From an optimization exercise on the open Yosys and OpenROAD flow, aimed at a short achievable clock period and few clock cycles; shortcuts taken in it are not production practice.
Only simulation tests tie the RTL to the original design; equivalence was not proved.
The series may have gaps, and a smaller design here may also do less where the tests do not look.

Figure 1. PDN straps and rails (run 1).
Pins as bars on the die edge.
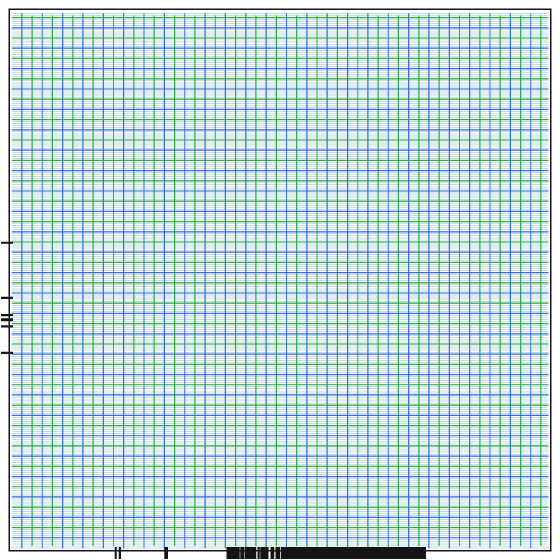
Figure 2. Cells coloured by class (run 1).
Fill, decap, tap and diode cells in grey.
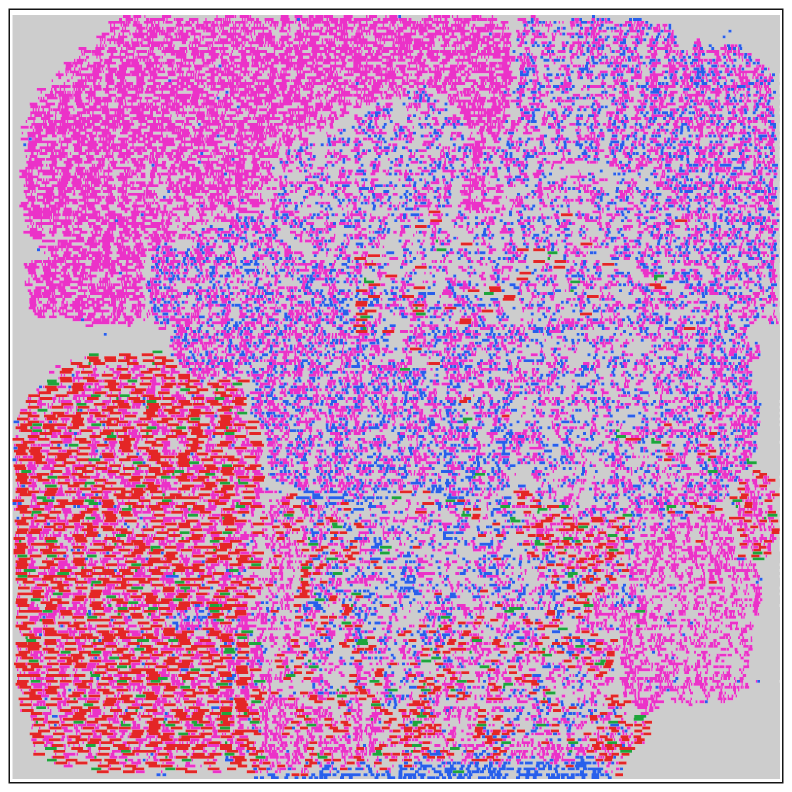
Figure 3. Clock wires, drivers and flops (run 1).
The bar under the picture is 200 um long.
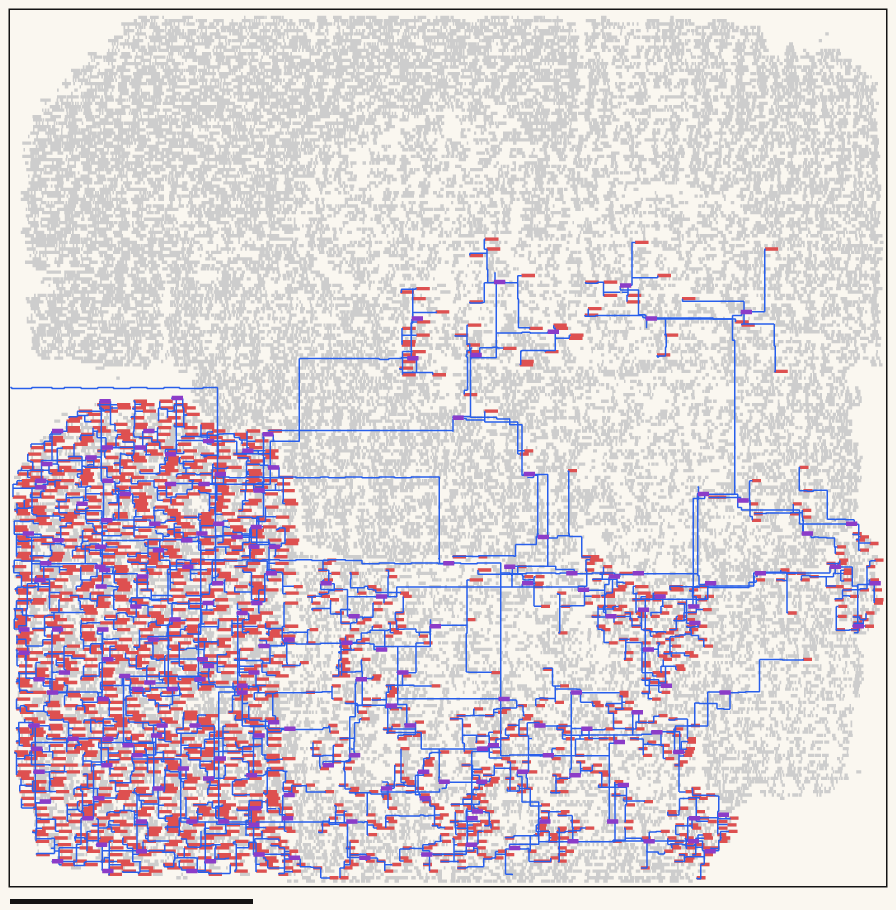
### design/flow/run.sh
#!/bin/bash
# synth_recipe.tcl (not shown) runs the flow's synth.tcl, then flattens the netlist and writes it again
# the make line also repeats each setting of config.mk as NAME=value (left out here)
make -C /OpenROAD-flow-scripts/flow DESIGN_CONFIG=/design/flow/config.mk WORK_HOME=/design/flow/orfs CLKGATE_MAP_FILE= SYNTH_SCRIPT=/design/flow/synth_recipe.tcl finish
### design/flow/config.mk
export PLATFORM = sky130hd
export DESIGN_NAME = mips
export DESIGN_NICKNAME = mips
export VERILOG_FILES = /design/flow/design.v
export SDC_FILE = /design/flow/constraint.sdc
export NUM_CORES = 8
export LEC_CHECK = 0
export CAP_MARGIN = 20
export CORE_MARGIN = 2
export CORE_UTILIZATION = 40
export SLEW_MARGIN = 20
### design/flow/constraint.sdc
create_clock -name core_clock -period 98.0 [get_ports {clk}]
set_input_delay 19.6000 -clock core_clock [delete_from_list [all_inputs] [get_ports {clk}]]
set_output_delay 19.6000 -clock core_clock [all_outputs]
set_load 0.01 [all_outputs]
### design/flow/design.v
`timescale 1ns / 1ps
module ALU(
    input [31:0] a,
    input [31:0] b,
    input [31:0] op,
    output [31:0] out
    );
    wire [31:0] sra_ans = $signed($signed(a) >>> b);
    wire [31:0] slt_ans = $signed(a) < $signed(b) ? 32'b1 : 32'b0;
  	assign out =  (op == 4'd0)  ? a + b    :
                  (op == 4'd1)  ? a - b    :
                  (op == 4'd2)  ? a & b    : 
                  (op == 4'd3)   ? a | b    :
                  (op == 4'd4)  ? a ^ b    :
                  (op == 4'd5)  ? ~(a | b) :
                  (op == 4'd6)  ? a << b   :
                  (op == 4'd7)  ? a >> b   :
                  (op == 4'd8)  ? sra_ans  :
                  (op == 4'd9)  ? slt_ans  :
                  (op == 4'd10) ? a < b    :
                  (op == 4'd11)  ? b << 16  :
                  (op == 4'd12) ? b - 4    :
                  0;
endmodule
`timescale 1ns / 1ps
module CU(
    input [31:0] instr,
    input [31:0] a,
    input [31:0] b,  
    input [31:0] DM_write_addr,
    output branch,
    output jump,
    output [31:0] jump_addr,
    output j_r,
    output clear_delay,  
    output bgezal,
    input bgezal_en_in,
    output bgezal_en_out,
    output [4:0] rs,
    output [4:0] rt,
    output [4:0] rd,
    output [15:0] imm,
    output [25:0] addr,
    output load,
    output store,
    output r_cal,
    output i_cal,
    output shift_s,
    output shift_v,
    output branch_ins,
    output jap,
    output lwmx,
    output md,
    output mt,
    output mf,
    output IMM_EXT_TYPE,
    output MemtoReg,
    output MemWrite,
    output [31:0] ALUControl,
    output [2:0] ALUSrcA,
    output [2:0] ALUSrcB,
    output [2:0] RF_data_sel,
    output [4:0] RF_write_addr,
    output RegWrite,
    output [3:0] MDU_type,
    output reg [3:0] DM_data_byteen,
    output reg [3:0] DM_rdata_byteen
	);
    wire [5:0] opcode = instr[31:26],
               func = instr[5:0];
    assign rs = instr[25:21],
           rt = (jap==0) ? instr[20:16] : 29,
           rd = instr[15:11],
           imm = instr[15:0],
           addr = instr[25:0];
    wire lb    = (opcode == 6'b100000   );
    wire lh    = (opcode == 6'b100001   );
    wire lw    = (opcode == 6'b100011   );
    assign lwmx    = (opcode == 6'b101010);
    wire sb    = (opcode == 6'b101000   );
    wire sh    = (opcode == 6'b101001   );
    wire sw    = (opcode == 6'b101011   );
    wire add   = (opcode == 6'b000000 && func == 6'b100000  );
    wire addu  = (opcode == 6'b000000 && func == 6'b100001 );
    wire sub   = (opcode == 6'b000000 && func == 6'b100010  );
    wire subu  = (opcode == 6'b000000 && func == 6'b100011 );
    wire slt   = (opcode == 6'b000000 && func == 6'b101010  );
    wire sltu  = (opcode == 6'b000000 && func == 6'b101011 );
    wire sll   = (opcode == 6'b000000 && func == 6'b000000  );
    wire srl   = (opcode == 6'b000000 && func == 6'b000010  );
    wire sra   = (opcode == 6'b000000 && func == 6'b000011  );
    wire sllv  = (opcode == 6'b000000 && func == 6'b000100 );
    wire srlv  = (opcode == 6'b000000 && func == 6'b000110 );
    wire srav  = (opcode == 6'b000000 && func == 6'b000111 );
    wire And   = (opcode == 6'b000000 && func == 6'b100100  );
    wire Or    = (opcode == 6'b000000 && func == 6'b100101   );
    wire Xor   = (opcode == 6'b000000 && func == 6'b100110  );
    wire Nor   = (opcode == 6'b000000 && func == 6'b100111  );
    wire addi  = (opcode == 6'b001000 );
    wire addiu = (opcode == 6'b001001);
    wire andi  = (opcode == 6'b001100 );
    wire ori   = (opcode == 6'b001101  );
    wire xori  = (opcode == 6'b001110 );
    wire lui   = (opcode == 6'b001111  );
    wire slti  = (opcode == 6'b001010 );
    wire sltiu = (opcode == 6'b001011);
    wire beq   = (opcode == 6'b000100  );
    wire bne   = (opcode == 6'b000101  );
    wire blez  = (opcode == 6'b000110 );
    wire bgtz  = (opcode == 6'b000111 );
    wire bltz  = (opcode == 6'b000001 && rt == 5'b00000);
    wire bgez  = (opcode == 6'b000001 && rt == 5'b00001);
    assign bgezal = (opcode == 6'b000001 && rt == 5'b10001);
    wire j     = (opcode == 6'b000010    );
    wire jal   = (opcode == 6'b000011  );
    wire jalr  = (opcode == 6'b000000 && func == 6'b001001 );
    wire jr    = (opcode == 6'b000000 && func == 6'b001000   );
    assign jap = (opcode == 6'b110110);
    wire mult  = (opcode == 6'b000000 && func == 6'b011000 );
    wire multu = (opcode == 6'b000000 && func == 6'b011001);
    wire div   = (opcode == 6'b000000 && func == 6'b011010  );
    wire divu  = (opcode == 6'b000000 && func == 6'b011011 );
    wire mfhi  = (opcode == 6'b000000 && func == 6'b010000 );
    wire mflo  = (opcode == 6'b000000 && func == 6'b010010 );
    wire mthi  = (opcode == 6'b000000 && func == 6'b010001 );
    wire mtlo  = (opcode == 6'b000000 && func == 6'b010011 );
    assign load   = lw | lh | lb | lwmx;
    assign store  = sw | sh | sb;
    assign r_cal  = add | addu | sub | subu | slt | sltu |
                    sll | sllv | srl | srlv | sra | srav |
                    And | Or | Xor | Nor;  
    assign i_cal = addi | addiu | andi | ori| xori | slti | sltiu | lui ;
    assign shift_s = sll | srl | sra;
    assign shift_v = sllv | srlv | srav;
    assign md = mult | multu | div | divu;
    assign mt = mtlo | mthi;
    assign mf = mflo | mfhi;
    assign branch_ins = beq | bne | blez | bgtz | bgez | bltz;
    assign jump = j | jal | jalr | jr | jap;
    assign j_r = jalr | jr;
    assign branch = beq  ? a==b :
                    bne  ? a!=b :
                    blez ? $signed(a)<=0 :
                    bgtz ? $signed(a)>0 :
                    bltz ? $signed(a)<0 :
                    bgez ? $signed(a)>=0 :
                    bgezal ? $signed(a)>=0 :
                    0;
    assign bgezal_en_out = bgezal && $signed(a)>=0;  
    assign jump_addr = (j|jal|jap) ?    {4'b0,instr[25:0],2'b0} :
                       (jr) ? a :
                       (jalr) ? a :
                       0;
    wire link = (jal | jalr | bgezal_en_in);
    wire [31:0] link_addr = (jal|bgezal_en_in)  ? 31 :
                            (jalr) ? rd :
                             0;
    assign clear_delay = 0;
    assign ALUSrcA = (shift_s | shift_v) ? 3'd1 : 3'd0; 
    assign ALUSrcB = shift_s ? 3'd3  :
                     shift_v ? 3'd4 :
                    (r_cal && !shift_s && !shift_v) ? 3'd1  : 
                    (i_cal | load | store)          ? 3'd2 :
                                                      3'd1  ;
    assign ALUControl = (sub | subu)   ? 4'd1  :
                        (And | andi)   ? 4'd2  :
                        (Or | ori)     ? 4'd3   :
                        (Xor | xori)   ? 4'd4  :
                        (Nor)          ? 4'd5  :
                        (sll | sllv)   ? 4'd6  :
                        (srl | srlv)   ? 4'd7  :
                        (sra | srav)   ? 4'd8  :
                        (slt | slti)   ? 4'd9  :
                        (sltu | sltiu) ? 4'd10 :
                        (lui)          ? 4'd11  :
                        (jap)          ? 4'd12 :
                                         4'd0;
    assign MDU_type  =  (mult)  ? 4'd1     :
                        (multu) ? 4'd2    :
                        (div)   ? 4'd3      :
                        (divu)  ? 4'd4     :
                        (mfhi)  ? 4'd5     :
                        (mflo)  ? 4'd6     :
                        (mthi)  ? 4'd7     :
                        (mtlo)  ? 4'd8     :
                         0;
    assign MemtoReg = load;
    assign MemWrite = store | jap;
    assign RegWrite = load | r_cal | i_cal | mf
                      | jal | jalr | jap;  
    assign RF_write_addr = (r_cal|jalr|mf) ? rd : 
                           (jal) ? 31 :
                           (i_cal|load) ? rt :
                           (jap) ? 29 :
                           0;
    assign RF_data_sel = (jal|jalr|bgezal_en_in) ? 3'd2 :
                         (load)  ?    3'd1 : 
                                      3'd0 ; 
    assign IMM_EXT_TYPE = (lui|ori|andi) ? 0 : 1;
    always @(*) begin
    	if(sw|jap)begin
        	DM_data_byteen <= 4'b1111;
   	 	end
    	else if(sh)begin
        	case(DM_write_addr[1:0])
				0 : DM_data_byteen <= 4'b0011;
				2 : DM_data_byteen <= 4'b1100;
				default : DM_data_byteen <= 4'b0000;
        	endcase
    	end
    	else if(sb)begin
			case(DM_write_addr[1:0])
				0 : DM_data_byteen <= 4'b0001;
				1 : DM_data_byteen <= 4'b0010;
				2 : DM_data_byteen <= 4'b0100;
				3 : DM_data_byteen <= 4'b1000;
				default : DM_data_byteen <= 4'b0000;
        	endcase
    	end
        else DM_data_byteen <= 4'b0000;
    end
    always @(*) begin
    	if(lw|lwmx)begin
        	DM_rdata_byteen <= 4'b1111;
   	 	end
    	else if(lh)begin
        	case(DM_write_addr[1:0])
				0 : DM_rdata_byteen <= 4'b0011;
				2 : DM_rdata_byteen <= 4'b1100;
				default : DM_rdata_byteen <= 4'b0000;
        	endcase
    	end
    	else if(lb)begin
			case(DM_write_addr[1:0])
				0 : DM_rdata_byteen <= 4'b0001;
				1 : DM_rdata_byteen <= 4'b0010;
				2 : DM_rdata_byteen <= 4'b0100;
				3 : DM_rdata_byteen <= 4'b1000;
				default : DM_rdata_byteen <= 4'b0000;
        	endcase
    	end
        else DM_rdata_byteen <= 4'b0000;
    end
endmodule
`timescale 1ns / 1ps
module GRF(
    input clk,
    input rst,
	  input WE,
    input [4:0] aAddr,
    input [4:0] bAddr,
	  input [4:0] wAddr,
    input [31:0] WD,
    input [31:0] PC,
    output [31:0] a,
    output [31:0] b
    );
	reg [31:0] grf[0:31];
  integer i;
  always @(posedge clk) begin
    if (rst)
        for(i=0;i<=31;i=i+1)
            grf[i] <= 0;
    else if(WE) begin
			if(wAddr!=0) begin
        grf[wAddr] <= WD;
      end
    end
  end
  assign a = (wAddr == aAddr && wAddr && WE) ? WD : grf[aAddr];  
  assign b = (wAddr == bAddr && wAddr && WE) ? WD : grf[bAddr];
endmodule
`timescale 1ns / 1ps
module IMM_EXT(
    input [15:0] in,
    input ext_type,
    output [31:0] out
);
    assign out = (ext_type==0) ? {16'h0000,in} :
                (in[15]==0)? {16'h0000,in} : {16'hffff,in};
endmodule
`timescale 1ns / 1ps
module MDU(
	input clk,
	input reset,
    input [31:0] rs_data,
    input [31:0] rt_data,
    input [3:0] MDU_type,
	output ALMD_sel,
    output MDUbusy,
    output [31:0] MDUout
);
	integer cycle;
	reg busy;
    reg [31:0] hi, lo, hi_tmp, lo_tmp;
	wire start = (MDU_type==4'd1) | (MDU_type==4'd2) | 
				 (MDU_type==4'd3)  | (MDU_type==4'd4)  ;
	assign MDUbusy = start | busy;
	assign MDUout = (MDU_type==4'd6) ? lo :
		   			(MDU_type==4'd5) ? hi :
		   							 	    0  ;
  	always @(posedge clk) begin
		if(reset)begin
			hi <= 0;
			lo <= 0;
			busy <= 0;
			cycle <= 0;
		end
		else if(cycle==0) begin
			case (MDU_type)
			4'd7 : hi <= rs_data;
			4'd8 : lo <= rs_data;
			4'd1 : begin
				cycle <= 5;
				busy <= 1;
				{hi_tmp,lo_tmp} <= $signed(rs_data) * $signed(rt_data);
			end
			4'd2: begin
				cycle <= 5;
				busy <= 1;
				{hi_tmp,lo_tmp} <= rs_data * rt_data;
			end
			4'd3  : begin
				cycle <= 10;
				busy <= 1;
				lo_tmp <= $signed(rs_data) / $signed(rt_data);
            	hi_tmp <= $signed(rs_data) % $signed(rt_data);
			end
			4'd4 : begin
				cycle <= 10;
				busy <= 1;
				lo_tmp <= rs_data / rt_data;
            	hi_tmp <= rs_data % rt_data;
			end
    		endcase
		end else if (cycle==1)begin
				busy <= 0;
				cycle <= 0;
				hi <= hi_tmp;
				lo <= lo_tmp;
		end else cycle = cycle - 1;
  	end
	assign ALMD_sel = ((MDU_type==4'd6)||(MDU_type==4'd5)) ? 
											1'd1 :																   
											1'd0 ;
endmodule
`timescale 1ns / 1ps
module PC(
    input clk,
    input rst,
    input branch,
    input jump,
    input stall,
    input [31:0] offset,
    input [31:0] jump_addr,
    output reg [31:0] npc
    );
  always @(posedge clk) begin
    if (rst) npc <= 32'h3000;
      else begin
            if(stall)       npc <= npc;
            else if(branch) npc <= npc + offset;
            else if(jump)   npc <= jump_addr;
            else            npc <= npc + 4;
        end
  end
endmodule
`timescale 1ns / 1ps
module IF2ID(
    input clk,
    input reset,
    input en,
    input [31:0] instr_F,
    output reg [31:0] instr_D,
    input [31:0] pc_in,
    output reg [31:0] pc_out
);
  always @(posedge clk) begin
    if(reset) begin
        instr_D <= 0;
        pc_out <= 16'h3000;
    end
    else if(en) begin
        instr_D <= instr_F;
        pc_out <= pc_in;
    end
  end
endmodule
module ID2EX(
    input clk,
    input reset,
    input en,
    input [31:0] regRD1_in,
    input [31:0] regRD2_in,
    input [31:0] imm_in,
    output reg [31:0] regRD1_out,
    output reg [31:0] regRD2_out,
    output reg [31:0] imm_out,
    input [31:0] instr_in,
    output reg [31:0] instr_out,
    input [31:0] pc_in,
    output reg [31:0] pc_out,
    input bgezal_en_in,
    output reg bgezal_en_out
);
  always @(posedge clk) begin
    if(reset) begin
        regRD1_out <= 0;
        regRD2_out <= 0;
        imm_out <= 0;
        instr_out <= 0;
        pc_out <= 16'h3000;
        bgezal_en_out <= 0;
    end
    else if(en) begin
        regRD1_out <= regRD1_in;
        regRD2_out = regRD2_in;
        imm_out = imm_in;
        instr_out <= instr_in;
        pc_out <= pc_in;
        bgezal_en_out <= bgezal_en_in;
    end
  end
endmodule
module EX2MEM(
    input clk,
    input reset,
    input en,
    input [31:0] regRD2_in,
    input [31:0] ALUout_in,
    output reg [31:0] regRD2_out,
    output reg [31:0] ALUout_out,
    input [31:0] instr_in,
    output reg [31:0] instr_out,
    input [31:0] pc_in,
    output reg [31:0] pc_out,
    input bgezal_en_in,
    output reg bgezal_en_out
);
always @(posedge clk) begin
    if(reset) begin
        regRD2_out <= 0;
        ALUout_out <= 0;
        instr_out <= 0;
        pc_out <= 16'h3000;
        bgezal_en_out <= 0;
    end
    else if(en) begin
        regRD2_out = regRD2_in;
        ALUout_out <= ALUout_in;
        instr_out <= instr_in;
        pc_out <= pc_in;
        bgezal_en_out <= bgezal_en_in;
    end
end
endmodule
module MEM2WB(
    input clk,
    input reset,
    input en,
    input [31:0] DM_out_in,
    input [31:0] ALUout_in,
    output reg [31:0] DM_out_out,
    output reg [31:0] ALUout_out,
    input [31:0] instr_in,
    output reg [31:0] instr_out,
    input [31:0] pc_in,
    output reg [31:0] pc_out,
    input bgezal_en_in,
    output reg bgezal_en_out,
    input lwmx_en_in,
    output reg lwmx_en_out
);
always @(posedge clk) begin
    if(reset) begin
        DM_out_out <= 0;
        ALUout_out <= 0;
        instr_out <= 0;
        pc_out <= 16'h3000;
        bgezal_en_out <= 0;
        lwmx_en_out <= 0;
    end
    else if(en) begin
        DM_out_out <= DM_out_in;
        ALUout_out <= ALUout_in;
        instr_out <= instr_in;
        pc_out <= pc_in;
        bgezal_en_out <= bgezal_en_in;
        lwmx_en_out <= lwmx_en_in;
    end
end
endmodule
`timescale 1ns / 1ps
module SU(
	input [31:0] instr_D,
    input [31:0] instr_E,
    input [31:0] instr_M,
    input busy,
    output stall
    );
    wire [4:0] rs_D, rt_D;
    CU SU_D(
        .instr(instr_D),
        .rs(rs_D),
        .rt(rt_D),
        .load(load_D),
        .store(store_D),
        .r_cal(r_cal_D),
        .i_cal(i_cal_D),
        .branch_ins(branch_D),
        .j_r(j_r_D),
        .md(md_D),
        .mt(mt_D),
        .mf(mf_D),
        .shift_s(shift_s_D),
        .jap(jap_D)
    );
    wire [2:0] rs_Tuse = (branch_D | j_r_D) ? 0 :
                         ((r_cal_D | !shift_s_D)| load_D | store_D | i_cal_D | md_D | mt_D) ? 1 :
                         3,
               rt_Tuse = (branch_D) ? 0 :
                         (r_cal_D|md_D|jap_D) ? 1 :
                         (store_D) ? 2 :
                         3;
    wire [4:0] RF_write_addr_E, RF_write_addr_M;
    CU SU_E(
        .instr(instr_E),
        .load(load_E),
        .r_cal(r_cal_E),
        .i_cal(i_cal_E),
        .branch_ins(branch_E),
        .j_r(j_r_E),
        .RF_write_addr(RF_write_addr_E),
        .mf(mf_E),
        .jap(jap_E),
        .lwmx(lwmx_E)
    );
    wire [2:0] Tnew_E = (load_E) ? 2 :
                        (r_cal_E | i_cal_E | mf_E | jap_E) ? 1:
                        0;
    CU SU_M(
        .instr(instr_M),
        .load(load_M),
        .RF_write_addr(RF_write_addr_M),
        .lwmx(lwmx_M)
    );
    wire [2:0] Tnew_M = (load_M) ? 1 : 0;
    wire rs_stall_e = (rs_Tuse < Tnew_E) && rs_D && (rs_D == RF_write_addr_E);
    wire rs_stall_m = (rs_Tuse < Tnew_M) && rs_D && (rs_D == RF_write_addr_M);
    wire rs_stall = rs_stall_e | rs_stall_m;
    wire rt_stall_e = (rt_Tuse < Tnew_E) && rt_D && (rt_D == RF_write_addr_E);
    wire rt_stall_m = (rt_Tuse < Tnew_M) && rt_D && (rt_D == RF_write_addr_M);
    wire rt_stall = rt_stall_e | rt_stall_m;
    wire MDU_stall = busy & (md_D | mt_D |mf_D);
    assign stall = rs_stall | rt_stall | busy |(lwmx_E|lwmx_M);  
endmodule
`timescale 1ns / 1ps
module mips(
	input clk,
    input reset,
    input [31:0] i_inst_rdata,  
    input [31:0] m_data_rdata,  
    output [31:0] i_inst_addr,  
    output [31:0] m_data_addr,  
    output [31:0] m_data_wdata,
    output [3:0] m_data_byteen,
    output [31:0] m_inst_addr,
    output w_grf_we,
    output [4:0] w_grf_addr,
    output [31:0] w_grf_wdata,
    output [31:0] w_inst_addr
    );
	wire en = 1;
    wire [31:0] offset;
    wire [31:0] PC_F, PC_D, PC_E, PC_M, PC_W;
    wire [31:0] instr_F, instr_D, instr_E, instr_M, instr_W;
    wire [4:0] rs_D, rs_E, rt_D, rt_E, rt_M, rd_D;
    wire [4:0] RF_write_addr_M, RF_write_addr_W;
    wire [31:0] RF_write_data_M, RF_write_data_W;
	wire [31:0] ALMDout_M, rt_data_M, DM_out_M;
	wire [31:0] DM_out_W, ALMDout_W;
	wire [3:0] m_rdata_byteen;
    assign i_inst_addr = PC_F;  
    assign m_data_addr = (jap_M==0) ? ALMDout_M : ALMDout_M + 4;  
    assign m_data_wdata = (m_data_byteen==4'b1111) ? DM_write_data_M        : 
                          (m_data_byteen==4'b0011) ? DM_write_data_M        : 
                          (m_data_byteen==4'b1100) ? DM_write_data_M << 16  : 
                          (m_data_byteen==4'b0001) ? DM_write_data_M        : 
                          (m_data_byteen==4'b0010) ? DM_write_data_M << 8   : 
                          (m_data_byteen==4'b0100) ? DM_write_data_M << 16  : 
                          (m_data_byteen==4'b1000) ? DM_write_data_M << 24  : 
                                                     0;  
    function [31:0] half_signed_ext;
    input [15:0] in;
        half_signed_ext = (in[15]) ? {16'hffff,in}:{16'h0000,in};
    endfunction
    function [31:0] byte_signed_ext;
    input [7:0] in;
        byte_signed_ext = (in[7]) ? {24'hffffff,in}:{24'h000000,in};
    endfunction
   assign DM_out_M = (m_rdata_byteen==4'b1111) ? m_data_rdata                           : 
                     (m_rdata_byteen==4'b0011) ? half_signed_ext(m_data_rdata[15:0])    : 
                     (m_rdata_byteen==4'b1100) ? half_signed_ext(m_data_rdata[31:16])   : 
                     (m_rdata_byteen==4'b0001) ? byte_signed_ext(m_data_rdata[7:0])     :  
                     (m_rdata_byteen==4'b0010) ? byte_signed_ext(m_data_rdata[15:8])    : 
                     (m_rdata_byteen==4'b0100) ? byte_signed_ext(m_data_rdata[23:16])   : 
                     (m_rdata_byteen==4'b1000) ? byte_signed_ext(m_data_rdata[31:24])   : 
                                                     0;  
    assign m_inst_addr = PC_M;
    assign w_grf_we = RegWrite_W;
    assign w_grf_addr = RF_write_addr_W;
    assign w_grf_wdata = RF_write_data_W;
    assign w_inst_addr = PC_W;
    assign instr_F = i_inst_rdata;
    assign RF_write_data_E = (RF_data_sel_E==3'd2) ? PC_E + 8    : 
                              0;
    assign RF_write_data_M = (RF_data_sel_M==3'd0) ? ALMDout_M :
                             (RF_data_sel_M==3'd2) ? PC_M + 8    : 
                              0;  
    assign RF_write_data_W = (RF_data_sel_W==3'd0) ? ALMDout_W :
                             (RF_data_sel_W==3'd1) ? DM_out_W    : 
                             (RF_data_sel_W==3'd2) ? PC_W + 8    :
                              0;  
    SU su(
	    .instr_D(instr_D),
        .instr_E(instr_E),
        .instr_M(instr_M),
        .busy(busy),
        .stall(stall)
    );
    wire [31:0] jump_addr;
    PC pc(
        .clk(clk),
        .rst(reset),
        .stall(stall),
        .branch(branch),
        .offset(offset),
        .jump(jump),
        .jump_addr(jump_addr),
        .npc(PC_F)
    );
    assign offset = (instr_D[15]==0) ? {14'h0000,instr_D[15:0],2'b0} : 
                                       {14'h3fff,instr_D[15:0],2'b0} ;
    IF2ID if2id(
        .clk(clk),
        .reset(reset | (~stall & clear_delay)),
        .en(~stall),
        .instr_F(instr_F),
        .instr_D(instr_D),
        .pc_in(PC_F),
        .pc_out(PC_D)
    );
    wire [31:0] rs_data_D, rt_data_D, IMM_D;
    wire IMM_EXT_TYPE;  
    wire [2:0] RF_data_sel_D;
    IMM_EXT imm_ext(
        .in(instr_D[15:0]),
        .ext_type(IMM_EXT_TYPE),
        .out(IMM_D)
    );
    wire [31:0] RS_FWD_D =  (rs_D==0) ? 0 : 
                            (rs_D==RF_write_addr_E) ? RF_write_data_E : 
                            (rs_D==RF_write_addr_M) ? RF_write_data_M : 
                            (rs_D==RF_write_addr_W) ? RF_write_data_W : 
                            rs_data_D;
    wire [31:0] RT_FWD_D =  (rt_D==0) ? 0 : 
                            (rt_D==RF_write_addr_E) ? RF_write_data_E : 
                            (rt_D==RF_write_addr_M) ? RF_write_data_M : 
                            (rt_D==RF_write_addr_W) ? RF_write_data_W : 
                            rt_data_D;
    CU cu_D(
        .instr(instr_D),
        .a(RS_FWD_D),
        .b(RT_FWD_D),
        .rs(rs_D),
        .rt(rt_D),
        .rd(rd_D),
        .IMM_EXT_TYPE(IMM_EXT_TYPE),
        .MemtoReg(MemtoReg_D),
        .MemWrite(MemWrite_D),
        .RF_data_sel(RF_data_sel_D),
        .RegWrite(RegWrite_D),
        .bgezal_en_out(bgezal_D),
        .bgezal_en_in(bgezal_D),
        .clear_delay(clear_delay),
        .branch(branch),
        .jump(jump),
        .jump_addr(jump_addr)
    );
    GRF grf(
        .clk(clk),
        .rst(reset),
	    .WE(RegWrite_W),
        .aAddr(rs_D),
        .bAddr(rt_D),
	    .wAddr(RF_write_addr_W),
        .WD(RF_write_data_W),
        .PC(PC_W),
        .a(rs_data_D),
        .b(rt_data_D)
    );
    wire [31:0] rs_data_E, rt_data_E, IMM_E, ALUResult_E, ALUControl_E;
    ID2EX id2ex(
        .clk(clk),
        .reset(reset | stall),
        .en(en),
        .regRD1_in(RS_FWD_D), 
        .regRD2_in(RT_FWD_D), 
        .imm_in(IMM_D),
        .regRD1_out(rs_data_E),
        .regRD2_out(rt_data_E),
        .imm_out(IMM_E),
        .instr_in(instr_D),
        .instr_out(instr_E),
        .pc_in(PC_D),
        .pc_out(PC_E),
        .bgezal_en_in(bgezal_D),
        .bgezal_en_out(bgezal_E)
    );
    wire [2:0] ALUSrcA, ALUSrcB;
    wire [31:0] RS_FWD_E =  (rs_E==0) ? 0 : 
                            (rs_E==RF_write_addr_M) ? RF_write_data_M : 
                            (rs_E==RF_write_addr_W) ? RF_write_data_W : 
                            rs_data_E;
    wire [31:0] RT_FWD_E =  (rt_E==0) ? 0 : 
                            (rt_E==RF_write_addr_M) ? RF_write_data_M : 
                            (rt_E==RF_write_addr_W) ? RF_write_data_W : 
                             rt_data_E;
    wire [31:0] ALMD_A = (ALUSrcA==3'd1) ? RT_FWD_E : RS_FWD_E;
    wire [31:0] ALMD_B = (ALUSrcB==3'd3)  ?  {27'b0, instr_E[10:6]} :
                         (ALUSrcB==3'd4) ?  {27'b0, RS_FWD_E[4:0]} :
                         (ALUSrcB==3'd2)    ?   IMM_E    : 
                         (ALUSrcB==3'd1)     ?   RT_FWD_E :
                         0;
	wire [4:0] RF_write_addr_E;
    wire [2:0] RF_data_sel_E;
    wire [3:0] MDU_type;
    CU cu_E(
        .instr(instr_E),
        .rs(rs_E),
        .rt(rt_E),
        .ALUSrcA(ALUSrcA),
        .ALUSrcB(ALUSrcB),
        .ALUControl(ALUControl_E),
        .MDU_type(MDU_type),
        .RF_data_sel(RF_data_sel_E),
        .RF_write_addr(RF_write_addr_E),
        .bgezal_en_in(bgezal_E)
    );
    ALU alu(
        .a(ALMD_A),
        .b(ALMD_B),
        .op(ALUControl_E),
        .out(ALUResult_E)
    );
    wire [31:0] MDUout_E;
    MDU mdu(
        .clk(clk),
        .reset(reset),
        .rs_data(RS_FWD_E),
        .rt_data(RT_FWD_E),
        .MDU_type(MDU_type),
        .ALMD_sel(ALMD_sel),
        .MDUbusy(busy),
        .MDUout(MDUout_E)
    );
    wire[31:0] ALMDout_E = (ALMD_sel==1'd0) ? ALUResult_E : MDUout_E;
    EX2MEM ex2mem(
        .clk(clk),
        .reset(reset),
        .en(en),
        .regRD2_in(RT_FWD_E),
        .ALUout_in(ALMDout_E),
        .regRD2_out(rt_data_M),
        .ALUout_out(ALMDout_M),
        .instr_in(instr_E),
        .instr_out(instr_M),
		.pc_in(PC_E),
        .pc_out(PC_M),
        .bgezal_en_in(bgezal_E),
        .bgezal_en_out(bgezal_M)
    );
    wire [2:0] RF_data_sel_M;
    CU cu_M(
        .instr(instr_M),
        .DM_write_addr(ALMDout_M),
        .rt(rt_M),
        .MemWrite(MemWrite_M),
        .RF_data_sel(RF_data_sel_M),
        .RF_write_addr(RF_write_addr_M),
        .DM_data_byteen(m_data_byteen),
        .DM_rdata_byteen(m_rdata_byteen),
        .bgezal_en_in(bgezal_M),
        .jap(jap_M)
    );
    wire [31:0] DM_write_data_M = 
                            (jap_M) ? PC_M + 8   :
                            (rt_M==0) ? 0 :
                            (rt_M==RF_write_addr_W) ? RF_write_data_W :
                             rt_data_M;
    wire lwmx_en_M = $signed(rt_data_M) < $signed(DM_out_M);
    MEM2WB mem2wb(
        .clk(clk),
        .reset(reset),
        .en(en),
        .DM_out_in(DM_out_M),
        .ALUout_in(ALMDout_M),
        .DM_out_out(DM_out_W),
        .ALUout_out(ALMDout_W),
        .instr_in(instr_M),
        .instr_out(instr_W),
		.pc_in(PC_M),
        .pc_out(PC_W),
        .bgezal_en_in(bgezal_M),
        .bgezal_en_out(bgezal_W),
        .lwmx_en_in(lwmx_en_M),
        .lwmx_en_out(lwmx_en_W)
    );
    wire [2:0] RF_data_sel_W;
    wire [4:0] RF_write_addr_W_;
    wire [4:0] lwmx_addr;
    assign lwmx_addr = (lwmx_en_W) ? 5 : 4;
    assign RF_write_addr_W = (lwmx_W) ? lwmx_addr : 
                              RF_write_addr_W_;
    CU cu_W(
        .instr(instr_W),
        .RF_data_sel(RF_data_sel_W),
        .RF_write_addr(RF_write_addr_W_),
        .RegWrite(RegWrite_W),
        .bgezal_en_in(bgezal_W),
        .lwmx(lwmx_W)
    );
endmodule
==> results_dict.tcl, run 1 <==
set metrics [dict create \
    num_rows 262 \
    worstHoldStart "id2ex.pc_out[26]$_SDFF_PP0_" \
    yosys_warnings 49 \
    synthCells 24400 \
    cp_top_family "compound AO/OA/AOI/OAI gates" \
    crit_type "reg -> reg" \
    finalClockSkew_ns 0.113 \
    synth_area_leaders "edfxtp_1 (16%), fa_1 (14%), ha_1 (9.9%)" \
    synth-main-ff-cell "edfxtp_1" \
    r2r_slack_ns 3.39 \
    finalMaxSlewViolations 0 \
    reg2reg_from "mem2wb.instr_out[29]$_SDFF_PP0_" \
    async_flop_share_pct 0 \
    grt_max_degree 150 \
    die_x_um 720 \
    hp-class "reg -> reg" \
    avgSynthCellArea_um2 8.42 \
    grt_overflow 0 \
    dr_wl_met3_um 172000 \
    drive_above_1_share_pct 25.3 \
    r2r_cells 500 \
    clkTransAtPathRegs_ns 0.07 \
    synth_seq_cells 1655 \
    first_pass_iters 10 \
    wl_met2_um 473000 \
    critPathLaunchType "register" \
    cp_num_buf_inv 73 \
    yosysTopAreaCell "edfxtp_1" \
    fmax_mhz 10.6 \
    cts_root_buffer "clkbuf_16" \
    hold_violations 0 \
    reg2reg_to "mdu.lo_tmp[19]$_DFFE_PP_" \
    cts_tree "yes" \
    ant_nets 0 \
    via_per_inst 6.29 \
    yosys.area.top_type_share_pct 15.9 \
    setup-violations-final 0 \
    die_area_um2 518000 \
    outcome "no timing/DRC/antenna violations" \
    cts_buffer_depth 4 \
    grt_pass1_wl_um 1650000 \
    route.detailed.drc 0 \
    maxCapViolCount 0 \
    start_util_pct 40.2 \
    min_to "ex2mem.pc_out[26]$_SDFF_PP0_" \
    critical_path_depth 500 \
    synth-edff-count 1088 \
    relSlewSlack_pct 3.42 \
    critPathSlowestCell "o21ai_0" \
    wl_per_cell_um 33.8 \
    clkLatencyLatePin_ns 0.95 \
    ys_seq_area_share_pct 21.5 \
    cpMostUsedCell "o21a_1" \
    num-fill-cells 48700 \
    gp_congestion 1.17 \
    cts_buffers 189 \
    worst-endpoint-arrival_ns 95.15 \
    crit_end "mdu.lo_tmp[19]$_DFFE_PP_" \
    syn_area_um2 205000 \
    netlist-cell-type-count 135 \
    top_layer "met5" \
    dp_slack_ns -7.01 \
    drt-met1-wl_um 453000 \
    tightest_slew_ns 1.45 \
    cp_max_fo 12 \
    num_vias 224000 \
    cts.htree.levels 4 \
    hold_depth 1 \
    core_area_um2 510000 \
    grt.total_usage_pct 44.8 \
    antenna_found_initial 152 \
    io_pins 268 \
    wl_um 1210000 \
    critPathRequiredTime_ns 98.54 \
    area_delta_synth_final_pct 27.8 \
    layout_worst_path_cycle_share_pct 96.5 \
    cpPeakStageDelay_ns 0.88 \
    numPortBuffers 267 \
    grt_pass1_vias 214000 \
    fin_util_pct 51.4 \
    fin_nets 31900 \
    dp_hpwl_um 931000 \
    initialDrtViolationCount 33600 \
    crit_start "mem2wb.instr_out[29]$_SDFF_PP0_" \
    layout_setup_ws_ns 3.39 \
    clkSinkCount 1655 \
    hold_buffers 0 \
    fin_crit_ns 94.61 \
    endpoint_kind "register" \
    fp.dieH_um 720 \
]
Testbench counts for the RTL of run 1, summed over its fixed seeds: cycles 93,704.
## Picture notes: Figure 1
Key: green = VDD; blue = VSS
268 signal pins sit on the boundary. 263 met1 rails follow the rows.

## Picture notes: Figure 2
Key: green = clock drivers and dummy loads [cells 329]; red = registers [cells 1655]; blue = remaining buffers and delay cells [cells 5560]; magenta = remaining logic cells [cells 21308]

## Picture notes: Figure 3
Key: purple = clock-net drivers [count 189]; red = flip-flops [count 1655]; blue = clock wires [length 25.7 mm]
There are 190 routed clock nets.

==> run 1: synth_stat cells (322+ instances only) <==
library cell / number
inv_1: 2003
mux2_2: 360
nor2_1: 3384
a21oi_1: 1490
edfxtp_1: 1088
mux4_2: 329
ha_1: 1619
o21ai_0: 1097
fa_1: 1477
nand3_1: 387
o21a_1: 433
dfxtp_1: 567
nor3_1: 668
xnor2_1: 684
nor2b_1: 322
clkbuf_1: 1087
nand2_1: 2483
==> run 1: cells in the final DEF (no fill, tap or decap), types with 549 or more instances in the layout <==
master / count
ha_1: 1614
nor3_1: 639
nand2_1: 2431
fa_1: 1476
xnor2_1: 660
edfxtp_1: 1088
o21ai_0: 961
inv_1: 1984
nor2_1: 3341
dfxtp_1: 549
buf_4: 5161
a21oi_1: 1408
==> run 1: how the worst max path moves through the flow <==
stage,startpoint,endpoint,slack [ns],cells after the start
floorplan,id2ex.instr_out[29]$_SDFF_PP0_,mdu.hi_tmp[29]$_DFFE_PP_,0.05,507
global placement,mem2wb.instr_out[27]$_SDFF_PP0_,mdu.hi_tmp[31]$_DFFE_PP_,-7.87,504
detailed placement,mem2wb.instr_out[27]$_SDFF_PP0_,mdu.hi_tmp[31]$_DFFE_PP_,-7.01,497
==> run 1: flip-flops by register name, summed over array words and instances (netlist names), 32 cells and up, named ones only <==
signal / cells
grf.grf: 1024
ex2mem.ALUout_out: 32
ex2mem.pc_out: 32
ex2mem.regRD2_out: 32
id2ex.instr_out: 32
id2ex.pc_out: 32
id2ex.regRD1_out: 32
id2ex.regRD2_out: 32
if2id.instr_D: 32
if2id.pc_out: 32
mdu.cycle: 32
mdu.hi: 32
mdu.hi_tmp: 32
mdu.lo: 32
mdu.lo_tmp: 32
mem2wb.ALUout_out: 32
mem2wb.DM_out_out: 32
mem2wb.pc_out: 32
pc.npc: 32
==> run 1: cells by family after synthesis <==
family          after synthesis  share of synthesized area, %
compound gates             5730                          18.5
xor+xnor                   1006                          4.30
fa+ha+maj                  3096                          24.3
buf+inv                    3484                          6.49
flops                      1655                          21.5
mux                         885                          6.56
other cells                   1                       0.00183
simple gates               8504                          18.4
==> run 1: routing by layer <==
| layer | GRT usage (%) | up-vias |
|---|---|---|
| met2 | 61.8 | 16300 |
| met1 | 57.2 | 109000 |
| met3 | 16.8 | 4082 |
| li1 | - | 94500 |
| met4 | 31.9 | 79 |
| met5 | 0.342 | - |
==> run 1: per-stage QoR <==
stage / instance area, um^2 / TNS [ns] / hold slack, ns / instances
after CTS: 259000 / 0 / 0.433 / 35500
after global routing: 262000 / -10.45 / 0.451 / 35600
after global placement: 252000 / -192.84 / 0.417 / 35100
final: 262000 / 0 / 0.429 / 35700
after detailed placement: 252000 / -172.77 / 0.424 / 35100
after floorplan: 205000 / 0 / 0.389 / 24400
==> run 1: final cells by class <==
type	instances	area (um^2)	area share (%)
Timing Repair Buffer	5560	43900	16.7
Clock buffer	230	5050	1.93
Antenna cell	103	258	0.0983
Tap cell	6732	8420	3.21
Clock inverter	99	1010	0.384
Sequential cell	1655	44100	16.8
Multi-Input combinational cell	19300	152000	57.9
Inverter	2054	7720	2.95
==> run 1: repair_timing <==
item,4_1_cts,5_1_grt
endpoints found under the setup margin,60,64
resized for setup,131,536
pin swaps,27,251
buffers inserted,31,92
gates cloned,2,2
Figure 4. Metal layers overlaid (run 1).
The bar under the picture is 200 um long.
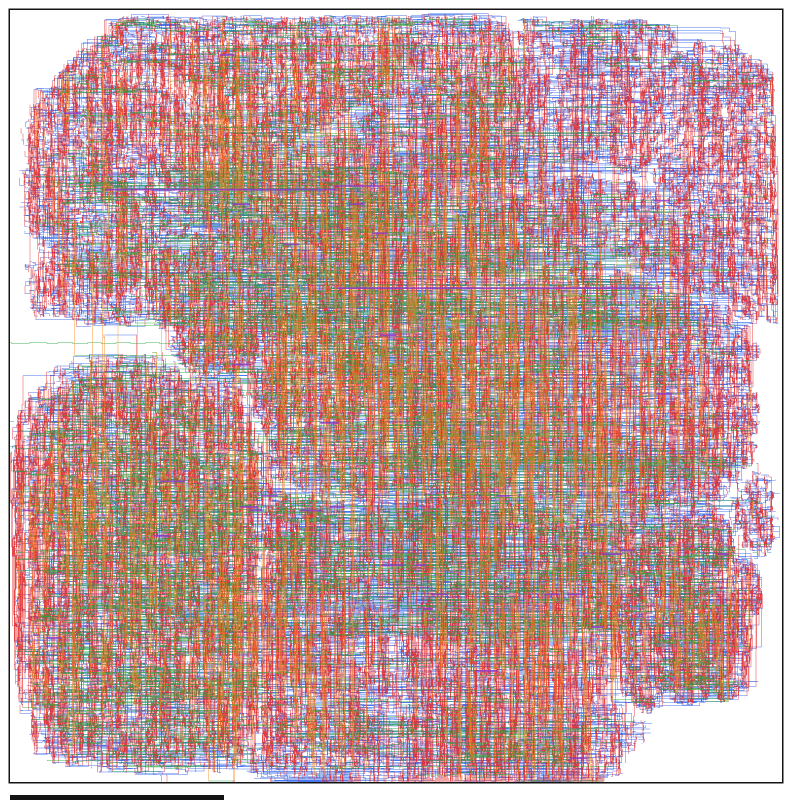

==> run 2: a larger rewrite; changed files in full <==
==> design/flow/design.v <==
`timescale 1ns / 1ps
module ALU(
    input [31:0] a,
    input [31:0] b,
    input [3:0] op,
    output reg [31:0] out
    );
    wire [31:0] sum = a + b;
    wire [31:0] dif = a - b;
    wire lt  = ($signed(a) < $signed(b));
    wire ltu = (a < b);
    always @(*) begin
        case (op)
            4'd0:  out = sum;
            4'd1:  out = dif;
            4'd2:  out = a & b;
            4'd3:   out = a | b;
            4'd4:  out = a ^ b;
            4'd5:  out = ~(a | b);
            4'd6:  out = a << b[4:0];
            4'd7:  out = a >> b[4:0];
            4'd8:  out = $signed(a) >>> b[4:0];
            4'd9:  out = {31'd0, lt};
            4'd10: out = {31'd0, ltu};
            4'd11:  out = {b[15:0], 16'd0};
            default:   out = sum;
        endcase
    end
endmodule
`timescale 1ns / 1ps
module GRF(
    input clk,
    input rst,
    input we,
    input [4:0] waddr,
    input [31:0] wdata,
    input [4:0] raddr_a,
    input [4:0] raddr_b,
    output [31:0] rdata_a,
    output [31:0] rdata_b
    );
    reg [31:0] r [1:31];
    integer i;
    always @(posedge clk) begin
        if (rst) begin
            for (i = 1; i < 32; i = i + 1) r[i] <= 32'd0;
        end else if (we && waddr != 5'd0) begin
            r[waddr] <= wdata;
        end
    end
    assign rdata_a = (raddr_a == 5'd0) ? 32'd0 : r[raddr_a];
    assign rdata_b = (raddr_b == 5'd0) ? 32'd0 : r[raddr_b];
endmodule
`timescale 1ns / 1ps
module MDU(
    input clk,
    input reset,
    input do_mult,
    input do_multu,
    input do_div,
    input do_divu,
    input do_mthi,
    input do_mtlo,
    input [31:0] a,
    input [31:0] b,
    output busy,
    output reg [31:0] hi,
    output reg [31:0] lo
    );
    wire ms = do_mult;
    wire signed [32:0] ma = {ms & a[31], a};
    wire signed [32:0] mb = {ms & b[31], b};
    wire signed [65:0] prod = ma * mb;
    reg        dbusy;
    reg [1:0]  dcnt;
    reg [31:0] drem, dsr, dden;
    reg        dnegq, dnegr;
    wire sa = do_div & a[31];
    wire sb = do_div & b[31];
    wire [31:0] ua = sa ? -a : a;
    wire [31:0] ub = sb ? -b : b;
    wire [1:0] c0 = (ub[31:8]  == 24'd0) ? 2'd3 :
                    (ub[31:16] == 16'd0) ? 2'd2 :
                    (ub[31:24] ==  8'd0) ? 2'd1 : 2'd0;
    reg [31:0] rem_init, sr_init;
    always @(*) begin
        case (c0)
            2'd0: begin rem_init = {8'd0,  ua[31:8]};  sr_init = {ua[7:0],  24'd0}; end
            2'd1: begin rem_init = {16'd0, ua[31:16]}; sr_init = {ua[15:0], 16'd0}; end
            2'd2: begin rem_init = {24'd0, ua[31:24]}; sr_init = {ua[23:0], 8'd0};  end
            default: begin rem_init = 32'd0;           sr_init = ua;            end
        endcase
    end
    reg [31:0] r_s, q_s;
    reg [32:0] t, d;
    integer k;
    always @(*) begin
        r_s = drem;
        q_s = dsr;
        for (k = 0; k < 8; k = k + 1) begin
            t = {r_s, q_s[31]};
            d = t - {1'b0, dden};
            if (!d[32]) begin
                r_s = d[31:0];
                q_s = {q_s[30:0], 1'b1};
            end else begin
                r_s = t[31:0];
                q_s = {q_s[30:0], 1'b0};
            end
        end
    end
    wire [31:0] q_fin = dnegq ? -q_s : q_s;
    wire [31:0] r_fin = dnegr ? -r_s : r_s;
    assign busy = dbusy;
    always @(posedge clk) begin
        if (reset) begin
            hi <= 32'd0;
            lo <= 32'd0;
            dbusy <= 1'b0;
            dcnt <= 2'd0;
        end else begin
            if (dbusy) begin
                drem <= r_s;
                dsr <= q_s;
                dcnt <= dcnt - 2'd1;
                if (dcnt == 2'd0) begin
                    dbusy <= 1'b0;
                    hi <= r_fin;
                    lo <= q_fin;
                end
            end
            if (do_mult | do_multu) begin
                hi <= prod[63:32];
                lo <= prod[31:0];
            end
            if (do_mthi) hi <= a;
            if (do_mtlo) lo <= a;
            if (do_div | do_divu) begin
                dbusy <= 1'b1;
                dcnt <= c0;
                drem <= rem_init;
                dsr <= sr_init;
                dden <= ub;
                dnegq <= sa ^ sb;
                dnegr <= sa;
            end
        end
    end
endmodule
`timescale 1ns / 1ps
module mips(
    input clk,
    input reset,
    input [31:0] i_inst_rdata,
    input [31:0] m_data_rdata,
    output [31:0] i_inst_addr,
    output [31:0] m_data_addr,
    output [31:0] m_data_wdata,
    output [3:0] m_data_byteen,
    output [31:0] m_inst_addr,
    output w_grf_we,
    output [4:0] w_grf_addr,
    output [31:0] w_grf_wdata,
    output [31:0] w_inst_addr
    );
    reg [31:0] pc_f;
    reg [31:0] ir, pc_x;
    reg        v_x;
    reg [31:0] m_addr, m_wdata, m_pc, m_res;
    reg [3:0]  m_be;
    reg        m_we, m_lw, m_lh, m_lb;
    reg [4:0]  m_waddr;
    reg [31:0] w_data, w_pc;
    reg        w_we;
    reg [4:0]  w_addr;
    assign i_inst_addr   = pc_f;
    assign m_data_addr   = m_addr;
    assign m_data_wdata  = m_wdata;
    assign m_data_byteen = m_be;
    assign m_inst_addr   = m_pc;
    assign w_grf_we      = w_we;
    assign w_grf_addr    = w_addr;
    assign w_grf_wdata   = w_data;
    assign w_inst_addr   = w_pc;
    wire [5:0] op = ir[31:26];
    wire [5:0] fn = ir[5:0];
    wire [4:0] rs = ir[25:21];
    wire [4:0] rt = ir[20:16];
    wire [4:0] rd = ir[15:11];
    wire [15:0] imm = ir[15:0];
    wire rtype = (op == 6'b000000);
    wire i_sll  = rtype & (fn == 6'b000000);
    wire i_srl  = rtype & (fn == 6'b000010);
    wire i_sra  = rtype & (fn == 6'b000011);
    wire i_sllv = rtype & (fn == 6'b000100);
    wire i_srlv = rtype & (fn == 6'b000110);
    wire i_srav = rtype & (fn == 6'b000111);
    wire i_jr   = rtype & (fn == 6'b001000);
    wire i_jalr = rtype & (fn == 6'b001001);
    wire i_mfhi = rtype & (fn == 6'b010000);
    wire i_mthi = rtype & (fn == 6'b010001);
    wire i_mflo = rtype & (fn == 6'b010010);
    wire i_mtlo = rtype & (fn == 6'b010011);
    wire i_mult = rtype & (fn == 6'b011000);
    wire i_multu= rtype & (fn == 6'b011001);
    wire i_div  = rtype & (fn == 6'b011010);
    wire i_divu = rtype & (fn == 6'b011011);
    wire i_add  = rtype & (fn == 6'b100000);
    wire i_addu = rtype & (fn == 6'b100001);
    wire i_sub  = rtype & (fn == 6'b100010);
    wire i_subu = rtype & (fn == 6'b100011);
    wire i_and  = rtype & (fn == 6'b100100);
    wire i_or   = rtype & (fn == 6'b100101);
    wire i_xor  = rtype & (fn == 6'b100110);
    wire i_nor  = rtype & (fn == 6'b100111);
    wire i_slt  = rtype & (fn == 6'b101010);
    wire i_sltu = rtype & (fn == 6'b101011);
    wire i_regimm = (op == 6'b000001);
    wire i_bltz = i_regimm & (rt == 5'b00000);
    wire i_bgez = i_regimm & (rt == 5'b00001);
    wire i_beq  = (op == 6'b000100);
    wire i_bne  = (op == 6'b000101);
    wire i_blez = (op == 6'b000110);
    wire i_bgtz = (op == 6'b000111);
    wire i_j    = (op == 6'b000010);
    wire i_jal  = (op == 6'b000011);
    wire i_addi = (op == 6'b001000);
    wire i_addiu= (op == 6'b001001);
    wire i_andi = (op == 6'b001100);
    wire i_ori  = (op == 6'b001101);
    wire i_xori = (op == 6'b001110);
    wire i_lui  = (op == 6'b001111);
    wire i_slti = (op == 6'b001010);
    wire i_sltiu= (op == 6'b001011);
    wire i_lw = (op == 6'b100011);
    wire i_lh = (op == 6'b100001);
    wire i_lb = (op == 6'b100000);
    wire i_sw = (op == 6'b101011);
    wire i_sh = (op == 6'b101001);
    wire i_sb = (op == 6'b101000);
    wire shift_s = i_sll | i_srl | i_sra;
    wire shift_v = i_sllv | i_srlv | i_srav;
    wire r_cal = i_add | i_addu | i_sub | i_subu | i_and | i_or | i_xor | i_nor |
                 i_slt | i_sltu | shift_s | shift_v;
    wire i_cal = i_addi | i_addiu | i_andi | i_ori | i_xori | i_lui | i_slti | i_sltiu;
    wire load  = i_lw | i_lh | i_lb;
    wire store = i_sw | i_sh | i_sb;
    wire md    = i_mult | i_multu | i_div | i_divu;
    wire mdu_op = md | i_mfhi | i_mflo | i_mthi | i_mtlo;
    wire use_rs = ~(i_lui | shift_s | i_mfhi | i_mflo | i_j | i_jal);
    wire use_rt = r_cal | md | i_beq | i_bne | store;
    wire        wr_x = v_x & (r_cal | i_cal | load | i_mfhi | i_mflo | i_jal | i_jalr);
    wire [4:0]  wa_x = (r_cal | i_jalr | i_mfhi | i_mflo) ? rd :
                       i_jal ? 5'd31 : rt;
    wire [31:0] rf_a, rf_b;
    GRF grf(
        .clk(clk), .rst(reset),
        .we(w_we), .waddr(w_addr), .wdata(w_data),
        .raddr_a(rs), .raddr_b(rt),
        .rdata_a(rf_a), .rdata_b(rf_b)
    );
    wire [31:0] va = (rs == 5'd0) ? 32'd0 :
                     (m_we && m_waddr == rs) ? m_res :
                     (w_we && w_addr == rs) ? w_data : rf_a;
    wire [31:0] vb = (rt == 5'd0) ? 32'd0 :
                     (m_we && m_waddr == rt) ? m_res :
                     (w_we && w_addr == rt) ? w_data : rf_b;
    wire mload = m_we & (m_lw | m_lh | m_lb);
    wire load_use = mload & ((use_rs & (m_waddr == rs)) | (use_rt & (m_waddr == rt)));
    wire mdu_busy;
    wire stall = v_x & (load_use | (mdu_op & mdu_busy));
    wire go = v_x & ~stall;
    wire sext = ~(i_andi | i_ori | i_lui);
    wire [31:0] immx = {{16{sext & imm[15]}}, imm};
    reg [3:0] aluop;
    always @(*) begin
        if (i_sub | i_subu)            aluop = 4'd1;
        else if (i_and | i_andi)       aluop = 4'd2;
        else if (i_or | i_ori)         aluop = 4'd3;
        else if (i_xor | i_xori)       aluop = 4'd4;
        else if (i_nor)                aluop = 4'd5;
        else if (i_sll | i_sllv)       aluop = 4'd6;
        else if (i_srl | i_srlv)       aluop = 4'd7;
        else if (i_sra | i_srav)       aluop = 4'd8;
        else if (i_slt | i_slti)       aluop = 4'd9;
        else if (i_sltu | i_sltiu)     aluop = 4'd10;
        else if (i_lui)                aluop = 4'd11;
        else                           aluop = 4'd0;
    end
    wire [31:0] alu_a = (shift_s | shift_v) ? vb : va;
    wire [31:0] alu_b = shift_s ? {27'd0, ir[10:6]} :
                        shift_v ? {27'd0, va[4:0]} :
                        (r_cal) ? vb : immx;
    wire [31:0] alu_out;
    ALU alu(.a(alu_a), .b(alu_b), .op(aluop), .out(alu_out));
    wire [31:0] hi, lo;
    MDU mdu(
        .clk(clk), .reset(reset),
        .do_mult(go & i_mult), .do_multu(go & i_multu),
        .do_div(go & i_div), .do_divu(go & i_divu),
        .do_mthi(go & i_mthi), .do_mtlo(go & i_mtlo),
        .a(va), .b(vb),
        .busy(mdu_busy), .hi(hi), .lo(lo)
    );
    wire [31:0] pc8 = pc_x + 32'd8;
    wire [31:0] res_x = (i_jal | i_jalr) ? pc8 :
                        i_mfhi ? hi :
                        i_mflo ? lo : alu_out;
    wire eq = (va == vb);
    wire taken = i_beq & eq | i_bne & ~eq |
                 i_blez & (va[31] | (va == 32'd0)) |
                 i_bgtz & ~va[31] & (va != 32'd0) |
                 i_bltz & va[31] | i_bgez & ~va[31];
    wire [31:0] br_target = pc_f + {{14{imm[15]}}, imm, 2'b00};
    wire [31:0] pc_next = stall ? pc_f :
                          taken ? br_target :
                          (i_j | i_jal) ? {4'b0, ir[25:0], 2'b00} :
                          (i_jr | i_jalr) ? va :
                          pc_f + 32'd4;
    wire [31:0] maddr = va + immx;
    reg [3:0] be_x;
    reg [31:0] wd_x;
    always @(*) begin
        be_x = 4'b0000;
        wd_x = vb;
        if (i_sw) be_x = 4'b1111;
        else if (i_sh) begin
            case (maddr[1:0])
                2'd0: be_x = 4'b0011;
                2'd2: begin be_x = 4'b1100; wd_x = vb << 16; end
                default: be_x = 4'b0000;
            endcase
        end else if (i_sb) begin
            case (maddr[1:0])
                2'd0: be_x = 4'b0001;
                2'd1: begin be_x = 4'b0010; wd_x = vb << 8; end
                2'd2: begin be_x = 4'b0100; wd_x = vb << 16; end
                default: begin be_x = 4'b1000; wd_x = vb << 24; end
            endcase
        end
    end
    reg [31:0] ld_data;
    always @(*) begin
        if (m_lw) ld_data = m_data_rdata;
        else if (m_lh) ld_data = m_addr[1] ? {{16{m_data_rdata[31]}}, m_data_rdata[31:16]}
                                           : {{16{m_data_rdata[15]}}, m_data_rdata[15:0]};
        else case (m_addr[1:0])
            2'd0: ld_data = {{24{m_data_rdata[7]}},  m_data_rdata[7:0]};
            2'd1: ld_data = {{24{m_data_rdata[15]}}, m_data_rdata[15:8]};
            2'd2: ld_data = {{24{m_data_rdata[23]}}, m_data_rdata[23:16]};
            default: ld_data = {{24{m_data_rdata[31]}}, m_data_rdata[31:24]};
        endcase
    end
    always @(posedge clk) begin
        if (reset) begin
            pc_f <= 32'h3000;
            v_x <= 1'b0;
            ir <= 32'd0;
            pc_x <= 32'd0;
            m_be <= 4'd0;
            m_we <= 1'b0;
            m_lw <= 1'b0; m_lh <= 1'b0; m_lb <= 1'b0;
            m_waddr <= 5'd0;
            m_addr <= 32'd0; m_wdata <= 32'd0; m_pc <= 32'd0; m_res <= 32'd0;
            w_we <= 1'b0;
            w_addr <= 5'd0;
            w_data <= 32'd0;
            w_pc <= 32'd0;
        end else begin
            pc_f <= pc_next;
            if (~stall) begin
                ir <= i_inst_rdata;
                pc_x <= pc_f;
                v_x <= 1'b1;
            end
            m_we <= go & wr_x & (wa_x != 5'd0);
            m_waddr <= wa_x;
            m_lw <= i_lw; m_lh <= i_lh; m_lb <= i_lb;
            m_be <= go ? be_x : 4'd0;
            m_addr <= maddr;
            m_wdata <= wd_x;
            m_pc <= pc_x;
            m_res <= res_x;
            w_we <= m_we;
            w_addr <= m_waddr;
            w_data <= (m_lw | m_lh | m_lb) ? ld_data : m_res;
            w_pc <= m_pc;
        end
    end
endmodule
Figure 5. Metal layers overlaid (run 2).
The bar under the picture is 200 um long.
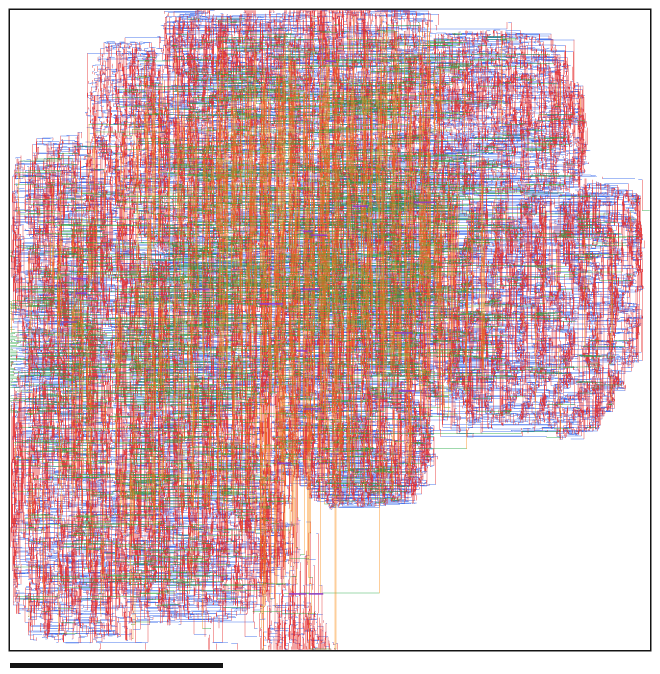
Key: blue = M1 [wire length 217 mm]; red = M2 [wire length 262 mm]; green = M3 [wire length 69.6 mm]; purple = M5 [wire length 236 um]; orange = M4 [wire length 55.5 mm]

Figure 6. PDN straps and rails (run 2).
Pins as bars on the die edge.
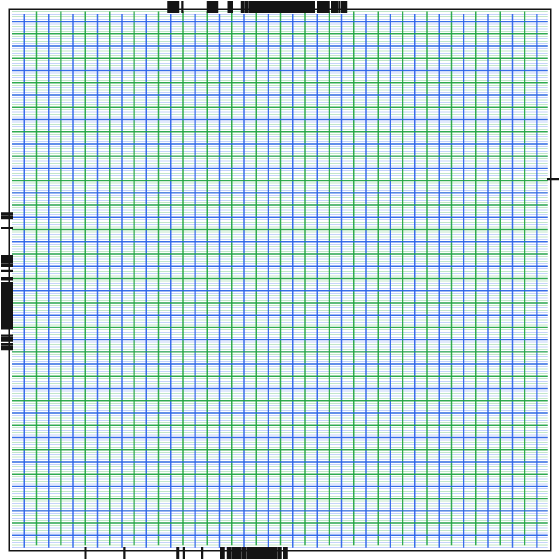
Key: green = VDD; blue = VSS
220 met1 rails follow the rows. 43 straps on met5. 268 signal pins sit on the boundary.

Figure 7. Cell outlines without signal wires (run 2).
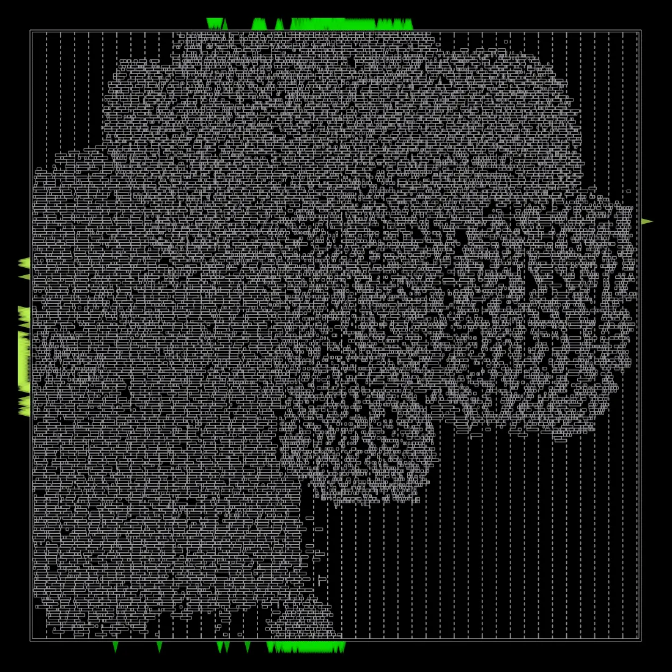
fillers: 33700
Well Taps: 4751

==> run 2 against run 1 <==
Synthesized area shrank 31%. Critical path depth shrank 374. Sequential share of layout area increased by 9.4 points. Count of clock-buffer cells in the layout shrank 2. Via count shrank 47%. Non-clock buffer count fell by 4873. Critical path type unchanged. First-iteration DRC count fell by 55%. Die area down 30%. Synthesized cell count fell by 41%. Register-to-register slack better by 59 ns. Routed wire length fell by 50%.
==> results_dict.tcl, run 2 <==
set metrics [dict create \
    outcome "no timing/DRC/antenna violations" \
    grt.total_usage_pct 32.9 \
    initialDrtViolationCount 15000 \
    cts_buffers 175 \
    reg2reg_from "mdu.dden[1]$_DFFE_PP_" \
    cpMostUsedCell "a21oi_1" \
    critPathLaunchType "register" \
    synth-edff-count 1122 \
    worstHoldStart "m_pc[2]$_SDFF_PP0_" \
    hold_depth 1 \
    synth_seq_cells 1507 \
    cts_root_buffer "clkbuf_16" \
    clkTransAtPathRegs_ns 0.06 \
    regMostFlops "grf.r" \
    r2r_cells 126 \
    maxCapViolCount 0 \
    yosys.area.top_type_share_pct 23.7 \
    via_per_inst 6.16 \
    cpPeakStageDelay_ns 0.69 \
    route.detailed.drc 0 \
    fmax_mhz 28.3 \
    final_common_cell "nand2_1" \
    placed_area_um2 152000 \
    die_x_um 600 \
    synth_common_cells "nand2_1 (1777), inv_1 (1302), fa_1 (1137)" \
    final_area_um2 158000 \
    hp-class "reg -> reg" \
    grt_pass1_vias 115000 \
    r2r_slack_ns 62.69 \
    layout_worst_path_cycle_share_pct 36.0 \
    worst-endpoint-arrival_ns 36.11 \
    cts-resized-gates 0 \
    most-common-layout-cells "nand2_1 (1773), inv_1 (1301), fa_1 (1137)" \
    ys_seq_area_share_pct 29.1 \
    hold_buffers 0 \
    synth-main-ff-cell "edfxtp_1" \
    layout_setup_ws_ns 62.69 \
    tightest_slew_ns 1.36 \
    rsz0062_at_grt "false" \
    synthCells 14400 \
    relSlewSlack_pct 8.76 \
    grt_max_degree 107 \
    largest_reg_flops 1024 \
    fin_nets 16100 \
    critPathRequiredTime_ns 98.80 \
    critPathSlowestCell "edfxtp_1" \
    io_pins 268 \
    dp_slack_ns 62.93 \
    clkSinkCount 1507 \
    yosysTopAreaCell "edfxtp_1" \
    setup-violations-final 0 \
    yosysMostFrequentCell "nand2_1" \
    fp.dieH_um 600 \
    tns_ns 0 \
    fin_crit_ns 35.31 \
    cp_max_fo 45 \
    cts.htree.levels 4 \
    grt_pass1_wl_um 856000 \
    avgSynthCellArea_um2 9.90 \
    first_pass_iters 7 \
    finalClockSkew_ns 0.109 \
    wl_um 605000 \
    cts_setup_buffers 0 \
    finalMaxSlewViolations 0 \
    die_area_um2 361000 \
    num_rows 219 \
    area_delta_synth_final_pct 11.1 \
    drive_above_1_share_pct 11.7 \
    gp_congestion 1.06 \
    num_vias 118000 \
    hold_violations 0 \
    numPortBuffers 267 \
    wl_per_cell_um 31.5 \
    netlist-cell-type-count 106 \
    cts_tree "yes" \
    reg2reg_to "mdu.lo[28]$_SDFFE_PP0P_" \
    min_to "w_pc[2]$_SDFF_PP0_" \
    syn_area_um2 142000 \
    async_flop_share_pct 0 \
    yosys_warnings 4 \
    grt_overflow 0 \
    antenna_found_initial 67 \
    clkLatencyLatePin_ns 0.94 \
    dp_hpwl_um 430000 \
    endpoint_kind "register" \
    ant_nets 0 \
    synth_area_leaders "edfxtp_1 (24%), fa_1 (16%), mux4_2 (10%)" \
    cts_buffer_depth 4 \
    crit_type "reg -> reg" \
    core_area_um2 355000 \
    start_util_pct 40.1 \
]
Testbench counts for the RTL of run 2, summed over its fixed seeds: cycles 72,867.
==> run 2: cell count changes after synthesis, sizes merged, moves of 376 or more <==
cell / previous run / this run
nand2: 2487 / 1778
ha: 1619 / 664
o21ai: 1150 / 623
and2: 162 / 1058
inv: 2035 / 1303
nor3: 678 / 167
o21a: 433 / 57
a21oi: 1493 / 835
nor2: 3391 / 852
==> run 2: per-stage QoR <==
stage          hold slack (ns)  instances  utilization [%]
6_report                 0.448      19200             44.6
5_1_grt                  0.477      19200             44.5
4_1_cts                  0.466      19200             44.5
3_5_place_dp             0.457      18900             42.9
3_3_place_gp             0.442      18900             42.9
2_1_floorplan            0.437      14400                -
==> run 2: critical path, delay by kind of cell, from the launching register on <==
family	cells	cell delay (ns)
AND/OR/NAND/NOR	27	6.22
XOR/XNOR	6	1.71
adder cells (fa/ha/maj)	9	3.70
flip-flops	1	0.69
buffers and inverters	14	4.17
AO/OA/AOI/OAI	70	18.47
==> run 2: logic make-up after synthesis <==
kind of cell	Yosys count	synth area share, %
DFF	1507	29.1
and+or+nand+nor	4674	15.8
xor gates and xnor gates	551	3.41
buffers and inverters	2309	6.10
AOI/OAI and AO/OA	2631	11.7
other	1	0.00264
muxes	905	12.1
adders and majority gates	1801	21.8
==> run 2: per-layer routing <==
metal / wire [um] / GRT usage, %
met5: 236 / 0.0132
met4: 55500 / 24.4
met3: 69600 / 9.21
met2: 262000 / 49.6
met1: 217000 / 40.3
==> run 2: worst max path at each step <==
stage                                    endpoint  cells past startpoint                  start
after floorplan           mdu.hi[28]$_SDFFE_PP0P_                    144  mdu.dden[1]$_DFFE_PP_
after global placement    mdu.hi[28]$_SDFFE_PP0P_                    128  mdu.dden[1]$_DFFE_PP_
after detailed placement  mdu.hi[28]$_SDFFE_PP0P_                    125  mdu.dden[1]$_DFFE_PP_
after CTS                 mdu.lo[28]$_SDFFE_PP0P_                    126  mdu.dden[1]$_DFFE_PP_
after global routing      mdu.lo[28]$_SDFFE_PP0P_                    129  mdu.dden[1]$_DFFE_PP_
final                     mdu.lo[28]$_SDFFE_PP0P_                    126  mdu.dden[1]$_DFFE_PP_
==> run 2: final cells by class <==
cell class                      count  area, um^2
Timing Repair Buffer              687        5930
Inverter                         1316        4940
Sequential cell                  1507       41400
Clock inverter                     89         843
Antenna cell                       43         108
Clock buffer                      228        4900
Tap cell                         4751        5940
Multi-Input combinational cell  10600       94000
Fill cell                       33700      197000
Figure 8. Path with the least slack (run 2).
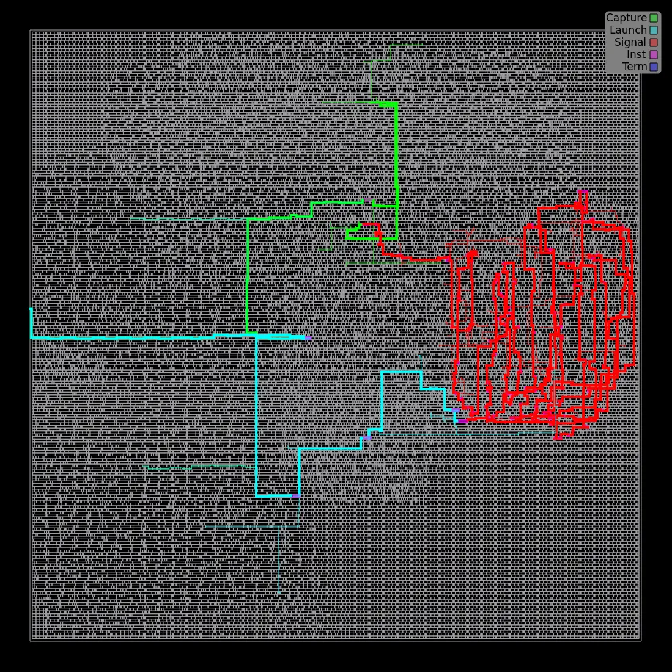

==> run 2 -> run 3 <==
--- a/design/flow/design.v
+++ b/design/flow/design.v
@@ -66,5 +66,9 @@
     output busy,
-    output reg [31:0] hi,
-    output reg [31:0] lo
+    output [31:0] hi,
+    output [31:0] lo
     );
+    reg [31:0] hi_r, lo_r;
+    reg        hi_neg, lo_neg;
+    assign hi = hi_neg ? -hi_r : hi_r;
+    assign lo = lo_neg ? -lo_r : lo_r;
     wire ms = do_mult;
@@ -74,3 +78,3 @@
     reg        dbusy;
-    reg [1:0]  dcnt;
+    reg [2:0]  dcnt;
     reg [31:0] drem, dsr, dden;
@@ -81,5 +85,13 @@
     wire [31:0] ub = sb ? -b : b;
-    wire [1:0] c0 = (ub[31:8]  == 24'd0) ? 2'd3 :
-                    (ub[31:16] == 16'd0) ? 2'd2 :
-                    (ub[31:24] ==  8'd0) ? 2'd1 : 2'd0;
+    reg [2:0] c0;
+    always @(*) begin
+        if (ub[31:28] != 4'd0)      c0 = 3'd0;
+        else if (ub[27:24] != 4'd0) c0 = 3'd1;
+        else if (ub[23:20] != 4'd0) c0 = 3'd2;
+        else if (ub[19:16] != 4'd0) c0 = 3'd3;
+        else if (ub[15:12] != 4'd0) c0 = 3'd4;
+        else if (ub[11:8] != 4'd0)  c0 = 3'd5;
+        else if (ub[7:4] != 4'd0)   c0 = 3'd6;
+        else                        c0 = 3'd7;
+    end
     reg [31:0] rem_init, sr_init;
@@ -87,5 +99,9 @@
         case (c0)
-            2'd0: begin rem_init = {8'd0,  ua[31:8]};  sr_init = {ua[7:0],  24'd0}; end
-            2'd1: begin rem_init = {16'd0, ua[31:16]}; sr_init = {ua[15:0], 16'd0}; end
-            2'd2: begin rem_init = {24'd0, ua[31:24]}; sr_init = {ua[23:0], 8'd0};  end
+            3'd0: begin rem_init = {4'd0,  ua[31:4]};  sr_init = {ua[3:0],  28'd0}; end
+            3'd1: begin rem_init = {8'd0,  ua[31:8]};  sr_init = {ua[7:0],  24'd0}; end
+            3'd2: begin rem_init = {12'd0, ua[31:12]}; sr_init = {ua[11:0], 20'd0}; end
+            3'd3: begin rem_init = {16'd0, ua[31:16]}; sr_init = {ua[15:0], 16'd0}; end
+            3'd4: begin rem_init = {20'd0, ua[31:20]}; sr_init = {ua[19:0], 12'd0}; end
+            3'd5: begin rem_init = {24'd0, ua[31:24]}; sr_init = {ua[23:0], 8'd0};  end
+            3'd6: begin rem_init = {28'd0, ua[31:28]}; sr_init = {ua[27:0], 4'd0};  end
             default: begin rem_init = 32'd0;           sr_init = ua;            end
@@ -99,3 +115,3 @@
         q_s = dsr;
-        for (k = 0; k < 8; k = k + 1) begin
+        for (k = 0; k < 4; k = k + 1) begin
             t = {r_s, q_s[31]};
@@ -111,4 +127,2 @@
     end
-    wire [31:0] q_fin = dnegq ? -q_s : q_s;
-    wire [31:0] r_fin = dnegr ? -r_s : r_s;
     assign busy = dbusy;
@@ -116,6 +130,8 @@
         if (reset) begin
-            hi <= 32'd0;
-            lo <= 32'd0;
+            hi_r <= 32'd0;
+            lo_r <= 32'd0;
+            hi_neg <= 1'b0;
+            lo_neg <= 1'b0;
             dbusy <= 1'b0;
-            dcnt <= 2'd0;
+            dcnt <= 3'd0;
         end else begin
@@ -124,7 +140,9 @@
                 dsr <= q_s;
-                dcnt <= dcnt - 2'd1;
-                if (dcnt == 2'd0) begin
+                dcnt <= dcnt - 3'd1;
+                if (dcnt == 3'd0) begin
                     dbusy <= 1'b0;
-                    hi <= r_fin;
-                    lo <= q_fin;
+                    hi_r <= r_s;
+                    lo_r <= q_s;
+                    hi_neg <= dnegr;
+                    lo_neg <= dnegq;
                 end
@@ -132,7 +150,9 @@
             if (do_mult | do_multu) begin
-                hi <= prod[63:32];
-                lo <= prod[31:0];
+                hi_r <= prod[63:32];
+                lo_r <= prod[31:0];
+                hi_neg <= 1'b0;
+                lo_neg <= 1'b0;
             end
-            if (do_mthi) hi <= a;
-            if (do_mtlo) lo <= a;
+            if (do_mthi) begin hi_r <= a; hi_neg <= 1'b0; end
+            if (do_mtlo) begin lo_r <= a; lo_neg <= 1'b0; end
             if (do_div | do_divu) begin
@@ -165,2 +185,5 @@
     );
+    reg rst_r;
+    always @(posedge clk) rst_r <= reset;
+    wire rst_q = reset | rst_r;
     reg [31:0] pc_f;
@@ -256,3 +279,3 @@
     GRF grf(
-        .clk(clk), .rst(reset),
+        .clk(clk), .rst(rst_r),
         .we(w_we), .waddr(w_addr), .wdata(w_data),
@@ -297,3 +320,3 @@
     MDU mdu(
-        .clk(clk), .reset(reset),
+        .clk(clk), .reset(rst_r),
         .do_mult(go & i_mult), .do_multu(go & i_multu),
@@ -354,3 +377,12 @@
     always @(posedge clk) begin
-        if (reset) begin
+        if (rst_q) begin
+            m_be <= 4'd0;
+            w_we <= 1'b0;
+        end else begin
+            m_be <= go ? be_x : 4'd0;
+            w_we <= m_we;
+        end
+    end
+    always @(posedge clk) begin
+        if (rst_r) begin
             pc_f <= 32'h3000;
@@ -359,3 +391,2 @@
             pc_x <= 32'd0;
-            m_be <= 4'd0;
             m_we <= 1'b0;
@@ -364,3 +395,2 @@
             m_addr <= 32'd0; m_wdata <= 32'd0; m_pc <= 32'd0; m_res <= 32'd0;
-            w_we <= 1'b0;
             w_addr <= 5'd0;
@@ -378,3 +408,2 @@
             m_lw <= i_lw; m_lh <= i_lh; m_lb <= i_lb;
-            m_be <= go ? be_x : 4'd0;
             m_addr <= maddr;
@@ -383,3 +412,2 @@
             m_res <= res_x;
-            w_we <= m_we;
             w_addr <= m_waddr;
==> design/flow/flow/run.sh (new file) <==
#!/bin/bash
set -euo pipefail
MARGIN=$(cat flow/margin.txt)
bash standard.sh SETUP_SLACK_MARGIN=$MARGIN finish > flow_standard.log 2>&1
==> design/flow/flow/margin.txt (new file) <==
77
==> design/flow/standard.sh (new file) <==
#!/bin/bash
# synth_recipe.tcl (not shown) runs the flow's synth.tcl, then flattens the netlist and writes it again
# the make line also repeats each setting of config.mk as NAME=value (left out here)
make -C /OpenROAD-flow-scripts/flow DESIGN_CONFIG=/design/flow/config.mk WORK_HOME=/design/flow/orfs CLKGATE_MAP_FILE= SYNTH_SCRIPT=/design/flow/synth_recipe.tcl "${@:-finish}"
removed: design/flow/run.sh
Figure 9. Path with the least slack (run 3).
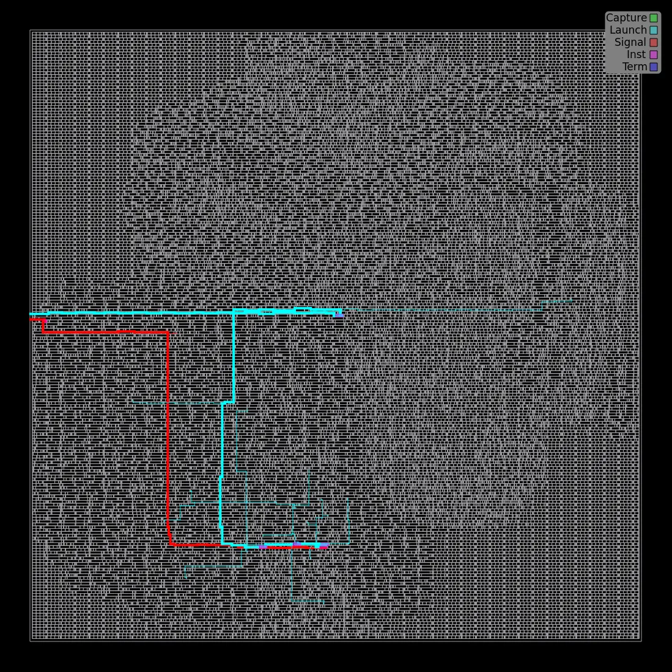
setup TNS: 0 ns
final core area utilization: 44.9%
min cycle time layout: 21.21 ns
slack of the critical path: 76.79 ns

Figure 10. Clock wires, drivers and flops (run 3).
The bar under the picture is 200 um long.
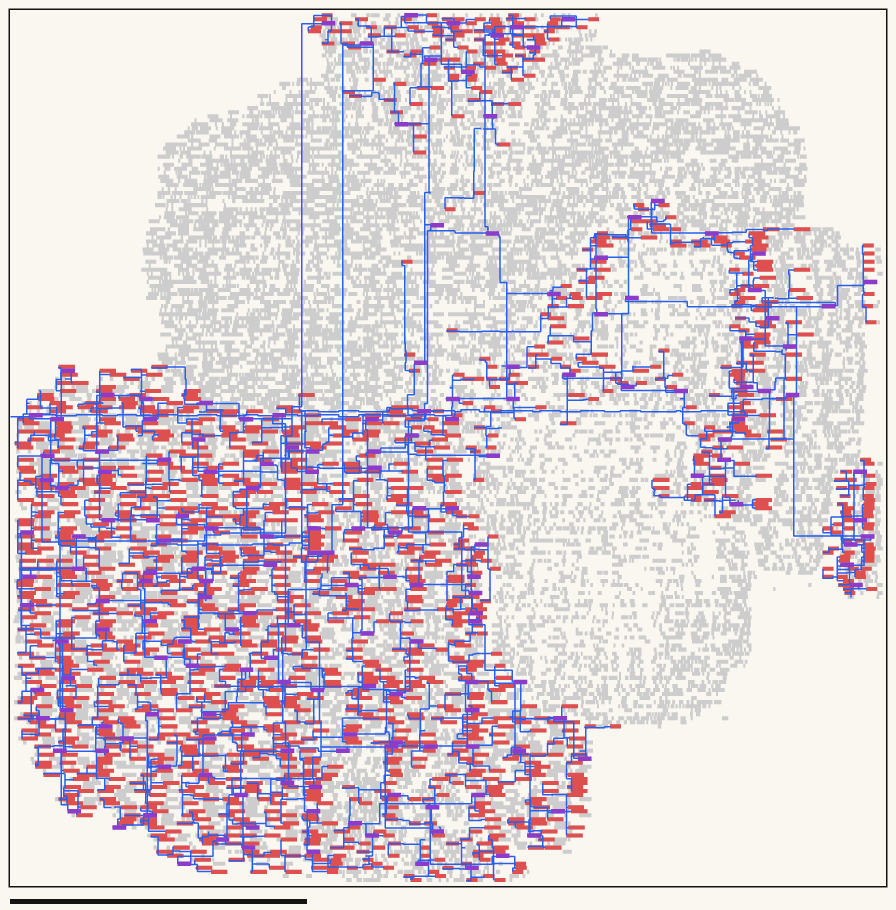
Key: red = flip-flops [count 1511]; purple = clock-net drivers [count 178]; blue = clock wires [length 22.7 mm]
Position of the flops: widely spread. There are 179 routed clock nets.

Figure 11. Cell outlines without signal wires (run 3).
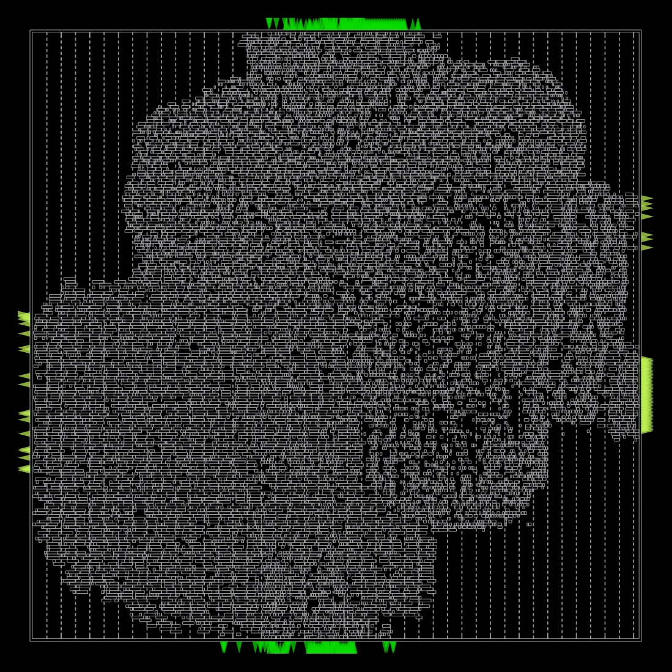
Well Taps: 4557
fillers: 32300
Seq cells: 1511

==> run 3 against run 2 <==
Die area down 3.6%. Routed wire length up 4.6%. Critical path type is now reg -> out. Cell count down 4.6%. Highest routed layer unchanged. Core utilization up 0.38 points. Maximum frequency up 66%.
==> results_dict.tcl, run 3 <==
set metrics [dict create \
    outcome "no timing/DRC/antenna violations" \
    grt_overflow 0 \
    synth_area_leaders "edfxtp_1 (25%), fa_1 (17%), mux4_2 (9.7%)" \
    die_x_um 590 \
    r2r_cells 59 \
    critPathRequiredTime_ns 78.40 \
    hold_violations 0 \
    rsz0062_at_grt "true" \
    grt.total_usage_pct 35.8 \
    synth-main-ff-cell "edfxtp_1" \
    syn_area_um2 137000 \
    clkLatencyLatePin_ns 1.02 \
    drive_above_1_share_pct 14.7 \
    layout_worst_path_cycle_share_pct 21.6 \
    dp_slack_ns 76.41 \
    synth_top_family_by_area "adder cells" \
    regMostFlops "grf.r" \
    grt_pass1_vias 112000 \
    min_to "w_pc[31]$_SDFF_PP0_" \
    most-common-layout-cells "nand2_1 (1564), inv_1 (1355), fa_1 (1132)" \
    netlist-cell-type-count 100 \
    io_pins 268 \
    finalClockSkew_ns 0.211 \
    antenna_found_initial 107 \
    maxCapViolCount 0 \
    hp-class "reg -> reg" \
    via_per_inst 6.35 \
    cp_max_fo 2 \
    gp_congestion 1.06 \
    clkTransAtPathRegs_ns 0.06 \
    dp_hpwl_um 427000 \
    fmax_mhz 47.1 \
    cts_buffer_depth 4 \
    yosys.area.top_type_share_pct 24.6 \
    synthCells 13600 \
    grt_max_degree 151 \
    finalMaxSlewViolations 0 \
    wl_um 632000 \
    first_pass_iters 10 \
    hold_depth 1 \
    clkSinkCount 1511 \
    synth.area.mux_share_pct 12.4 \
    grt_pass1_wl_um 879000 \
    reg2reg_from "mdu.dden[1]$_DFFE_PP_" \
    ys_seq_area_share_pct 30.2 \
    endpoint_kind "output pin" \
    crit_start "w_data[7]$_SDFF_PP0_" \
    final_common_cell "nand2_1" \
    route.detailed.drc 0 \
    largest_reg_flops 1024 \
    die_area_um2 348000 \
    critPathSlowestCell "dfxtp_4" \
    yosys.area_share.simple_pct 15.4 \
    area_delta_synth_final_pct 12.1 \
    synth_compound_gate_area_share_pct 10.8 \
    wl_per_cell_um 34.5 \
    cts_buffers 178 \
    yosysTopAreaCell "edfxtp_1" \
    synth-edff-count 1122 \
    num_vias 116000 \
    setup-violations-final 0 \
    crit_type "reg -> out" \
    placed_area_um2 146000 \
    fp.dieH_um 590 \
    cp_num_buf_inv 1 \
    cts_root_buffer "clkbuf_16" \
    worst-endpoint-arrival_ns 1.61 \
    synth_adder_area_share_pct 21.4 \
    async_flop_share_pct 0 \
]
Testbench counts for the RTL of run 3, summed over its fixed seeds: cycles 73,465.
[run 3: per-layer routing]
layer	part of all wire (%)	track usage, %	vias to the layer above	wire, um
li1	-	-	47100	-
met1	35	44.0	57900	222000
met2	41	50.5	8886	259000
met3	14	13.6	2467	89000
met4	9.8	28.1	86	61800
met5	0.12	0.438	-	756
[run 3: per-stage QoR]
stage | hold WS [ns] | cells
2_1_floorplan | 0.437 | 13600
3_3_place_gp | 0.453 | 17800
3_5_place_dp | 0.452 | 17800
4_1_cts | 0.461 | 18200
5_1_grt | 0.470 | 18300
6_report | 0.459 | 18300
[run 3: worst max path at each step]
stage          cells after the start                     to  slack, ns
2_1_floorplan                      5  w_data[10]$_SDFF_PP0_      77.11
3_3_place_gp                       4  w_data[30]$_SDFF_PP0_      76.38
3_5_place_dp                       4  w_data[30]$_SDFF_PP0_      76.41
4_1_cts                            1         w_grf_wdata[7]      76.80
5_1_grt                            1         w_grf_wdata[5]      76.80
6_report                           1         w_grf_wdata[7]      76.79
[run 3: cell type report]
| class | count | area, um^2 | area share (%) |
|---|---|---|---|
| tap | 4557 | 5700 | 3.71 |
| timing repair buffer | 812 | 7210 | 4.69 |
| sequential | 1511 | 41800 | 27.2 |
| antenna | 79 | 198 | 0.129 |
| multi-input combinational | 9685 | 87800 | 57.1 |
| inverter | 1369 | 5150 | 3.35 |
| clock inverter | 105 | 1130 | 0.736 |
| clock buffer | 219 | 4790 | 3.12 |
[run 3: what timing repair did]
action / in CTS / in global routing
setup buffers: 90 / 7
setup endpoints to repair: 202 / 51
resized for setup: 1033 / 20
hold buffers: 0 / 0
cloned: 21 / 0
[run 3: cells by family after synthesis]
family                     Yosys count
adders and majority gates         1670
DFF                               1511
buffers and inverters             2407
AOI/OAI and AO/OA                 2263
other                                1
and+or+nand+nor                   4311
muxes                              948
xor gates and xnor gates           461
Figure 12. PDN straps and rails (run 3).
Pins as bars on the die edge.
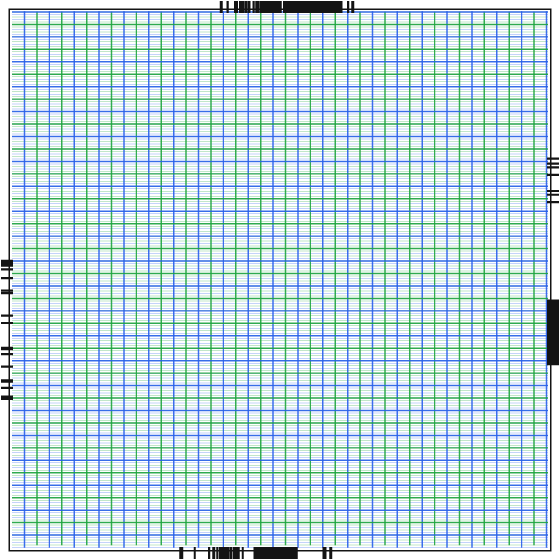

==> run 3 -> run 4 <==
--- a/design/flow/design.v
+++ b/design/flow/design.v
@@ -198,2 +198,5 @@
     reg [4:0]  w_addr;
+    reg [31:0] wo_data;
+    reg        wo_we;
+    reg [4:0]  wo_addr;
     assign i_inst_addr   = pc_f;
@@ -203,5 +206,5 @@
     assign m_inst_addr   = m_pc;
-    assign w_grf_we      = w_we;
-    assign w_grf_addr    = w_addr;
-    assign w_grf_wdata   = w_data;
+    assign w_grf_we      = wo_we;
+    assign w_grf_addr    = wo_addr;
+    assign w_grf_wdata   = wo_data;
     assign w_inst_addr   = w_pc;
@@ -380,2 +383,3 @@
             w_we <= 1'b0;
+            wo_we <= 1'b0;
         end else begin
@@ -383,2 +387,3 @@
             w_we <= m_we;
+            wo_we <= m_we;
         end
@@ -397,2 +402,4 @@
             w_data <= 32'd0;
+            wo_addr <= 5'd0;
+            wo_data <= 32'd0;
             w_pc <= 32'd0;
@@ -414,2 +421,4 @@
             w_data <= (m_lw | m_lh | m_lb) ? ld_data : m_res;
+            wo_addr <= m_waddr;
+            wo_data <= (m_lw | m_lh | m_lb) ? ld_data : m_res;
             w_pc <= m_pc;
Figure 13. PDN straps and rails (run 4).
Pins as bars on the die edge.
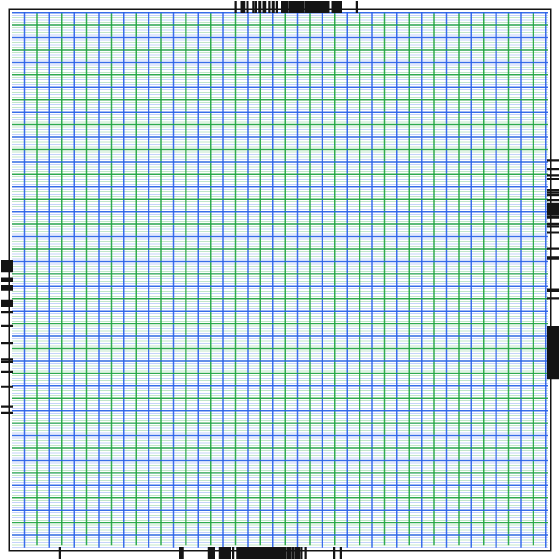
Key: blue = VSS; green = VDD
The core has 215 rows. 268 signal pins sit on the boundary. 43 straps on met5.

Figure 14. Clock wires, drivers and flops (run 4).
The bar under the picture is 200 um long.
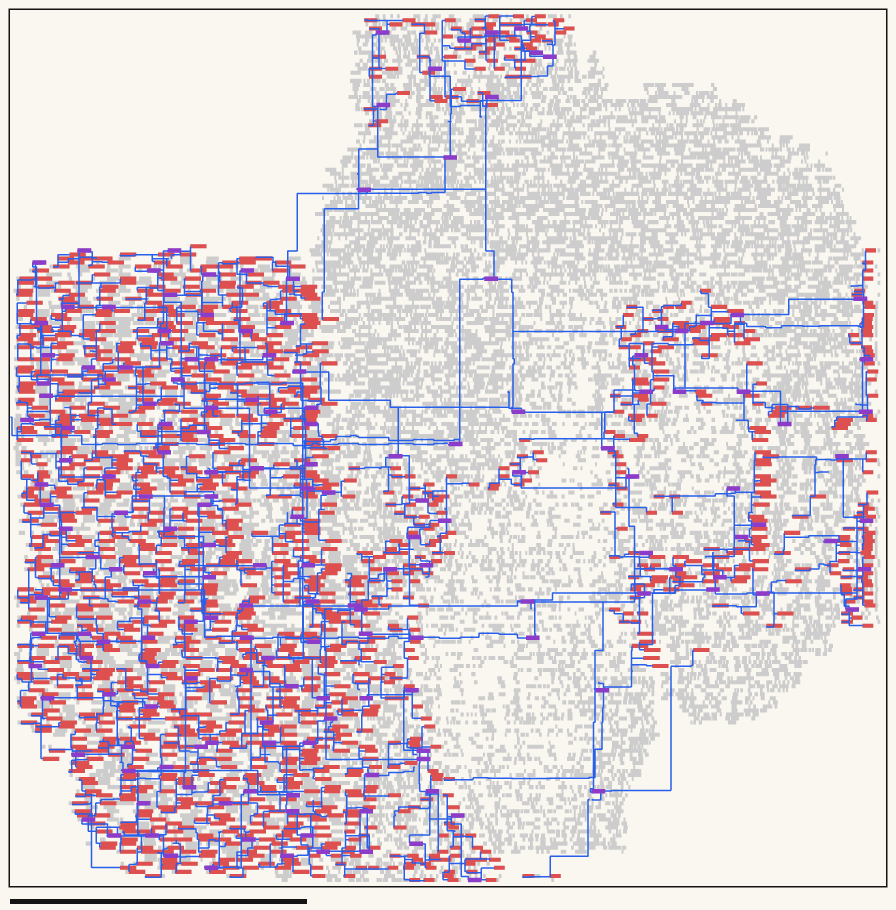
Key: red = flip-flops [count 1511]; purple = clock-net drivers [count 179]; blue = clock wires [length 23.2 mm]
There are 180 routed clock nets.

Figure 15. Metal layers overlaid (run 4).
The bar under the picture is 200 um long.
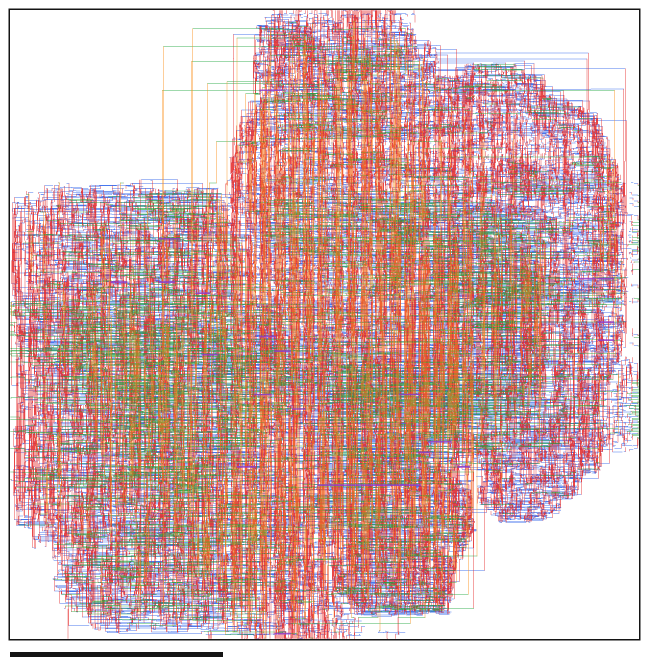
Key: purple = M5 [wire length 384 um]; red = M2 [wire length 268 mm]; green = M3 [wire length 77.5 mm]; orange = M4 [wire length 66.5 mm]; blue = M1 [wire length 214 mm]

==> run 4 against run 3 <==
Still clean on timing, DRC and antenna. Sequential share of layout area fell by 0.13 points. Count of clock-buffer cells in the layout rose by 15. Critical path depth rose by 1. Clock skew fell by 0.095 ns.
==> results_dict.tcl, run 4 <==
set metrics [dict create \
    clkLatencyLatePin_ns 0.97 \
    finalClockSkew_ns 0.116 \
    cts_buffers 179 \
    ys_seq_area_share_pct 30.2 \
    yosys_warnings 4 \
    placed_area_um2 147000 \
    wl_um 627000 \
    cts.htree.levels 4 \
    core_area_um2 343000 \
    layout_worst_path_cycle_share_pct 21.6 \
    relSlewSlack_pct 4.22 \
    first_pass_iters 9 \
    fp.dieH_um 590 \
    initialDrtViolationCount 15800 \
    cts_root_buffer "clkbuf_16" \
    synth-main-ff-cell "edfxtp_1" \
    via_per_inst 6.28 \
    crit_type "reg -> out" \
    setup-violations-final 0 \
    num-fill-cells 32500 \
    async_flop_share_pct 0 \
    clkSinkCount 1511 \
    yosysMostFrequentCell "nand2_1" \
    cts_tree "yes" \
    fin_nets 15300 \
    synth_seq_cells 1511 \
    hold_violations 0 \
    tns_ns 0 \
    endpoint_kind "output pin" \
    antenna_found_initial 88 \
    grt_pass1_vias 112000 \
    fmax_mhz 47.2 \
    cp_max_fo 2 \
    grt_pass1_wl_um 872000 \
    final_area_um2 155000 \
    start_util_pct 40.1 \
    worst-endpoint-arrival_ns 1.59 \
    netlist-cell-type-count 106 \
    synth_area_leaders "edfxtp_1 (24%), fa_1 (16%), mux4_2 (10%)" \
    wl_per_cell_um 34.2 \
    drive_above_1_share_pct 15.7 \
    most-common-layout-cells "nand2_1 (1484), inv_1 (1377), and2_1 (1135)" \
    die_area_um2 349000 \
    route.detailed.drc 0 \
    critPathRequiredTime_ns 78.40 \
    grt_max_degree 110 \
    final_common_cell "nand2_1" \
    area_delta_synth_final_pct 12.4 \
    num_rows 215 \
    grt_overflow 0 \
    rsz0062_at_grt "true" \
    num_vias 115000 \
    cts_buffer_depth 4 \
    die_x_um 590 \
    synth_common_cells "nand2_1 (1488), inv_1 (1381), and2_1 (1139)" \
    syn_area_um2 138000 \
    gp_congestion 1.08 \
    largest_reg_flops 1024 \
    yosys.area.top_type_share_pct 24.5 \
    io_pins 268 \
    dp_hpwl_um 436000 \
    grt.total_usage_pct 35.5 \
    maxCapViolCount 0 \
    outcome "no timing/DRC/antenna violations" \
    synth-edff-count 1122 \
    critPathLaunchType "register" \
    clkTransAtPathRegs_ns 0.06 \
    ant_nets 0 \
    tightest_slew_ns 1.43 \
    fin_crit_ns 21.19 \
    synthCells 13500 \
    regMostFlops "grf.r" \
    numPortBuffers 267 \
    layout_setup_ws_ns 76.81 \
    yosysTopAreaCell "edfxtp_1" \
    avgSynthCellArea_um2 10.2 \
    hp-class "reg -> reg" \
    finalMaxSlewViolations 0 \
    dp_slack_ns 76.50 \
]
Testbench counts for the RTL of run 4, summed over its fixed seeds: cycles 73,465.
==> run 4: metrics by stage <==
step	hold WS, ns	util [%]	std cells
finish	0.456	45.1	18300
global route	0.466	45.1	18300
CTS	0.459	45.0	18300
detailed placement	0.453	42.8	17800
global placement	0.450	42.8	17800
floorplan	0.440	-	13600
==> run 4: area by class of cell <==
type,count,area [um^2],area share [%]
multi-input cells,9665,88300,57.1
clock buffers,234,4950,3.20
flip-flops and latches,1511,41800,27.0
clock inverters,93,936,0.605
well taps,4557,5700,3.69
repair buffers,827,7550,4.88
inverters,1389,5220,3.38
diodes,66,165,0.107
==> run 4: critical path: stages (launching register included) <==
cell and delay, ns:
dfxtp_4 0.36, buf_12 0.14, buf_8 0.13
==> run 4: logic make-up (layout without fill, tap and decap cells) <==
group                    count (synthesis)  after routing  synth area share, %
flip-flops                            1511           1511                 30.2
AO/OA/AOI/OAI                         2266           2266                 10.8
XOR/XNOR                               448            448                 2.86
multiplexers                           940            940                 12.8
AND/OR/NAND/NOR                       4309           4309                 15.4
buffers and inverters                 2390           2543                 6.70
other                                    1             98              0.00273
adder cells (fa/ha/maj)               1670           1670                 21.4
==> run 4: final timing paths <==
kind	end	startpoint	slack, ns	cells after the start
setup / recovery	w_grf_wdata[30]	wo_data[30]$_SDFF_PP0_	76.81	2
hold / removal	w_pc[4]$_SDFF_PP0_	m_pc[4]$_SDFF_PP0_	0.46	1
hold reg to reg	w_pc[4]$_SDFF_PP0_	m_pc[4]$_SDFF_PP0_	0.46	1
setup reg to reg	mdu.drem[2]$_DFFE_PP_	mdu.dden[0]$_DFFE_PP_	79.67	58
==> run 4: what timing repair did <==
item	4_1_cts	5_1_grt
hold buffers	0	0
gates cloned	29	0
gates resized for setup	1128	29
setup endpoints to repair	202	64
buffers inserted	94	6
==> run 4: per-layer routing <==
metal / vias to the layer above / global-route usage [%] / share of wire (%)
met1: 57800 / 41.8 / 34
met3: 2207 / 11.4 / 12
met2: 8007 / 52.5 / 43
li1: 47100 / - / -
met4: 42 / 30.4 / 11
met5: - / 0.164 / 0.061
Figure 16. Cell outlines without signal wires (run 4).
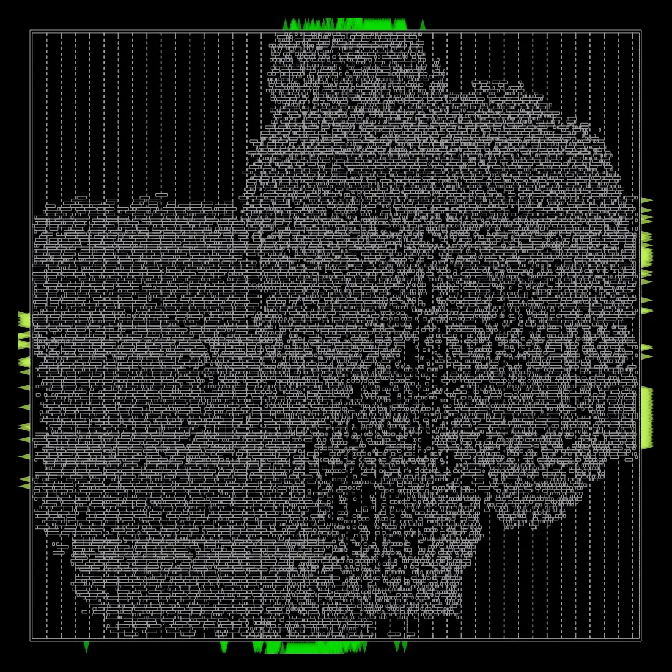

--- run 5: outline of the changes from run 4 ---
design/flow/design.v: 427 -> 706 lines; modules unchanged: 2
  CU: new, 145 lines
  GRF: edited, 23 -> 29 lines
  IM: new, 43 lines
  mips: edited, 257 -> 340 lines
==> module GRF as of run 5 <==
module GRF(
    input clk,
    input rst,
    input we,
    input [4:0] waddr,
    input [31:0] wdata,
    input [4:0] ra0,
    input [4:0] ra1,
    input [4:0] ra2,
    input [4:0] ra3,
    output [31:0] rd0,
    output [31:0] rd1,
    output [31:0] rd2,
    output [31:0] rd3
    );
    reg [31:0] r [1:31];
    integer i;
    always @(posedge clk) begin
        if (rst) begin
            for (i = 1; i < 32; i = i + 1) r[i] <= 32'd0;
        end else if (we && waddr != 5'd0) begin
            r[waddr] <= wdata;
        end
    end
    assign rd0 = (ra0 == 5'd0) ? 32'd0 : r[ra0];
    assign rd1 = (ra1 == 5'd0) ? 32'd0 : r[ra1];
    assign rd2 = (ra2 == 5'd0) ? 32'd0 : r[ra2];
    assign rd3 = (ra3 == 5'd0) ? 32'd0 : r[ra3];
endmodule
==> module CU as of run 5 <==
module CU(
    input [31:0] instr,
    output [4:0] rs,
    output [4:0] rt,
    output use_rs,           
    output use_rt,           
    output wr,               
    output [4:0] waddr,      
    output link,             
    output mf_hi,
    output mf_lo,
    output load,
    output ld_w,
    output ld_h,
    output ld_b,
    output store,
    output st_w,
    output st_h,
    output st_b,
    output mdu,              
    output md_mult,
    output md_multu,
    output md_div,
    output md_divu,
    output md_mthi,
    output md_mtlo,
    output ctl,              
    output br_beq,
    output br_bne,
    output br_blez,
    output br_bgtz,
    output br_bltz,
    output br_bgez,
    output jmp_imm,          
    output jmp_reg,          
    output reg [3:0] aluop,
    output alu_a_rt,         
    output alu_b_sa,         
    output alu_b_rs,         
    output alu_b_imm,        
    output [31:0] immx       
    );
    wire [5:0] op = instr[31:26];
    wire [5:0] fn = instr[5:0];
    assign rs = instr[25:21];
    assign rt = instr[20:16];
    wire [4:0] rd = instr[15:11];
    wire [15:0] imm = instr[15:0];
    wire rtype = (op == 6'b000000);
    wire i_sll  = rtype & (fn == 6'b000000);
    wire i_srl  = rtype & (fn == 6'b000010);
    wire i_sra  = rtype & (fn == 6'b000011);
    wire i_sllv = rtype & (fn == 6'b000100);
    wire i_srlv = rtype & (fn == 6'b000110);
    wire i_srav = rtype & (fn == 6'b000111);
    wire i_jr   = rtype & (fn == 6'b001000);
    wire i_jalr = rtype & (fn == 6'b001001);
    wire i_mfhi = rtype & (fn == 6'b010000);
    wire i_mthi = rtype & (fn == 6'b010001);
    wire i_mflo = rtype & (fn == 6'b010010);
    wire i_mtlo = rtype & (fn == 6'b010011);
    wire i_mult = rtype & (fn == 6'b011000);
    wire i_multu= rtype & (fn == 6'b011001);
    wire i_div  = rtype & (fn == 6'b011010);
    wire i_divu = rtype & (fn == 6'b011011);
    wire i_add  = rtype & (fn == 6'b100000);
    wire i_addu = rtype & (fn == 6'b100001);
    wire i_sub  = rtype & (fn == 6'b100010);
    wire i_subu = rtype & (fn == 6'b100011);
    wire i_and  = rtype & (fn == 6'b100100);
    wire i_or   = rtype & (fn == 6'b100101);
    wire i_xor  = rtype & (fn == 6'b100110);
    wire i_nor  = rtype & (fn == 6'b100111);
    wire i_slt  = rtype & (fn == 6'b101010);
    wire i_sltu = rtype & (fn == 6'b101011);
    wire i_regimm = (op == 6'b000001);
    assign br_bltz = i_regimm & (rt == 5'b00000);
    assign br_bgez = i_regimm & (rt == 5'b00001);
    assign br_beq  = (op == 6'b000100);
    assign br_bne  = (op == 6'b000101);
    assign br_blez = (op == 6'b000110);
    assign br_bgtz = (op == 6'b000111);
    wire i_j    = (op == 6'b000010);
    wire i_jal  = (op == 6'b000011);
    wire i_addi = (op == 6'b001000);
    wire i_addiu= (op == 6'b001001);
    wire i_andi = (op == 6'b001100);
    wire i_ori  = (op == 6'b001101);
    wire i_xori = (op == 6'b001110);
    wire i_lui  = (op == 6'b001111);
    wire i_slti = (op == 6'b001010);
    wire i_sltiu= (op == 6'b001011);
    assign ld_w = (op == 6'b100011);
    assign ld_h = (op == 6'b100001);
    assign ld_b = (op == 6'b100000);
    assign st_w = (op == 6'b101011);
    assign st_h = (op == 6'b101001);
    assign st_b = (op == 6'b101000);
    assign load  = ld_w | ld_h | ld_b;
    assign store = st_w | st_h | st_b;
    wire shift_s = i_sll | i_srl | i_sra;
    wire shift_v = i_sllv | i_srlv | i_srav;
    wire r_cal = i_add | i_addu | i_sub | i_subu | i_and | i_or | i_xor | i_nor |
                 i_slt | i_sltu | shift_s | shift_v;
    wire i_cal = i_addi | i_addiu | i_andi | i_ori | i_xori | i_lui | i_slti | i_sltiu;
    assign md_mult  = i_mult;
    assign md_multu = i_multu;
    assign md_div   = i_div;
    assign md_divu  = i_divu;
    assign md_mthi  = i_mthi;
    assign md_mtlo  = i_mtlo;
    assign mf_hi = i_mfhi;
    assign mf_lo = i_mflo;
    assign mdu = i_mult | i_multu | i_div | i_divu | i_mthi | i_mtlo | i_mfhi | i_mflo;
    assign jmp_imm = i_j | i_jal;
    assign jmp_reg = i_jr | i_jalr;
    assign ctl = br_beq | br_bne | br_blez | br_bgtz | br_bltz | br_bgez | jmp_imm | jmp_reg;
    assign link = i_jal | i_jalr;
    assign use_rs = ~(i_lui | shift_s | i_mfhi | i_mflo | i_j | i_jal);
    assign use_rt = r_cal | i_mult | i_multu | i_div | i_divu | br_beq | br_bne | store;
    wire wr_any = r_cal | i_cal | load | i_mfhi | i_mflo | i_jal | i_jalr;
    assign waddr = (r_cal | i_jalr | i_mfhi | i_mflo) ? rd :
                   i_jal ? 5'd31 : rt;
    assign wr = wr_any & (waddr != 5'd0);
    always @(*) begin
        if (i_sub | i_subu)            aluop = 4'd1;
        else if (i_and | i_andi)       aluop = 4'd2;
        else if (i_or | i_ori)         aluop = 4'd3;
        else if (i_xor | i_xori)       aluop = 4'd4;
        else if (i_nor)                aluop = 4'd5;
        else if (i_sll | i_sllv)       aluop = 4'd6;
        else if (i_srl | i_srlv)       aluop = 4'd7;
        else if (i_sra | i_srav)       aluop = 4'd8;
        else if (i_slt | i_slti)       aluop = 4'd9;
        else if (i_sltu | i_sltiu)     aluop = 4'd10;
        else if (i_lui)                aluop = 4'd11;
        else                           aluop = 4'd0;
    end
    assign alu_a_rt  = shift_s | shift_v;
    assign alu_b_sa  = shift_s;
    assign alu_b_rs  = shift_v;
    assign alu_b_imm = ~r_cal;
    wire sext = ~(i_andi | i_ori | i_lui);
    assign immx = {{16{sext & imm[15]}}, imm};
endmodule
==> module IM as of run 5 <==
module IM #(parameter NQ = 8) (
    input clk,
    input rst,
    input fill,
    input [31:0] fill_a,
    input [31:0] fill_d,
    input [31:0] ra,             
    output [31:0] rd0,
    output [31:0] rd1,
    input [NQ*32-1:0] qa,
    output [NQ-1:0] qhit
    );
    reg        cv [0:127];
    reg [5:0]  ct [0:127];
    reg [31:0] cd0 [0:63];
    reg [31:0] cd1 [0:63];
    wire fill_ok = fill & (fill_a[31:15] == 17'd0);
    integer i;
    always @(posedge clk) begin
        if (rst) begin
            for (i = 0; i < 128; i = i + 1) cv[i] <= 1'b0;
        end else if (fill_ok) begin
            cv[fill_a[8:2]] <= 1'b1;
        end
    end
    always @(posedge clk) begin
        if (fill_ok) begin
            ct[fill_a[8:2]] <= fill_a[14:9];
            if (fill_a[2]) cd1[fill_a[8:3]] <= fill_d;
            else           cd0[fill_a[8:3]] <= fill_d;
        end
    end
    wire [5:0] ra_n = ra[8:3] + 6'd1;
    assign rd0 = ra[2] ? cd1[ra[8:3]] : cd0[ra[8:3]];
    assign rd1 = ra[2] ? cd0[ra_n] : cd1[ra[8:3]];
    genvar g;
    generate
        for (g = 0; g < NQ; g = g + 1) begin : q
            wire [31:0] a = qa[g*32 +: 32];
            assign qhit[g] = (a[31:15] == 17'd0) & cv[a[8:2]] & (ct[a[8:2]] == a[14:9]);
        end
    endgenerate
endmodule
==> design/flow/run.sh (new file) <==
#!/bin/bash
# synth_recipe.tcl (not shown) runs the flow's synth.tcl, then flattens the netlist and writes it again
# the make line also repeats each setting of config.mk as NAME=value (left out here)
make -C /OpenROAD-flow-scripts/flow DESIGN_CONFIG=/design/flow/config.mk WORK_HOME=/design/flow/orfs CLKGATE_MAP_FILE= SYNTH_SCRIPT=/design/flow/synth_recipe.tcl finish
removed: design/flow/flow/run.sh
removed: design/flow/flow/margin.txt
removed: design/flow/standard.sh
Figure 17. Cell outlines without signal wires (run 5).
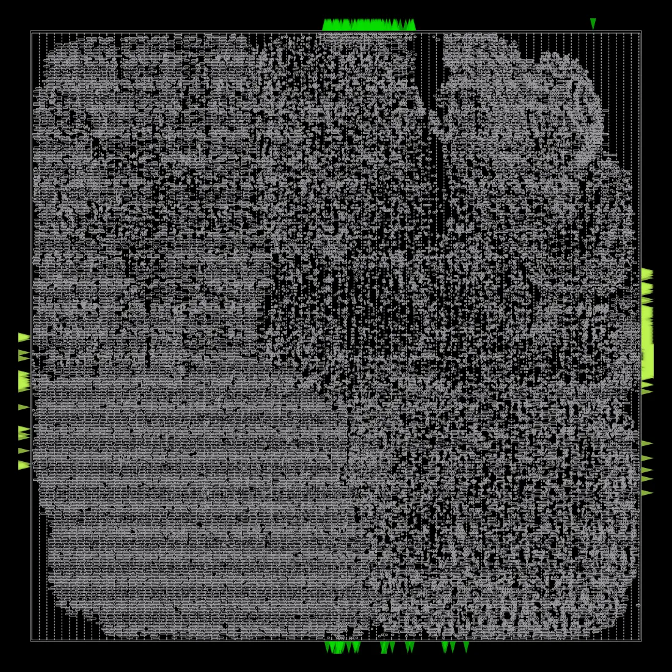
row count: 411
core footprint: 1250000 um^2

Figure 18. Path with the least slack (run 5).
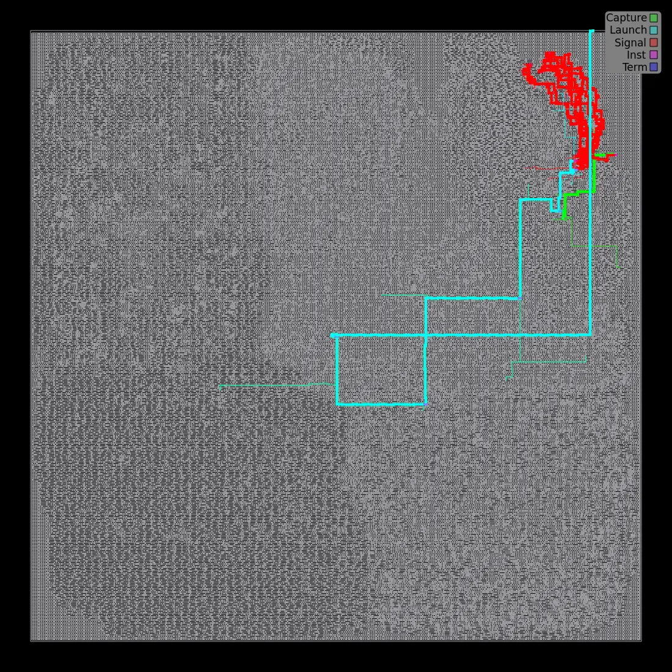
final core area utilization: 44.6%
non-filler cells, final: 60500
min cycle time layout: 25.29 ns
slack of the critical path: 72.71 ns

Figure 19. PDN straps and rails (run 5).
Pins as bars on the die edge.
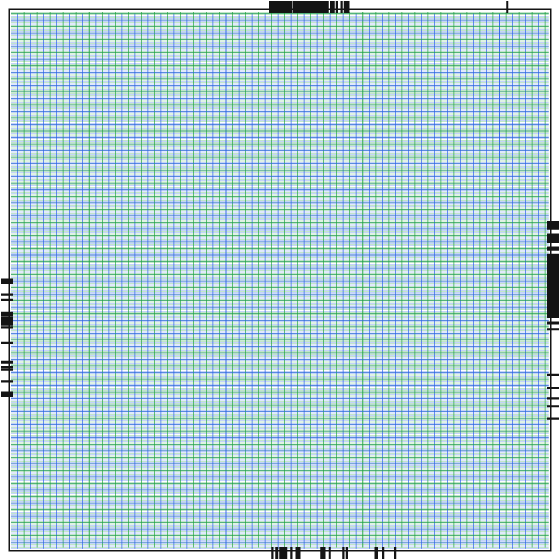
Key: green = VDD; blue = VSS
The core has 411 rows. 412 met1 rails follow the rows. 268 signal pins sit on the boundary. 82 straps on met4. 82 straps on met5.

==> run 5 against run 4 <==
Now fails the layout checks on antenna rules, capacitance limit, slew limit. Design area grew to 3.6 times the previous value. Die area grew to 3.6 times the previous value. Via count grew to 4.0 times the previous value. Global-route usage is 12 points higher. Worst setup slack worse by 4.1 ns. Synthesized area grew to 3.7 times the previous value. Core utilization is 0.51 points lower. Synthesized cell count grew to 3.2 times the previous value. Flip-flop and latch count is 5123 higher. Routed wire length grew to 5.0 times the previous value. Register-to-register slack worse by 7.0 ns. Largest cell class unchanged.
==> results_dict.tcl, run 5 <==
set metrics [dict create \
    cts.htree.levels 6 \
    synth-edff-count 5986 \
    clkTransAtPathRegs_ns 0.06 \
    cpMostUsedCell "o21ai_0" \
    async_flop_share_pct 0 \
    outcome "failed layout checks" \
    clkLatencyLatePin_ns 1.42 \
    yosysMostFrequentCell "edfxtp_1" \
    die_area_um2 1270000 \
    violations "antenna rules, capacitance limit, slew limit" \
    cts_root_buffer "clkbuf_16" \
    dp_hpwl_um 2130000 \
    initialDrtViolationCount 91400 \
    synthCells 43700 \
    netlist-cell-type-count 139 \
    reg2reg_from "mdu.dden[1]$_DFFE_PP_" \
    io_pins 268 \
    synth_seq_cells 6634 \
    avgSynthCellArea_um2 11.5 \
    reg2reg_to "mdu.hi_r[2]$_SDFFE_PP0P_" \
    crit_start "mdu.dden[1]$_DFFE_PP_" \
    wl_um 3130000 \
    finalMaxSlewViolations 12 \
    cp_max_fo 39 \
    dp_slack_ns 73.51 \
    worst-endpoint-arrival_ns 26.29 \
    num_vias 459000 \
    die_x_um 1130 \
    gp_congestion 1.07 \
    worstHoldStart "m_wpc[5]$_SDFF_PP0_" \
    cts_setup_buffers 0 \
    crit_type "reg -> reg" \
    grt_overflow 0 \
    tns_ns 0 \
    clkSinkCount 6634 \
    multi_input_area_um2 289000 \
    wl_per_cell_um 51.8 \
    fmax_mhz 39.5 \
    critPathSlowestCell "a2111oi_0" \
    ant_nets 2 \
    route.detailed.drc 0 \
    ff_latch_area_um2 193000 \
    ys_seq_area_share_pct 38.3 \
    maxCapViolCount 2 \
    cpPeakStageDelay_ns 0.65 \
    via_per_inst 7.58 \
    layout_worst_path_cycle_share_pct 25.8 \
    grt.total_usage_pct 47.8 \
    numPortBuffers 267 \
    syn_area_um2 503000 \
    cts_buffer_depth 5 \
    setup-violations-final 0 \
    synth_common_cells "edfxtp_1 (5986), nand2_1 (4951), mux4_2 (4643)" \
    area_delta_synth_final_pct 11.1 \
    hold_depth 1 \
    tightest_slew_ns 1.54 \
    drive_above_1_share_pct 22.5 \
    grt_pass1_vias 419000 \
]
Testbench counts for the RTL of run 5, summed over its fixed seeds: cycles 62,100.
## run 5: cell count changes after synthesis, sizes merged, moves of 1528 or more
cell | before | now
buf | 183 | 1711
clkbuf | 818 | 2980
edfxtp | 1122 | 5986
mux2i | 183 | 1945
mux4 | 638 | 4643
nand2 | 1489 | 4957
nor2 | 722 | 2323
## run 5: how the worst max path moves through the flow
stage / end / slack (ns) / cells past startpoint
detailed placement: mdu.hi_r[31]$_SDFFE_PP0P_ / 73.51 / 94
global route: mdu.hi_r[7]$_SDFFE_PP0P_ / 70.60 / 94
CTS: mdu.hi_r[2]$_SDFFE_PP0P_ / 73.39 / 94
floorplan: w_data[15]$_SDFF_PP0_ / 77.12 / 5
global placement: mdu.hi_r[31]$_SDFFE_PP0P_ / 71.75 / 94
finish: mdu.hi_r[2]$_SDFFE_PP0P_ / 72.71 / 94
## run 5: kinds of logic (layout without fill, tap and decap cells)
kind of cell    after synthesis  in the layout  synth area share (%)
compound gates             7575           7575                  10.2
buf+inv                    6562           5893                  5.44
xor+xnor                   1618           1618                  2.83
other cells                   1            758              0.000746
fa+ha+maj                  1813           1813                  6.20
flops                      6634           6634                  38.3
mux                        6884           6884                  25.3
simple gates              12600          12600                  11.7
## run 5: critical path, delay by kind of cell, from the launching register on
kind | cells | cell delay [ns]
multiplexers | 4 | 1.45
XOR/XNOR | 4 | 1.43
adder cells (fa/ha/maj) | 4 | 1.44
buffers and inverters | 5 | 2.07
flip-flops | 1 | 0.49
AO/OA/AOI/OAI | 64 | 15.88
AND/OR/NAND/NOR | 13 | 2.19
## run 5: cell type report
cell class                 count  area share, %
antenna                      726          0.325
clock buffer                 937           3.63
clock inverter               472          0.907
inverter                    1871           1.27
multi-input combinational  30500           51.7
sequential                  6634           34.5
tap                        16700           3.75
timing repair buffer        2613           3.87
## run 5: metal layers
metal / up-vias / GRT usage (%) / wire length (um)
li1: 165000 / - / -
met1: 234000 / 59.0 / 1090000
met2: 47600 / 64.5 / 1240000
met3: 12000 / 22.2 / 495000
met4: 197 / 36.9 / 311000
met5: - / 0.714 / 2440
## run 5: metrics by stage
step	hold slack, ns	instances	cell area (um^2)	utilization [%]
3_3_place_gp	0.422	58300	530000	42.3
5_1_grt	0.453	60000	558000	44.5
2_1_floorplan	0.414	43700	503000	-
6_report	0.442	60500	559000	44.6
4_1_cts	0.444	59700	557000	44.4
3_5_place_dp	0.428	58300	531000	42.4

re-timing with driven ports:
The results above use ideal ports. As a check the final layouts listed here were re-extracted and re-timed, cells and wires unchanged. Step 1: set_driving_cell puts a clkbuf_16 on clk and a buf_2 on each other input, an assumption about the parent block. Step 2 adds t to the input delays and takes it off the output delays; t is the mean of the earliest and latest rising clock arrival at the registers after step 1. Input paths then give back, and output paths get back, about the clock's delay inside the block. Slacks: ideal / step 1 / step 2; pairs: ideal / step 1.
run	shift t [ns]	slack for setup (ns)	pins driven straight from the clock port
run 1	0.998	3.388 / 3.388 / 3.388	1
run 2	0.964	62.690 / 62.690 / 62.690	1
run 3	0.994	76.789 / 76.706 / 76.303	1
run 4	0.995	76.806 / 76.720 / 76.459	1
run 5	1.472	72.714 / 72.714 / 72.714	1
The setup slack of run 3, which loses most, moves by -0.083 ns with the drivers and by -0.486 ns with both steps.
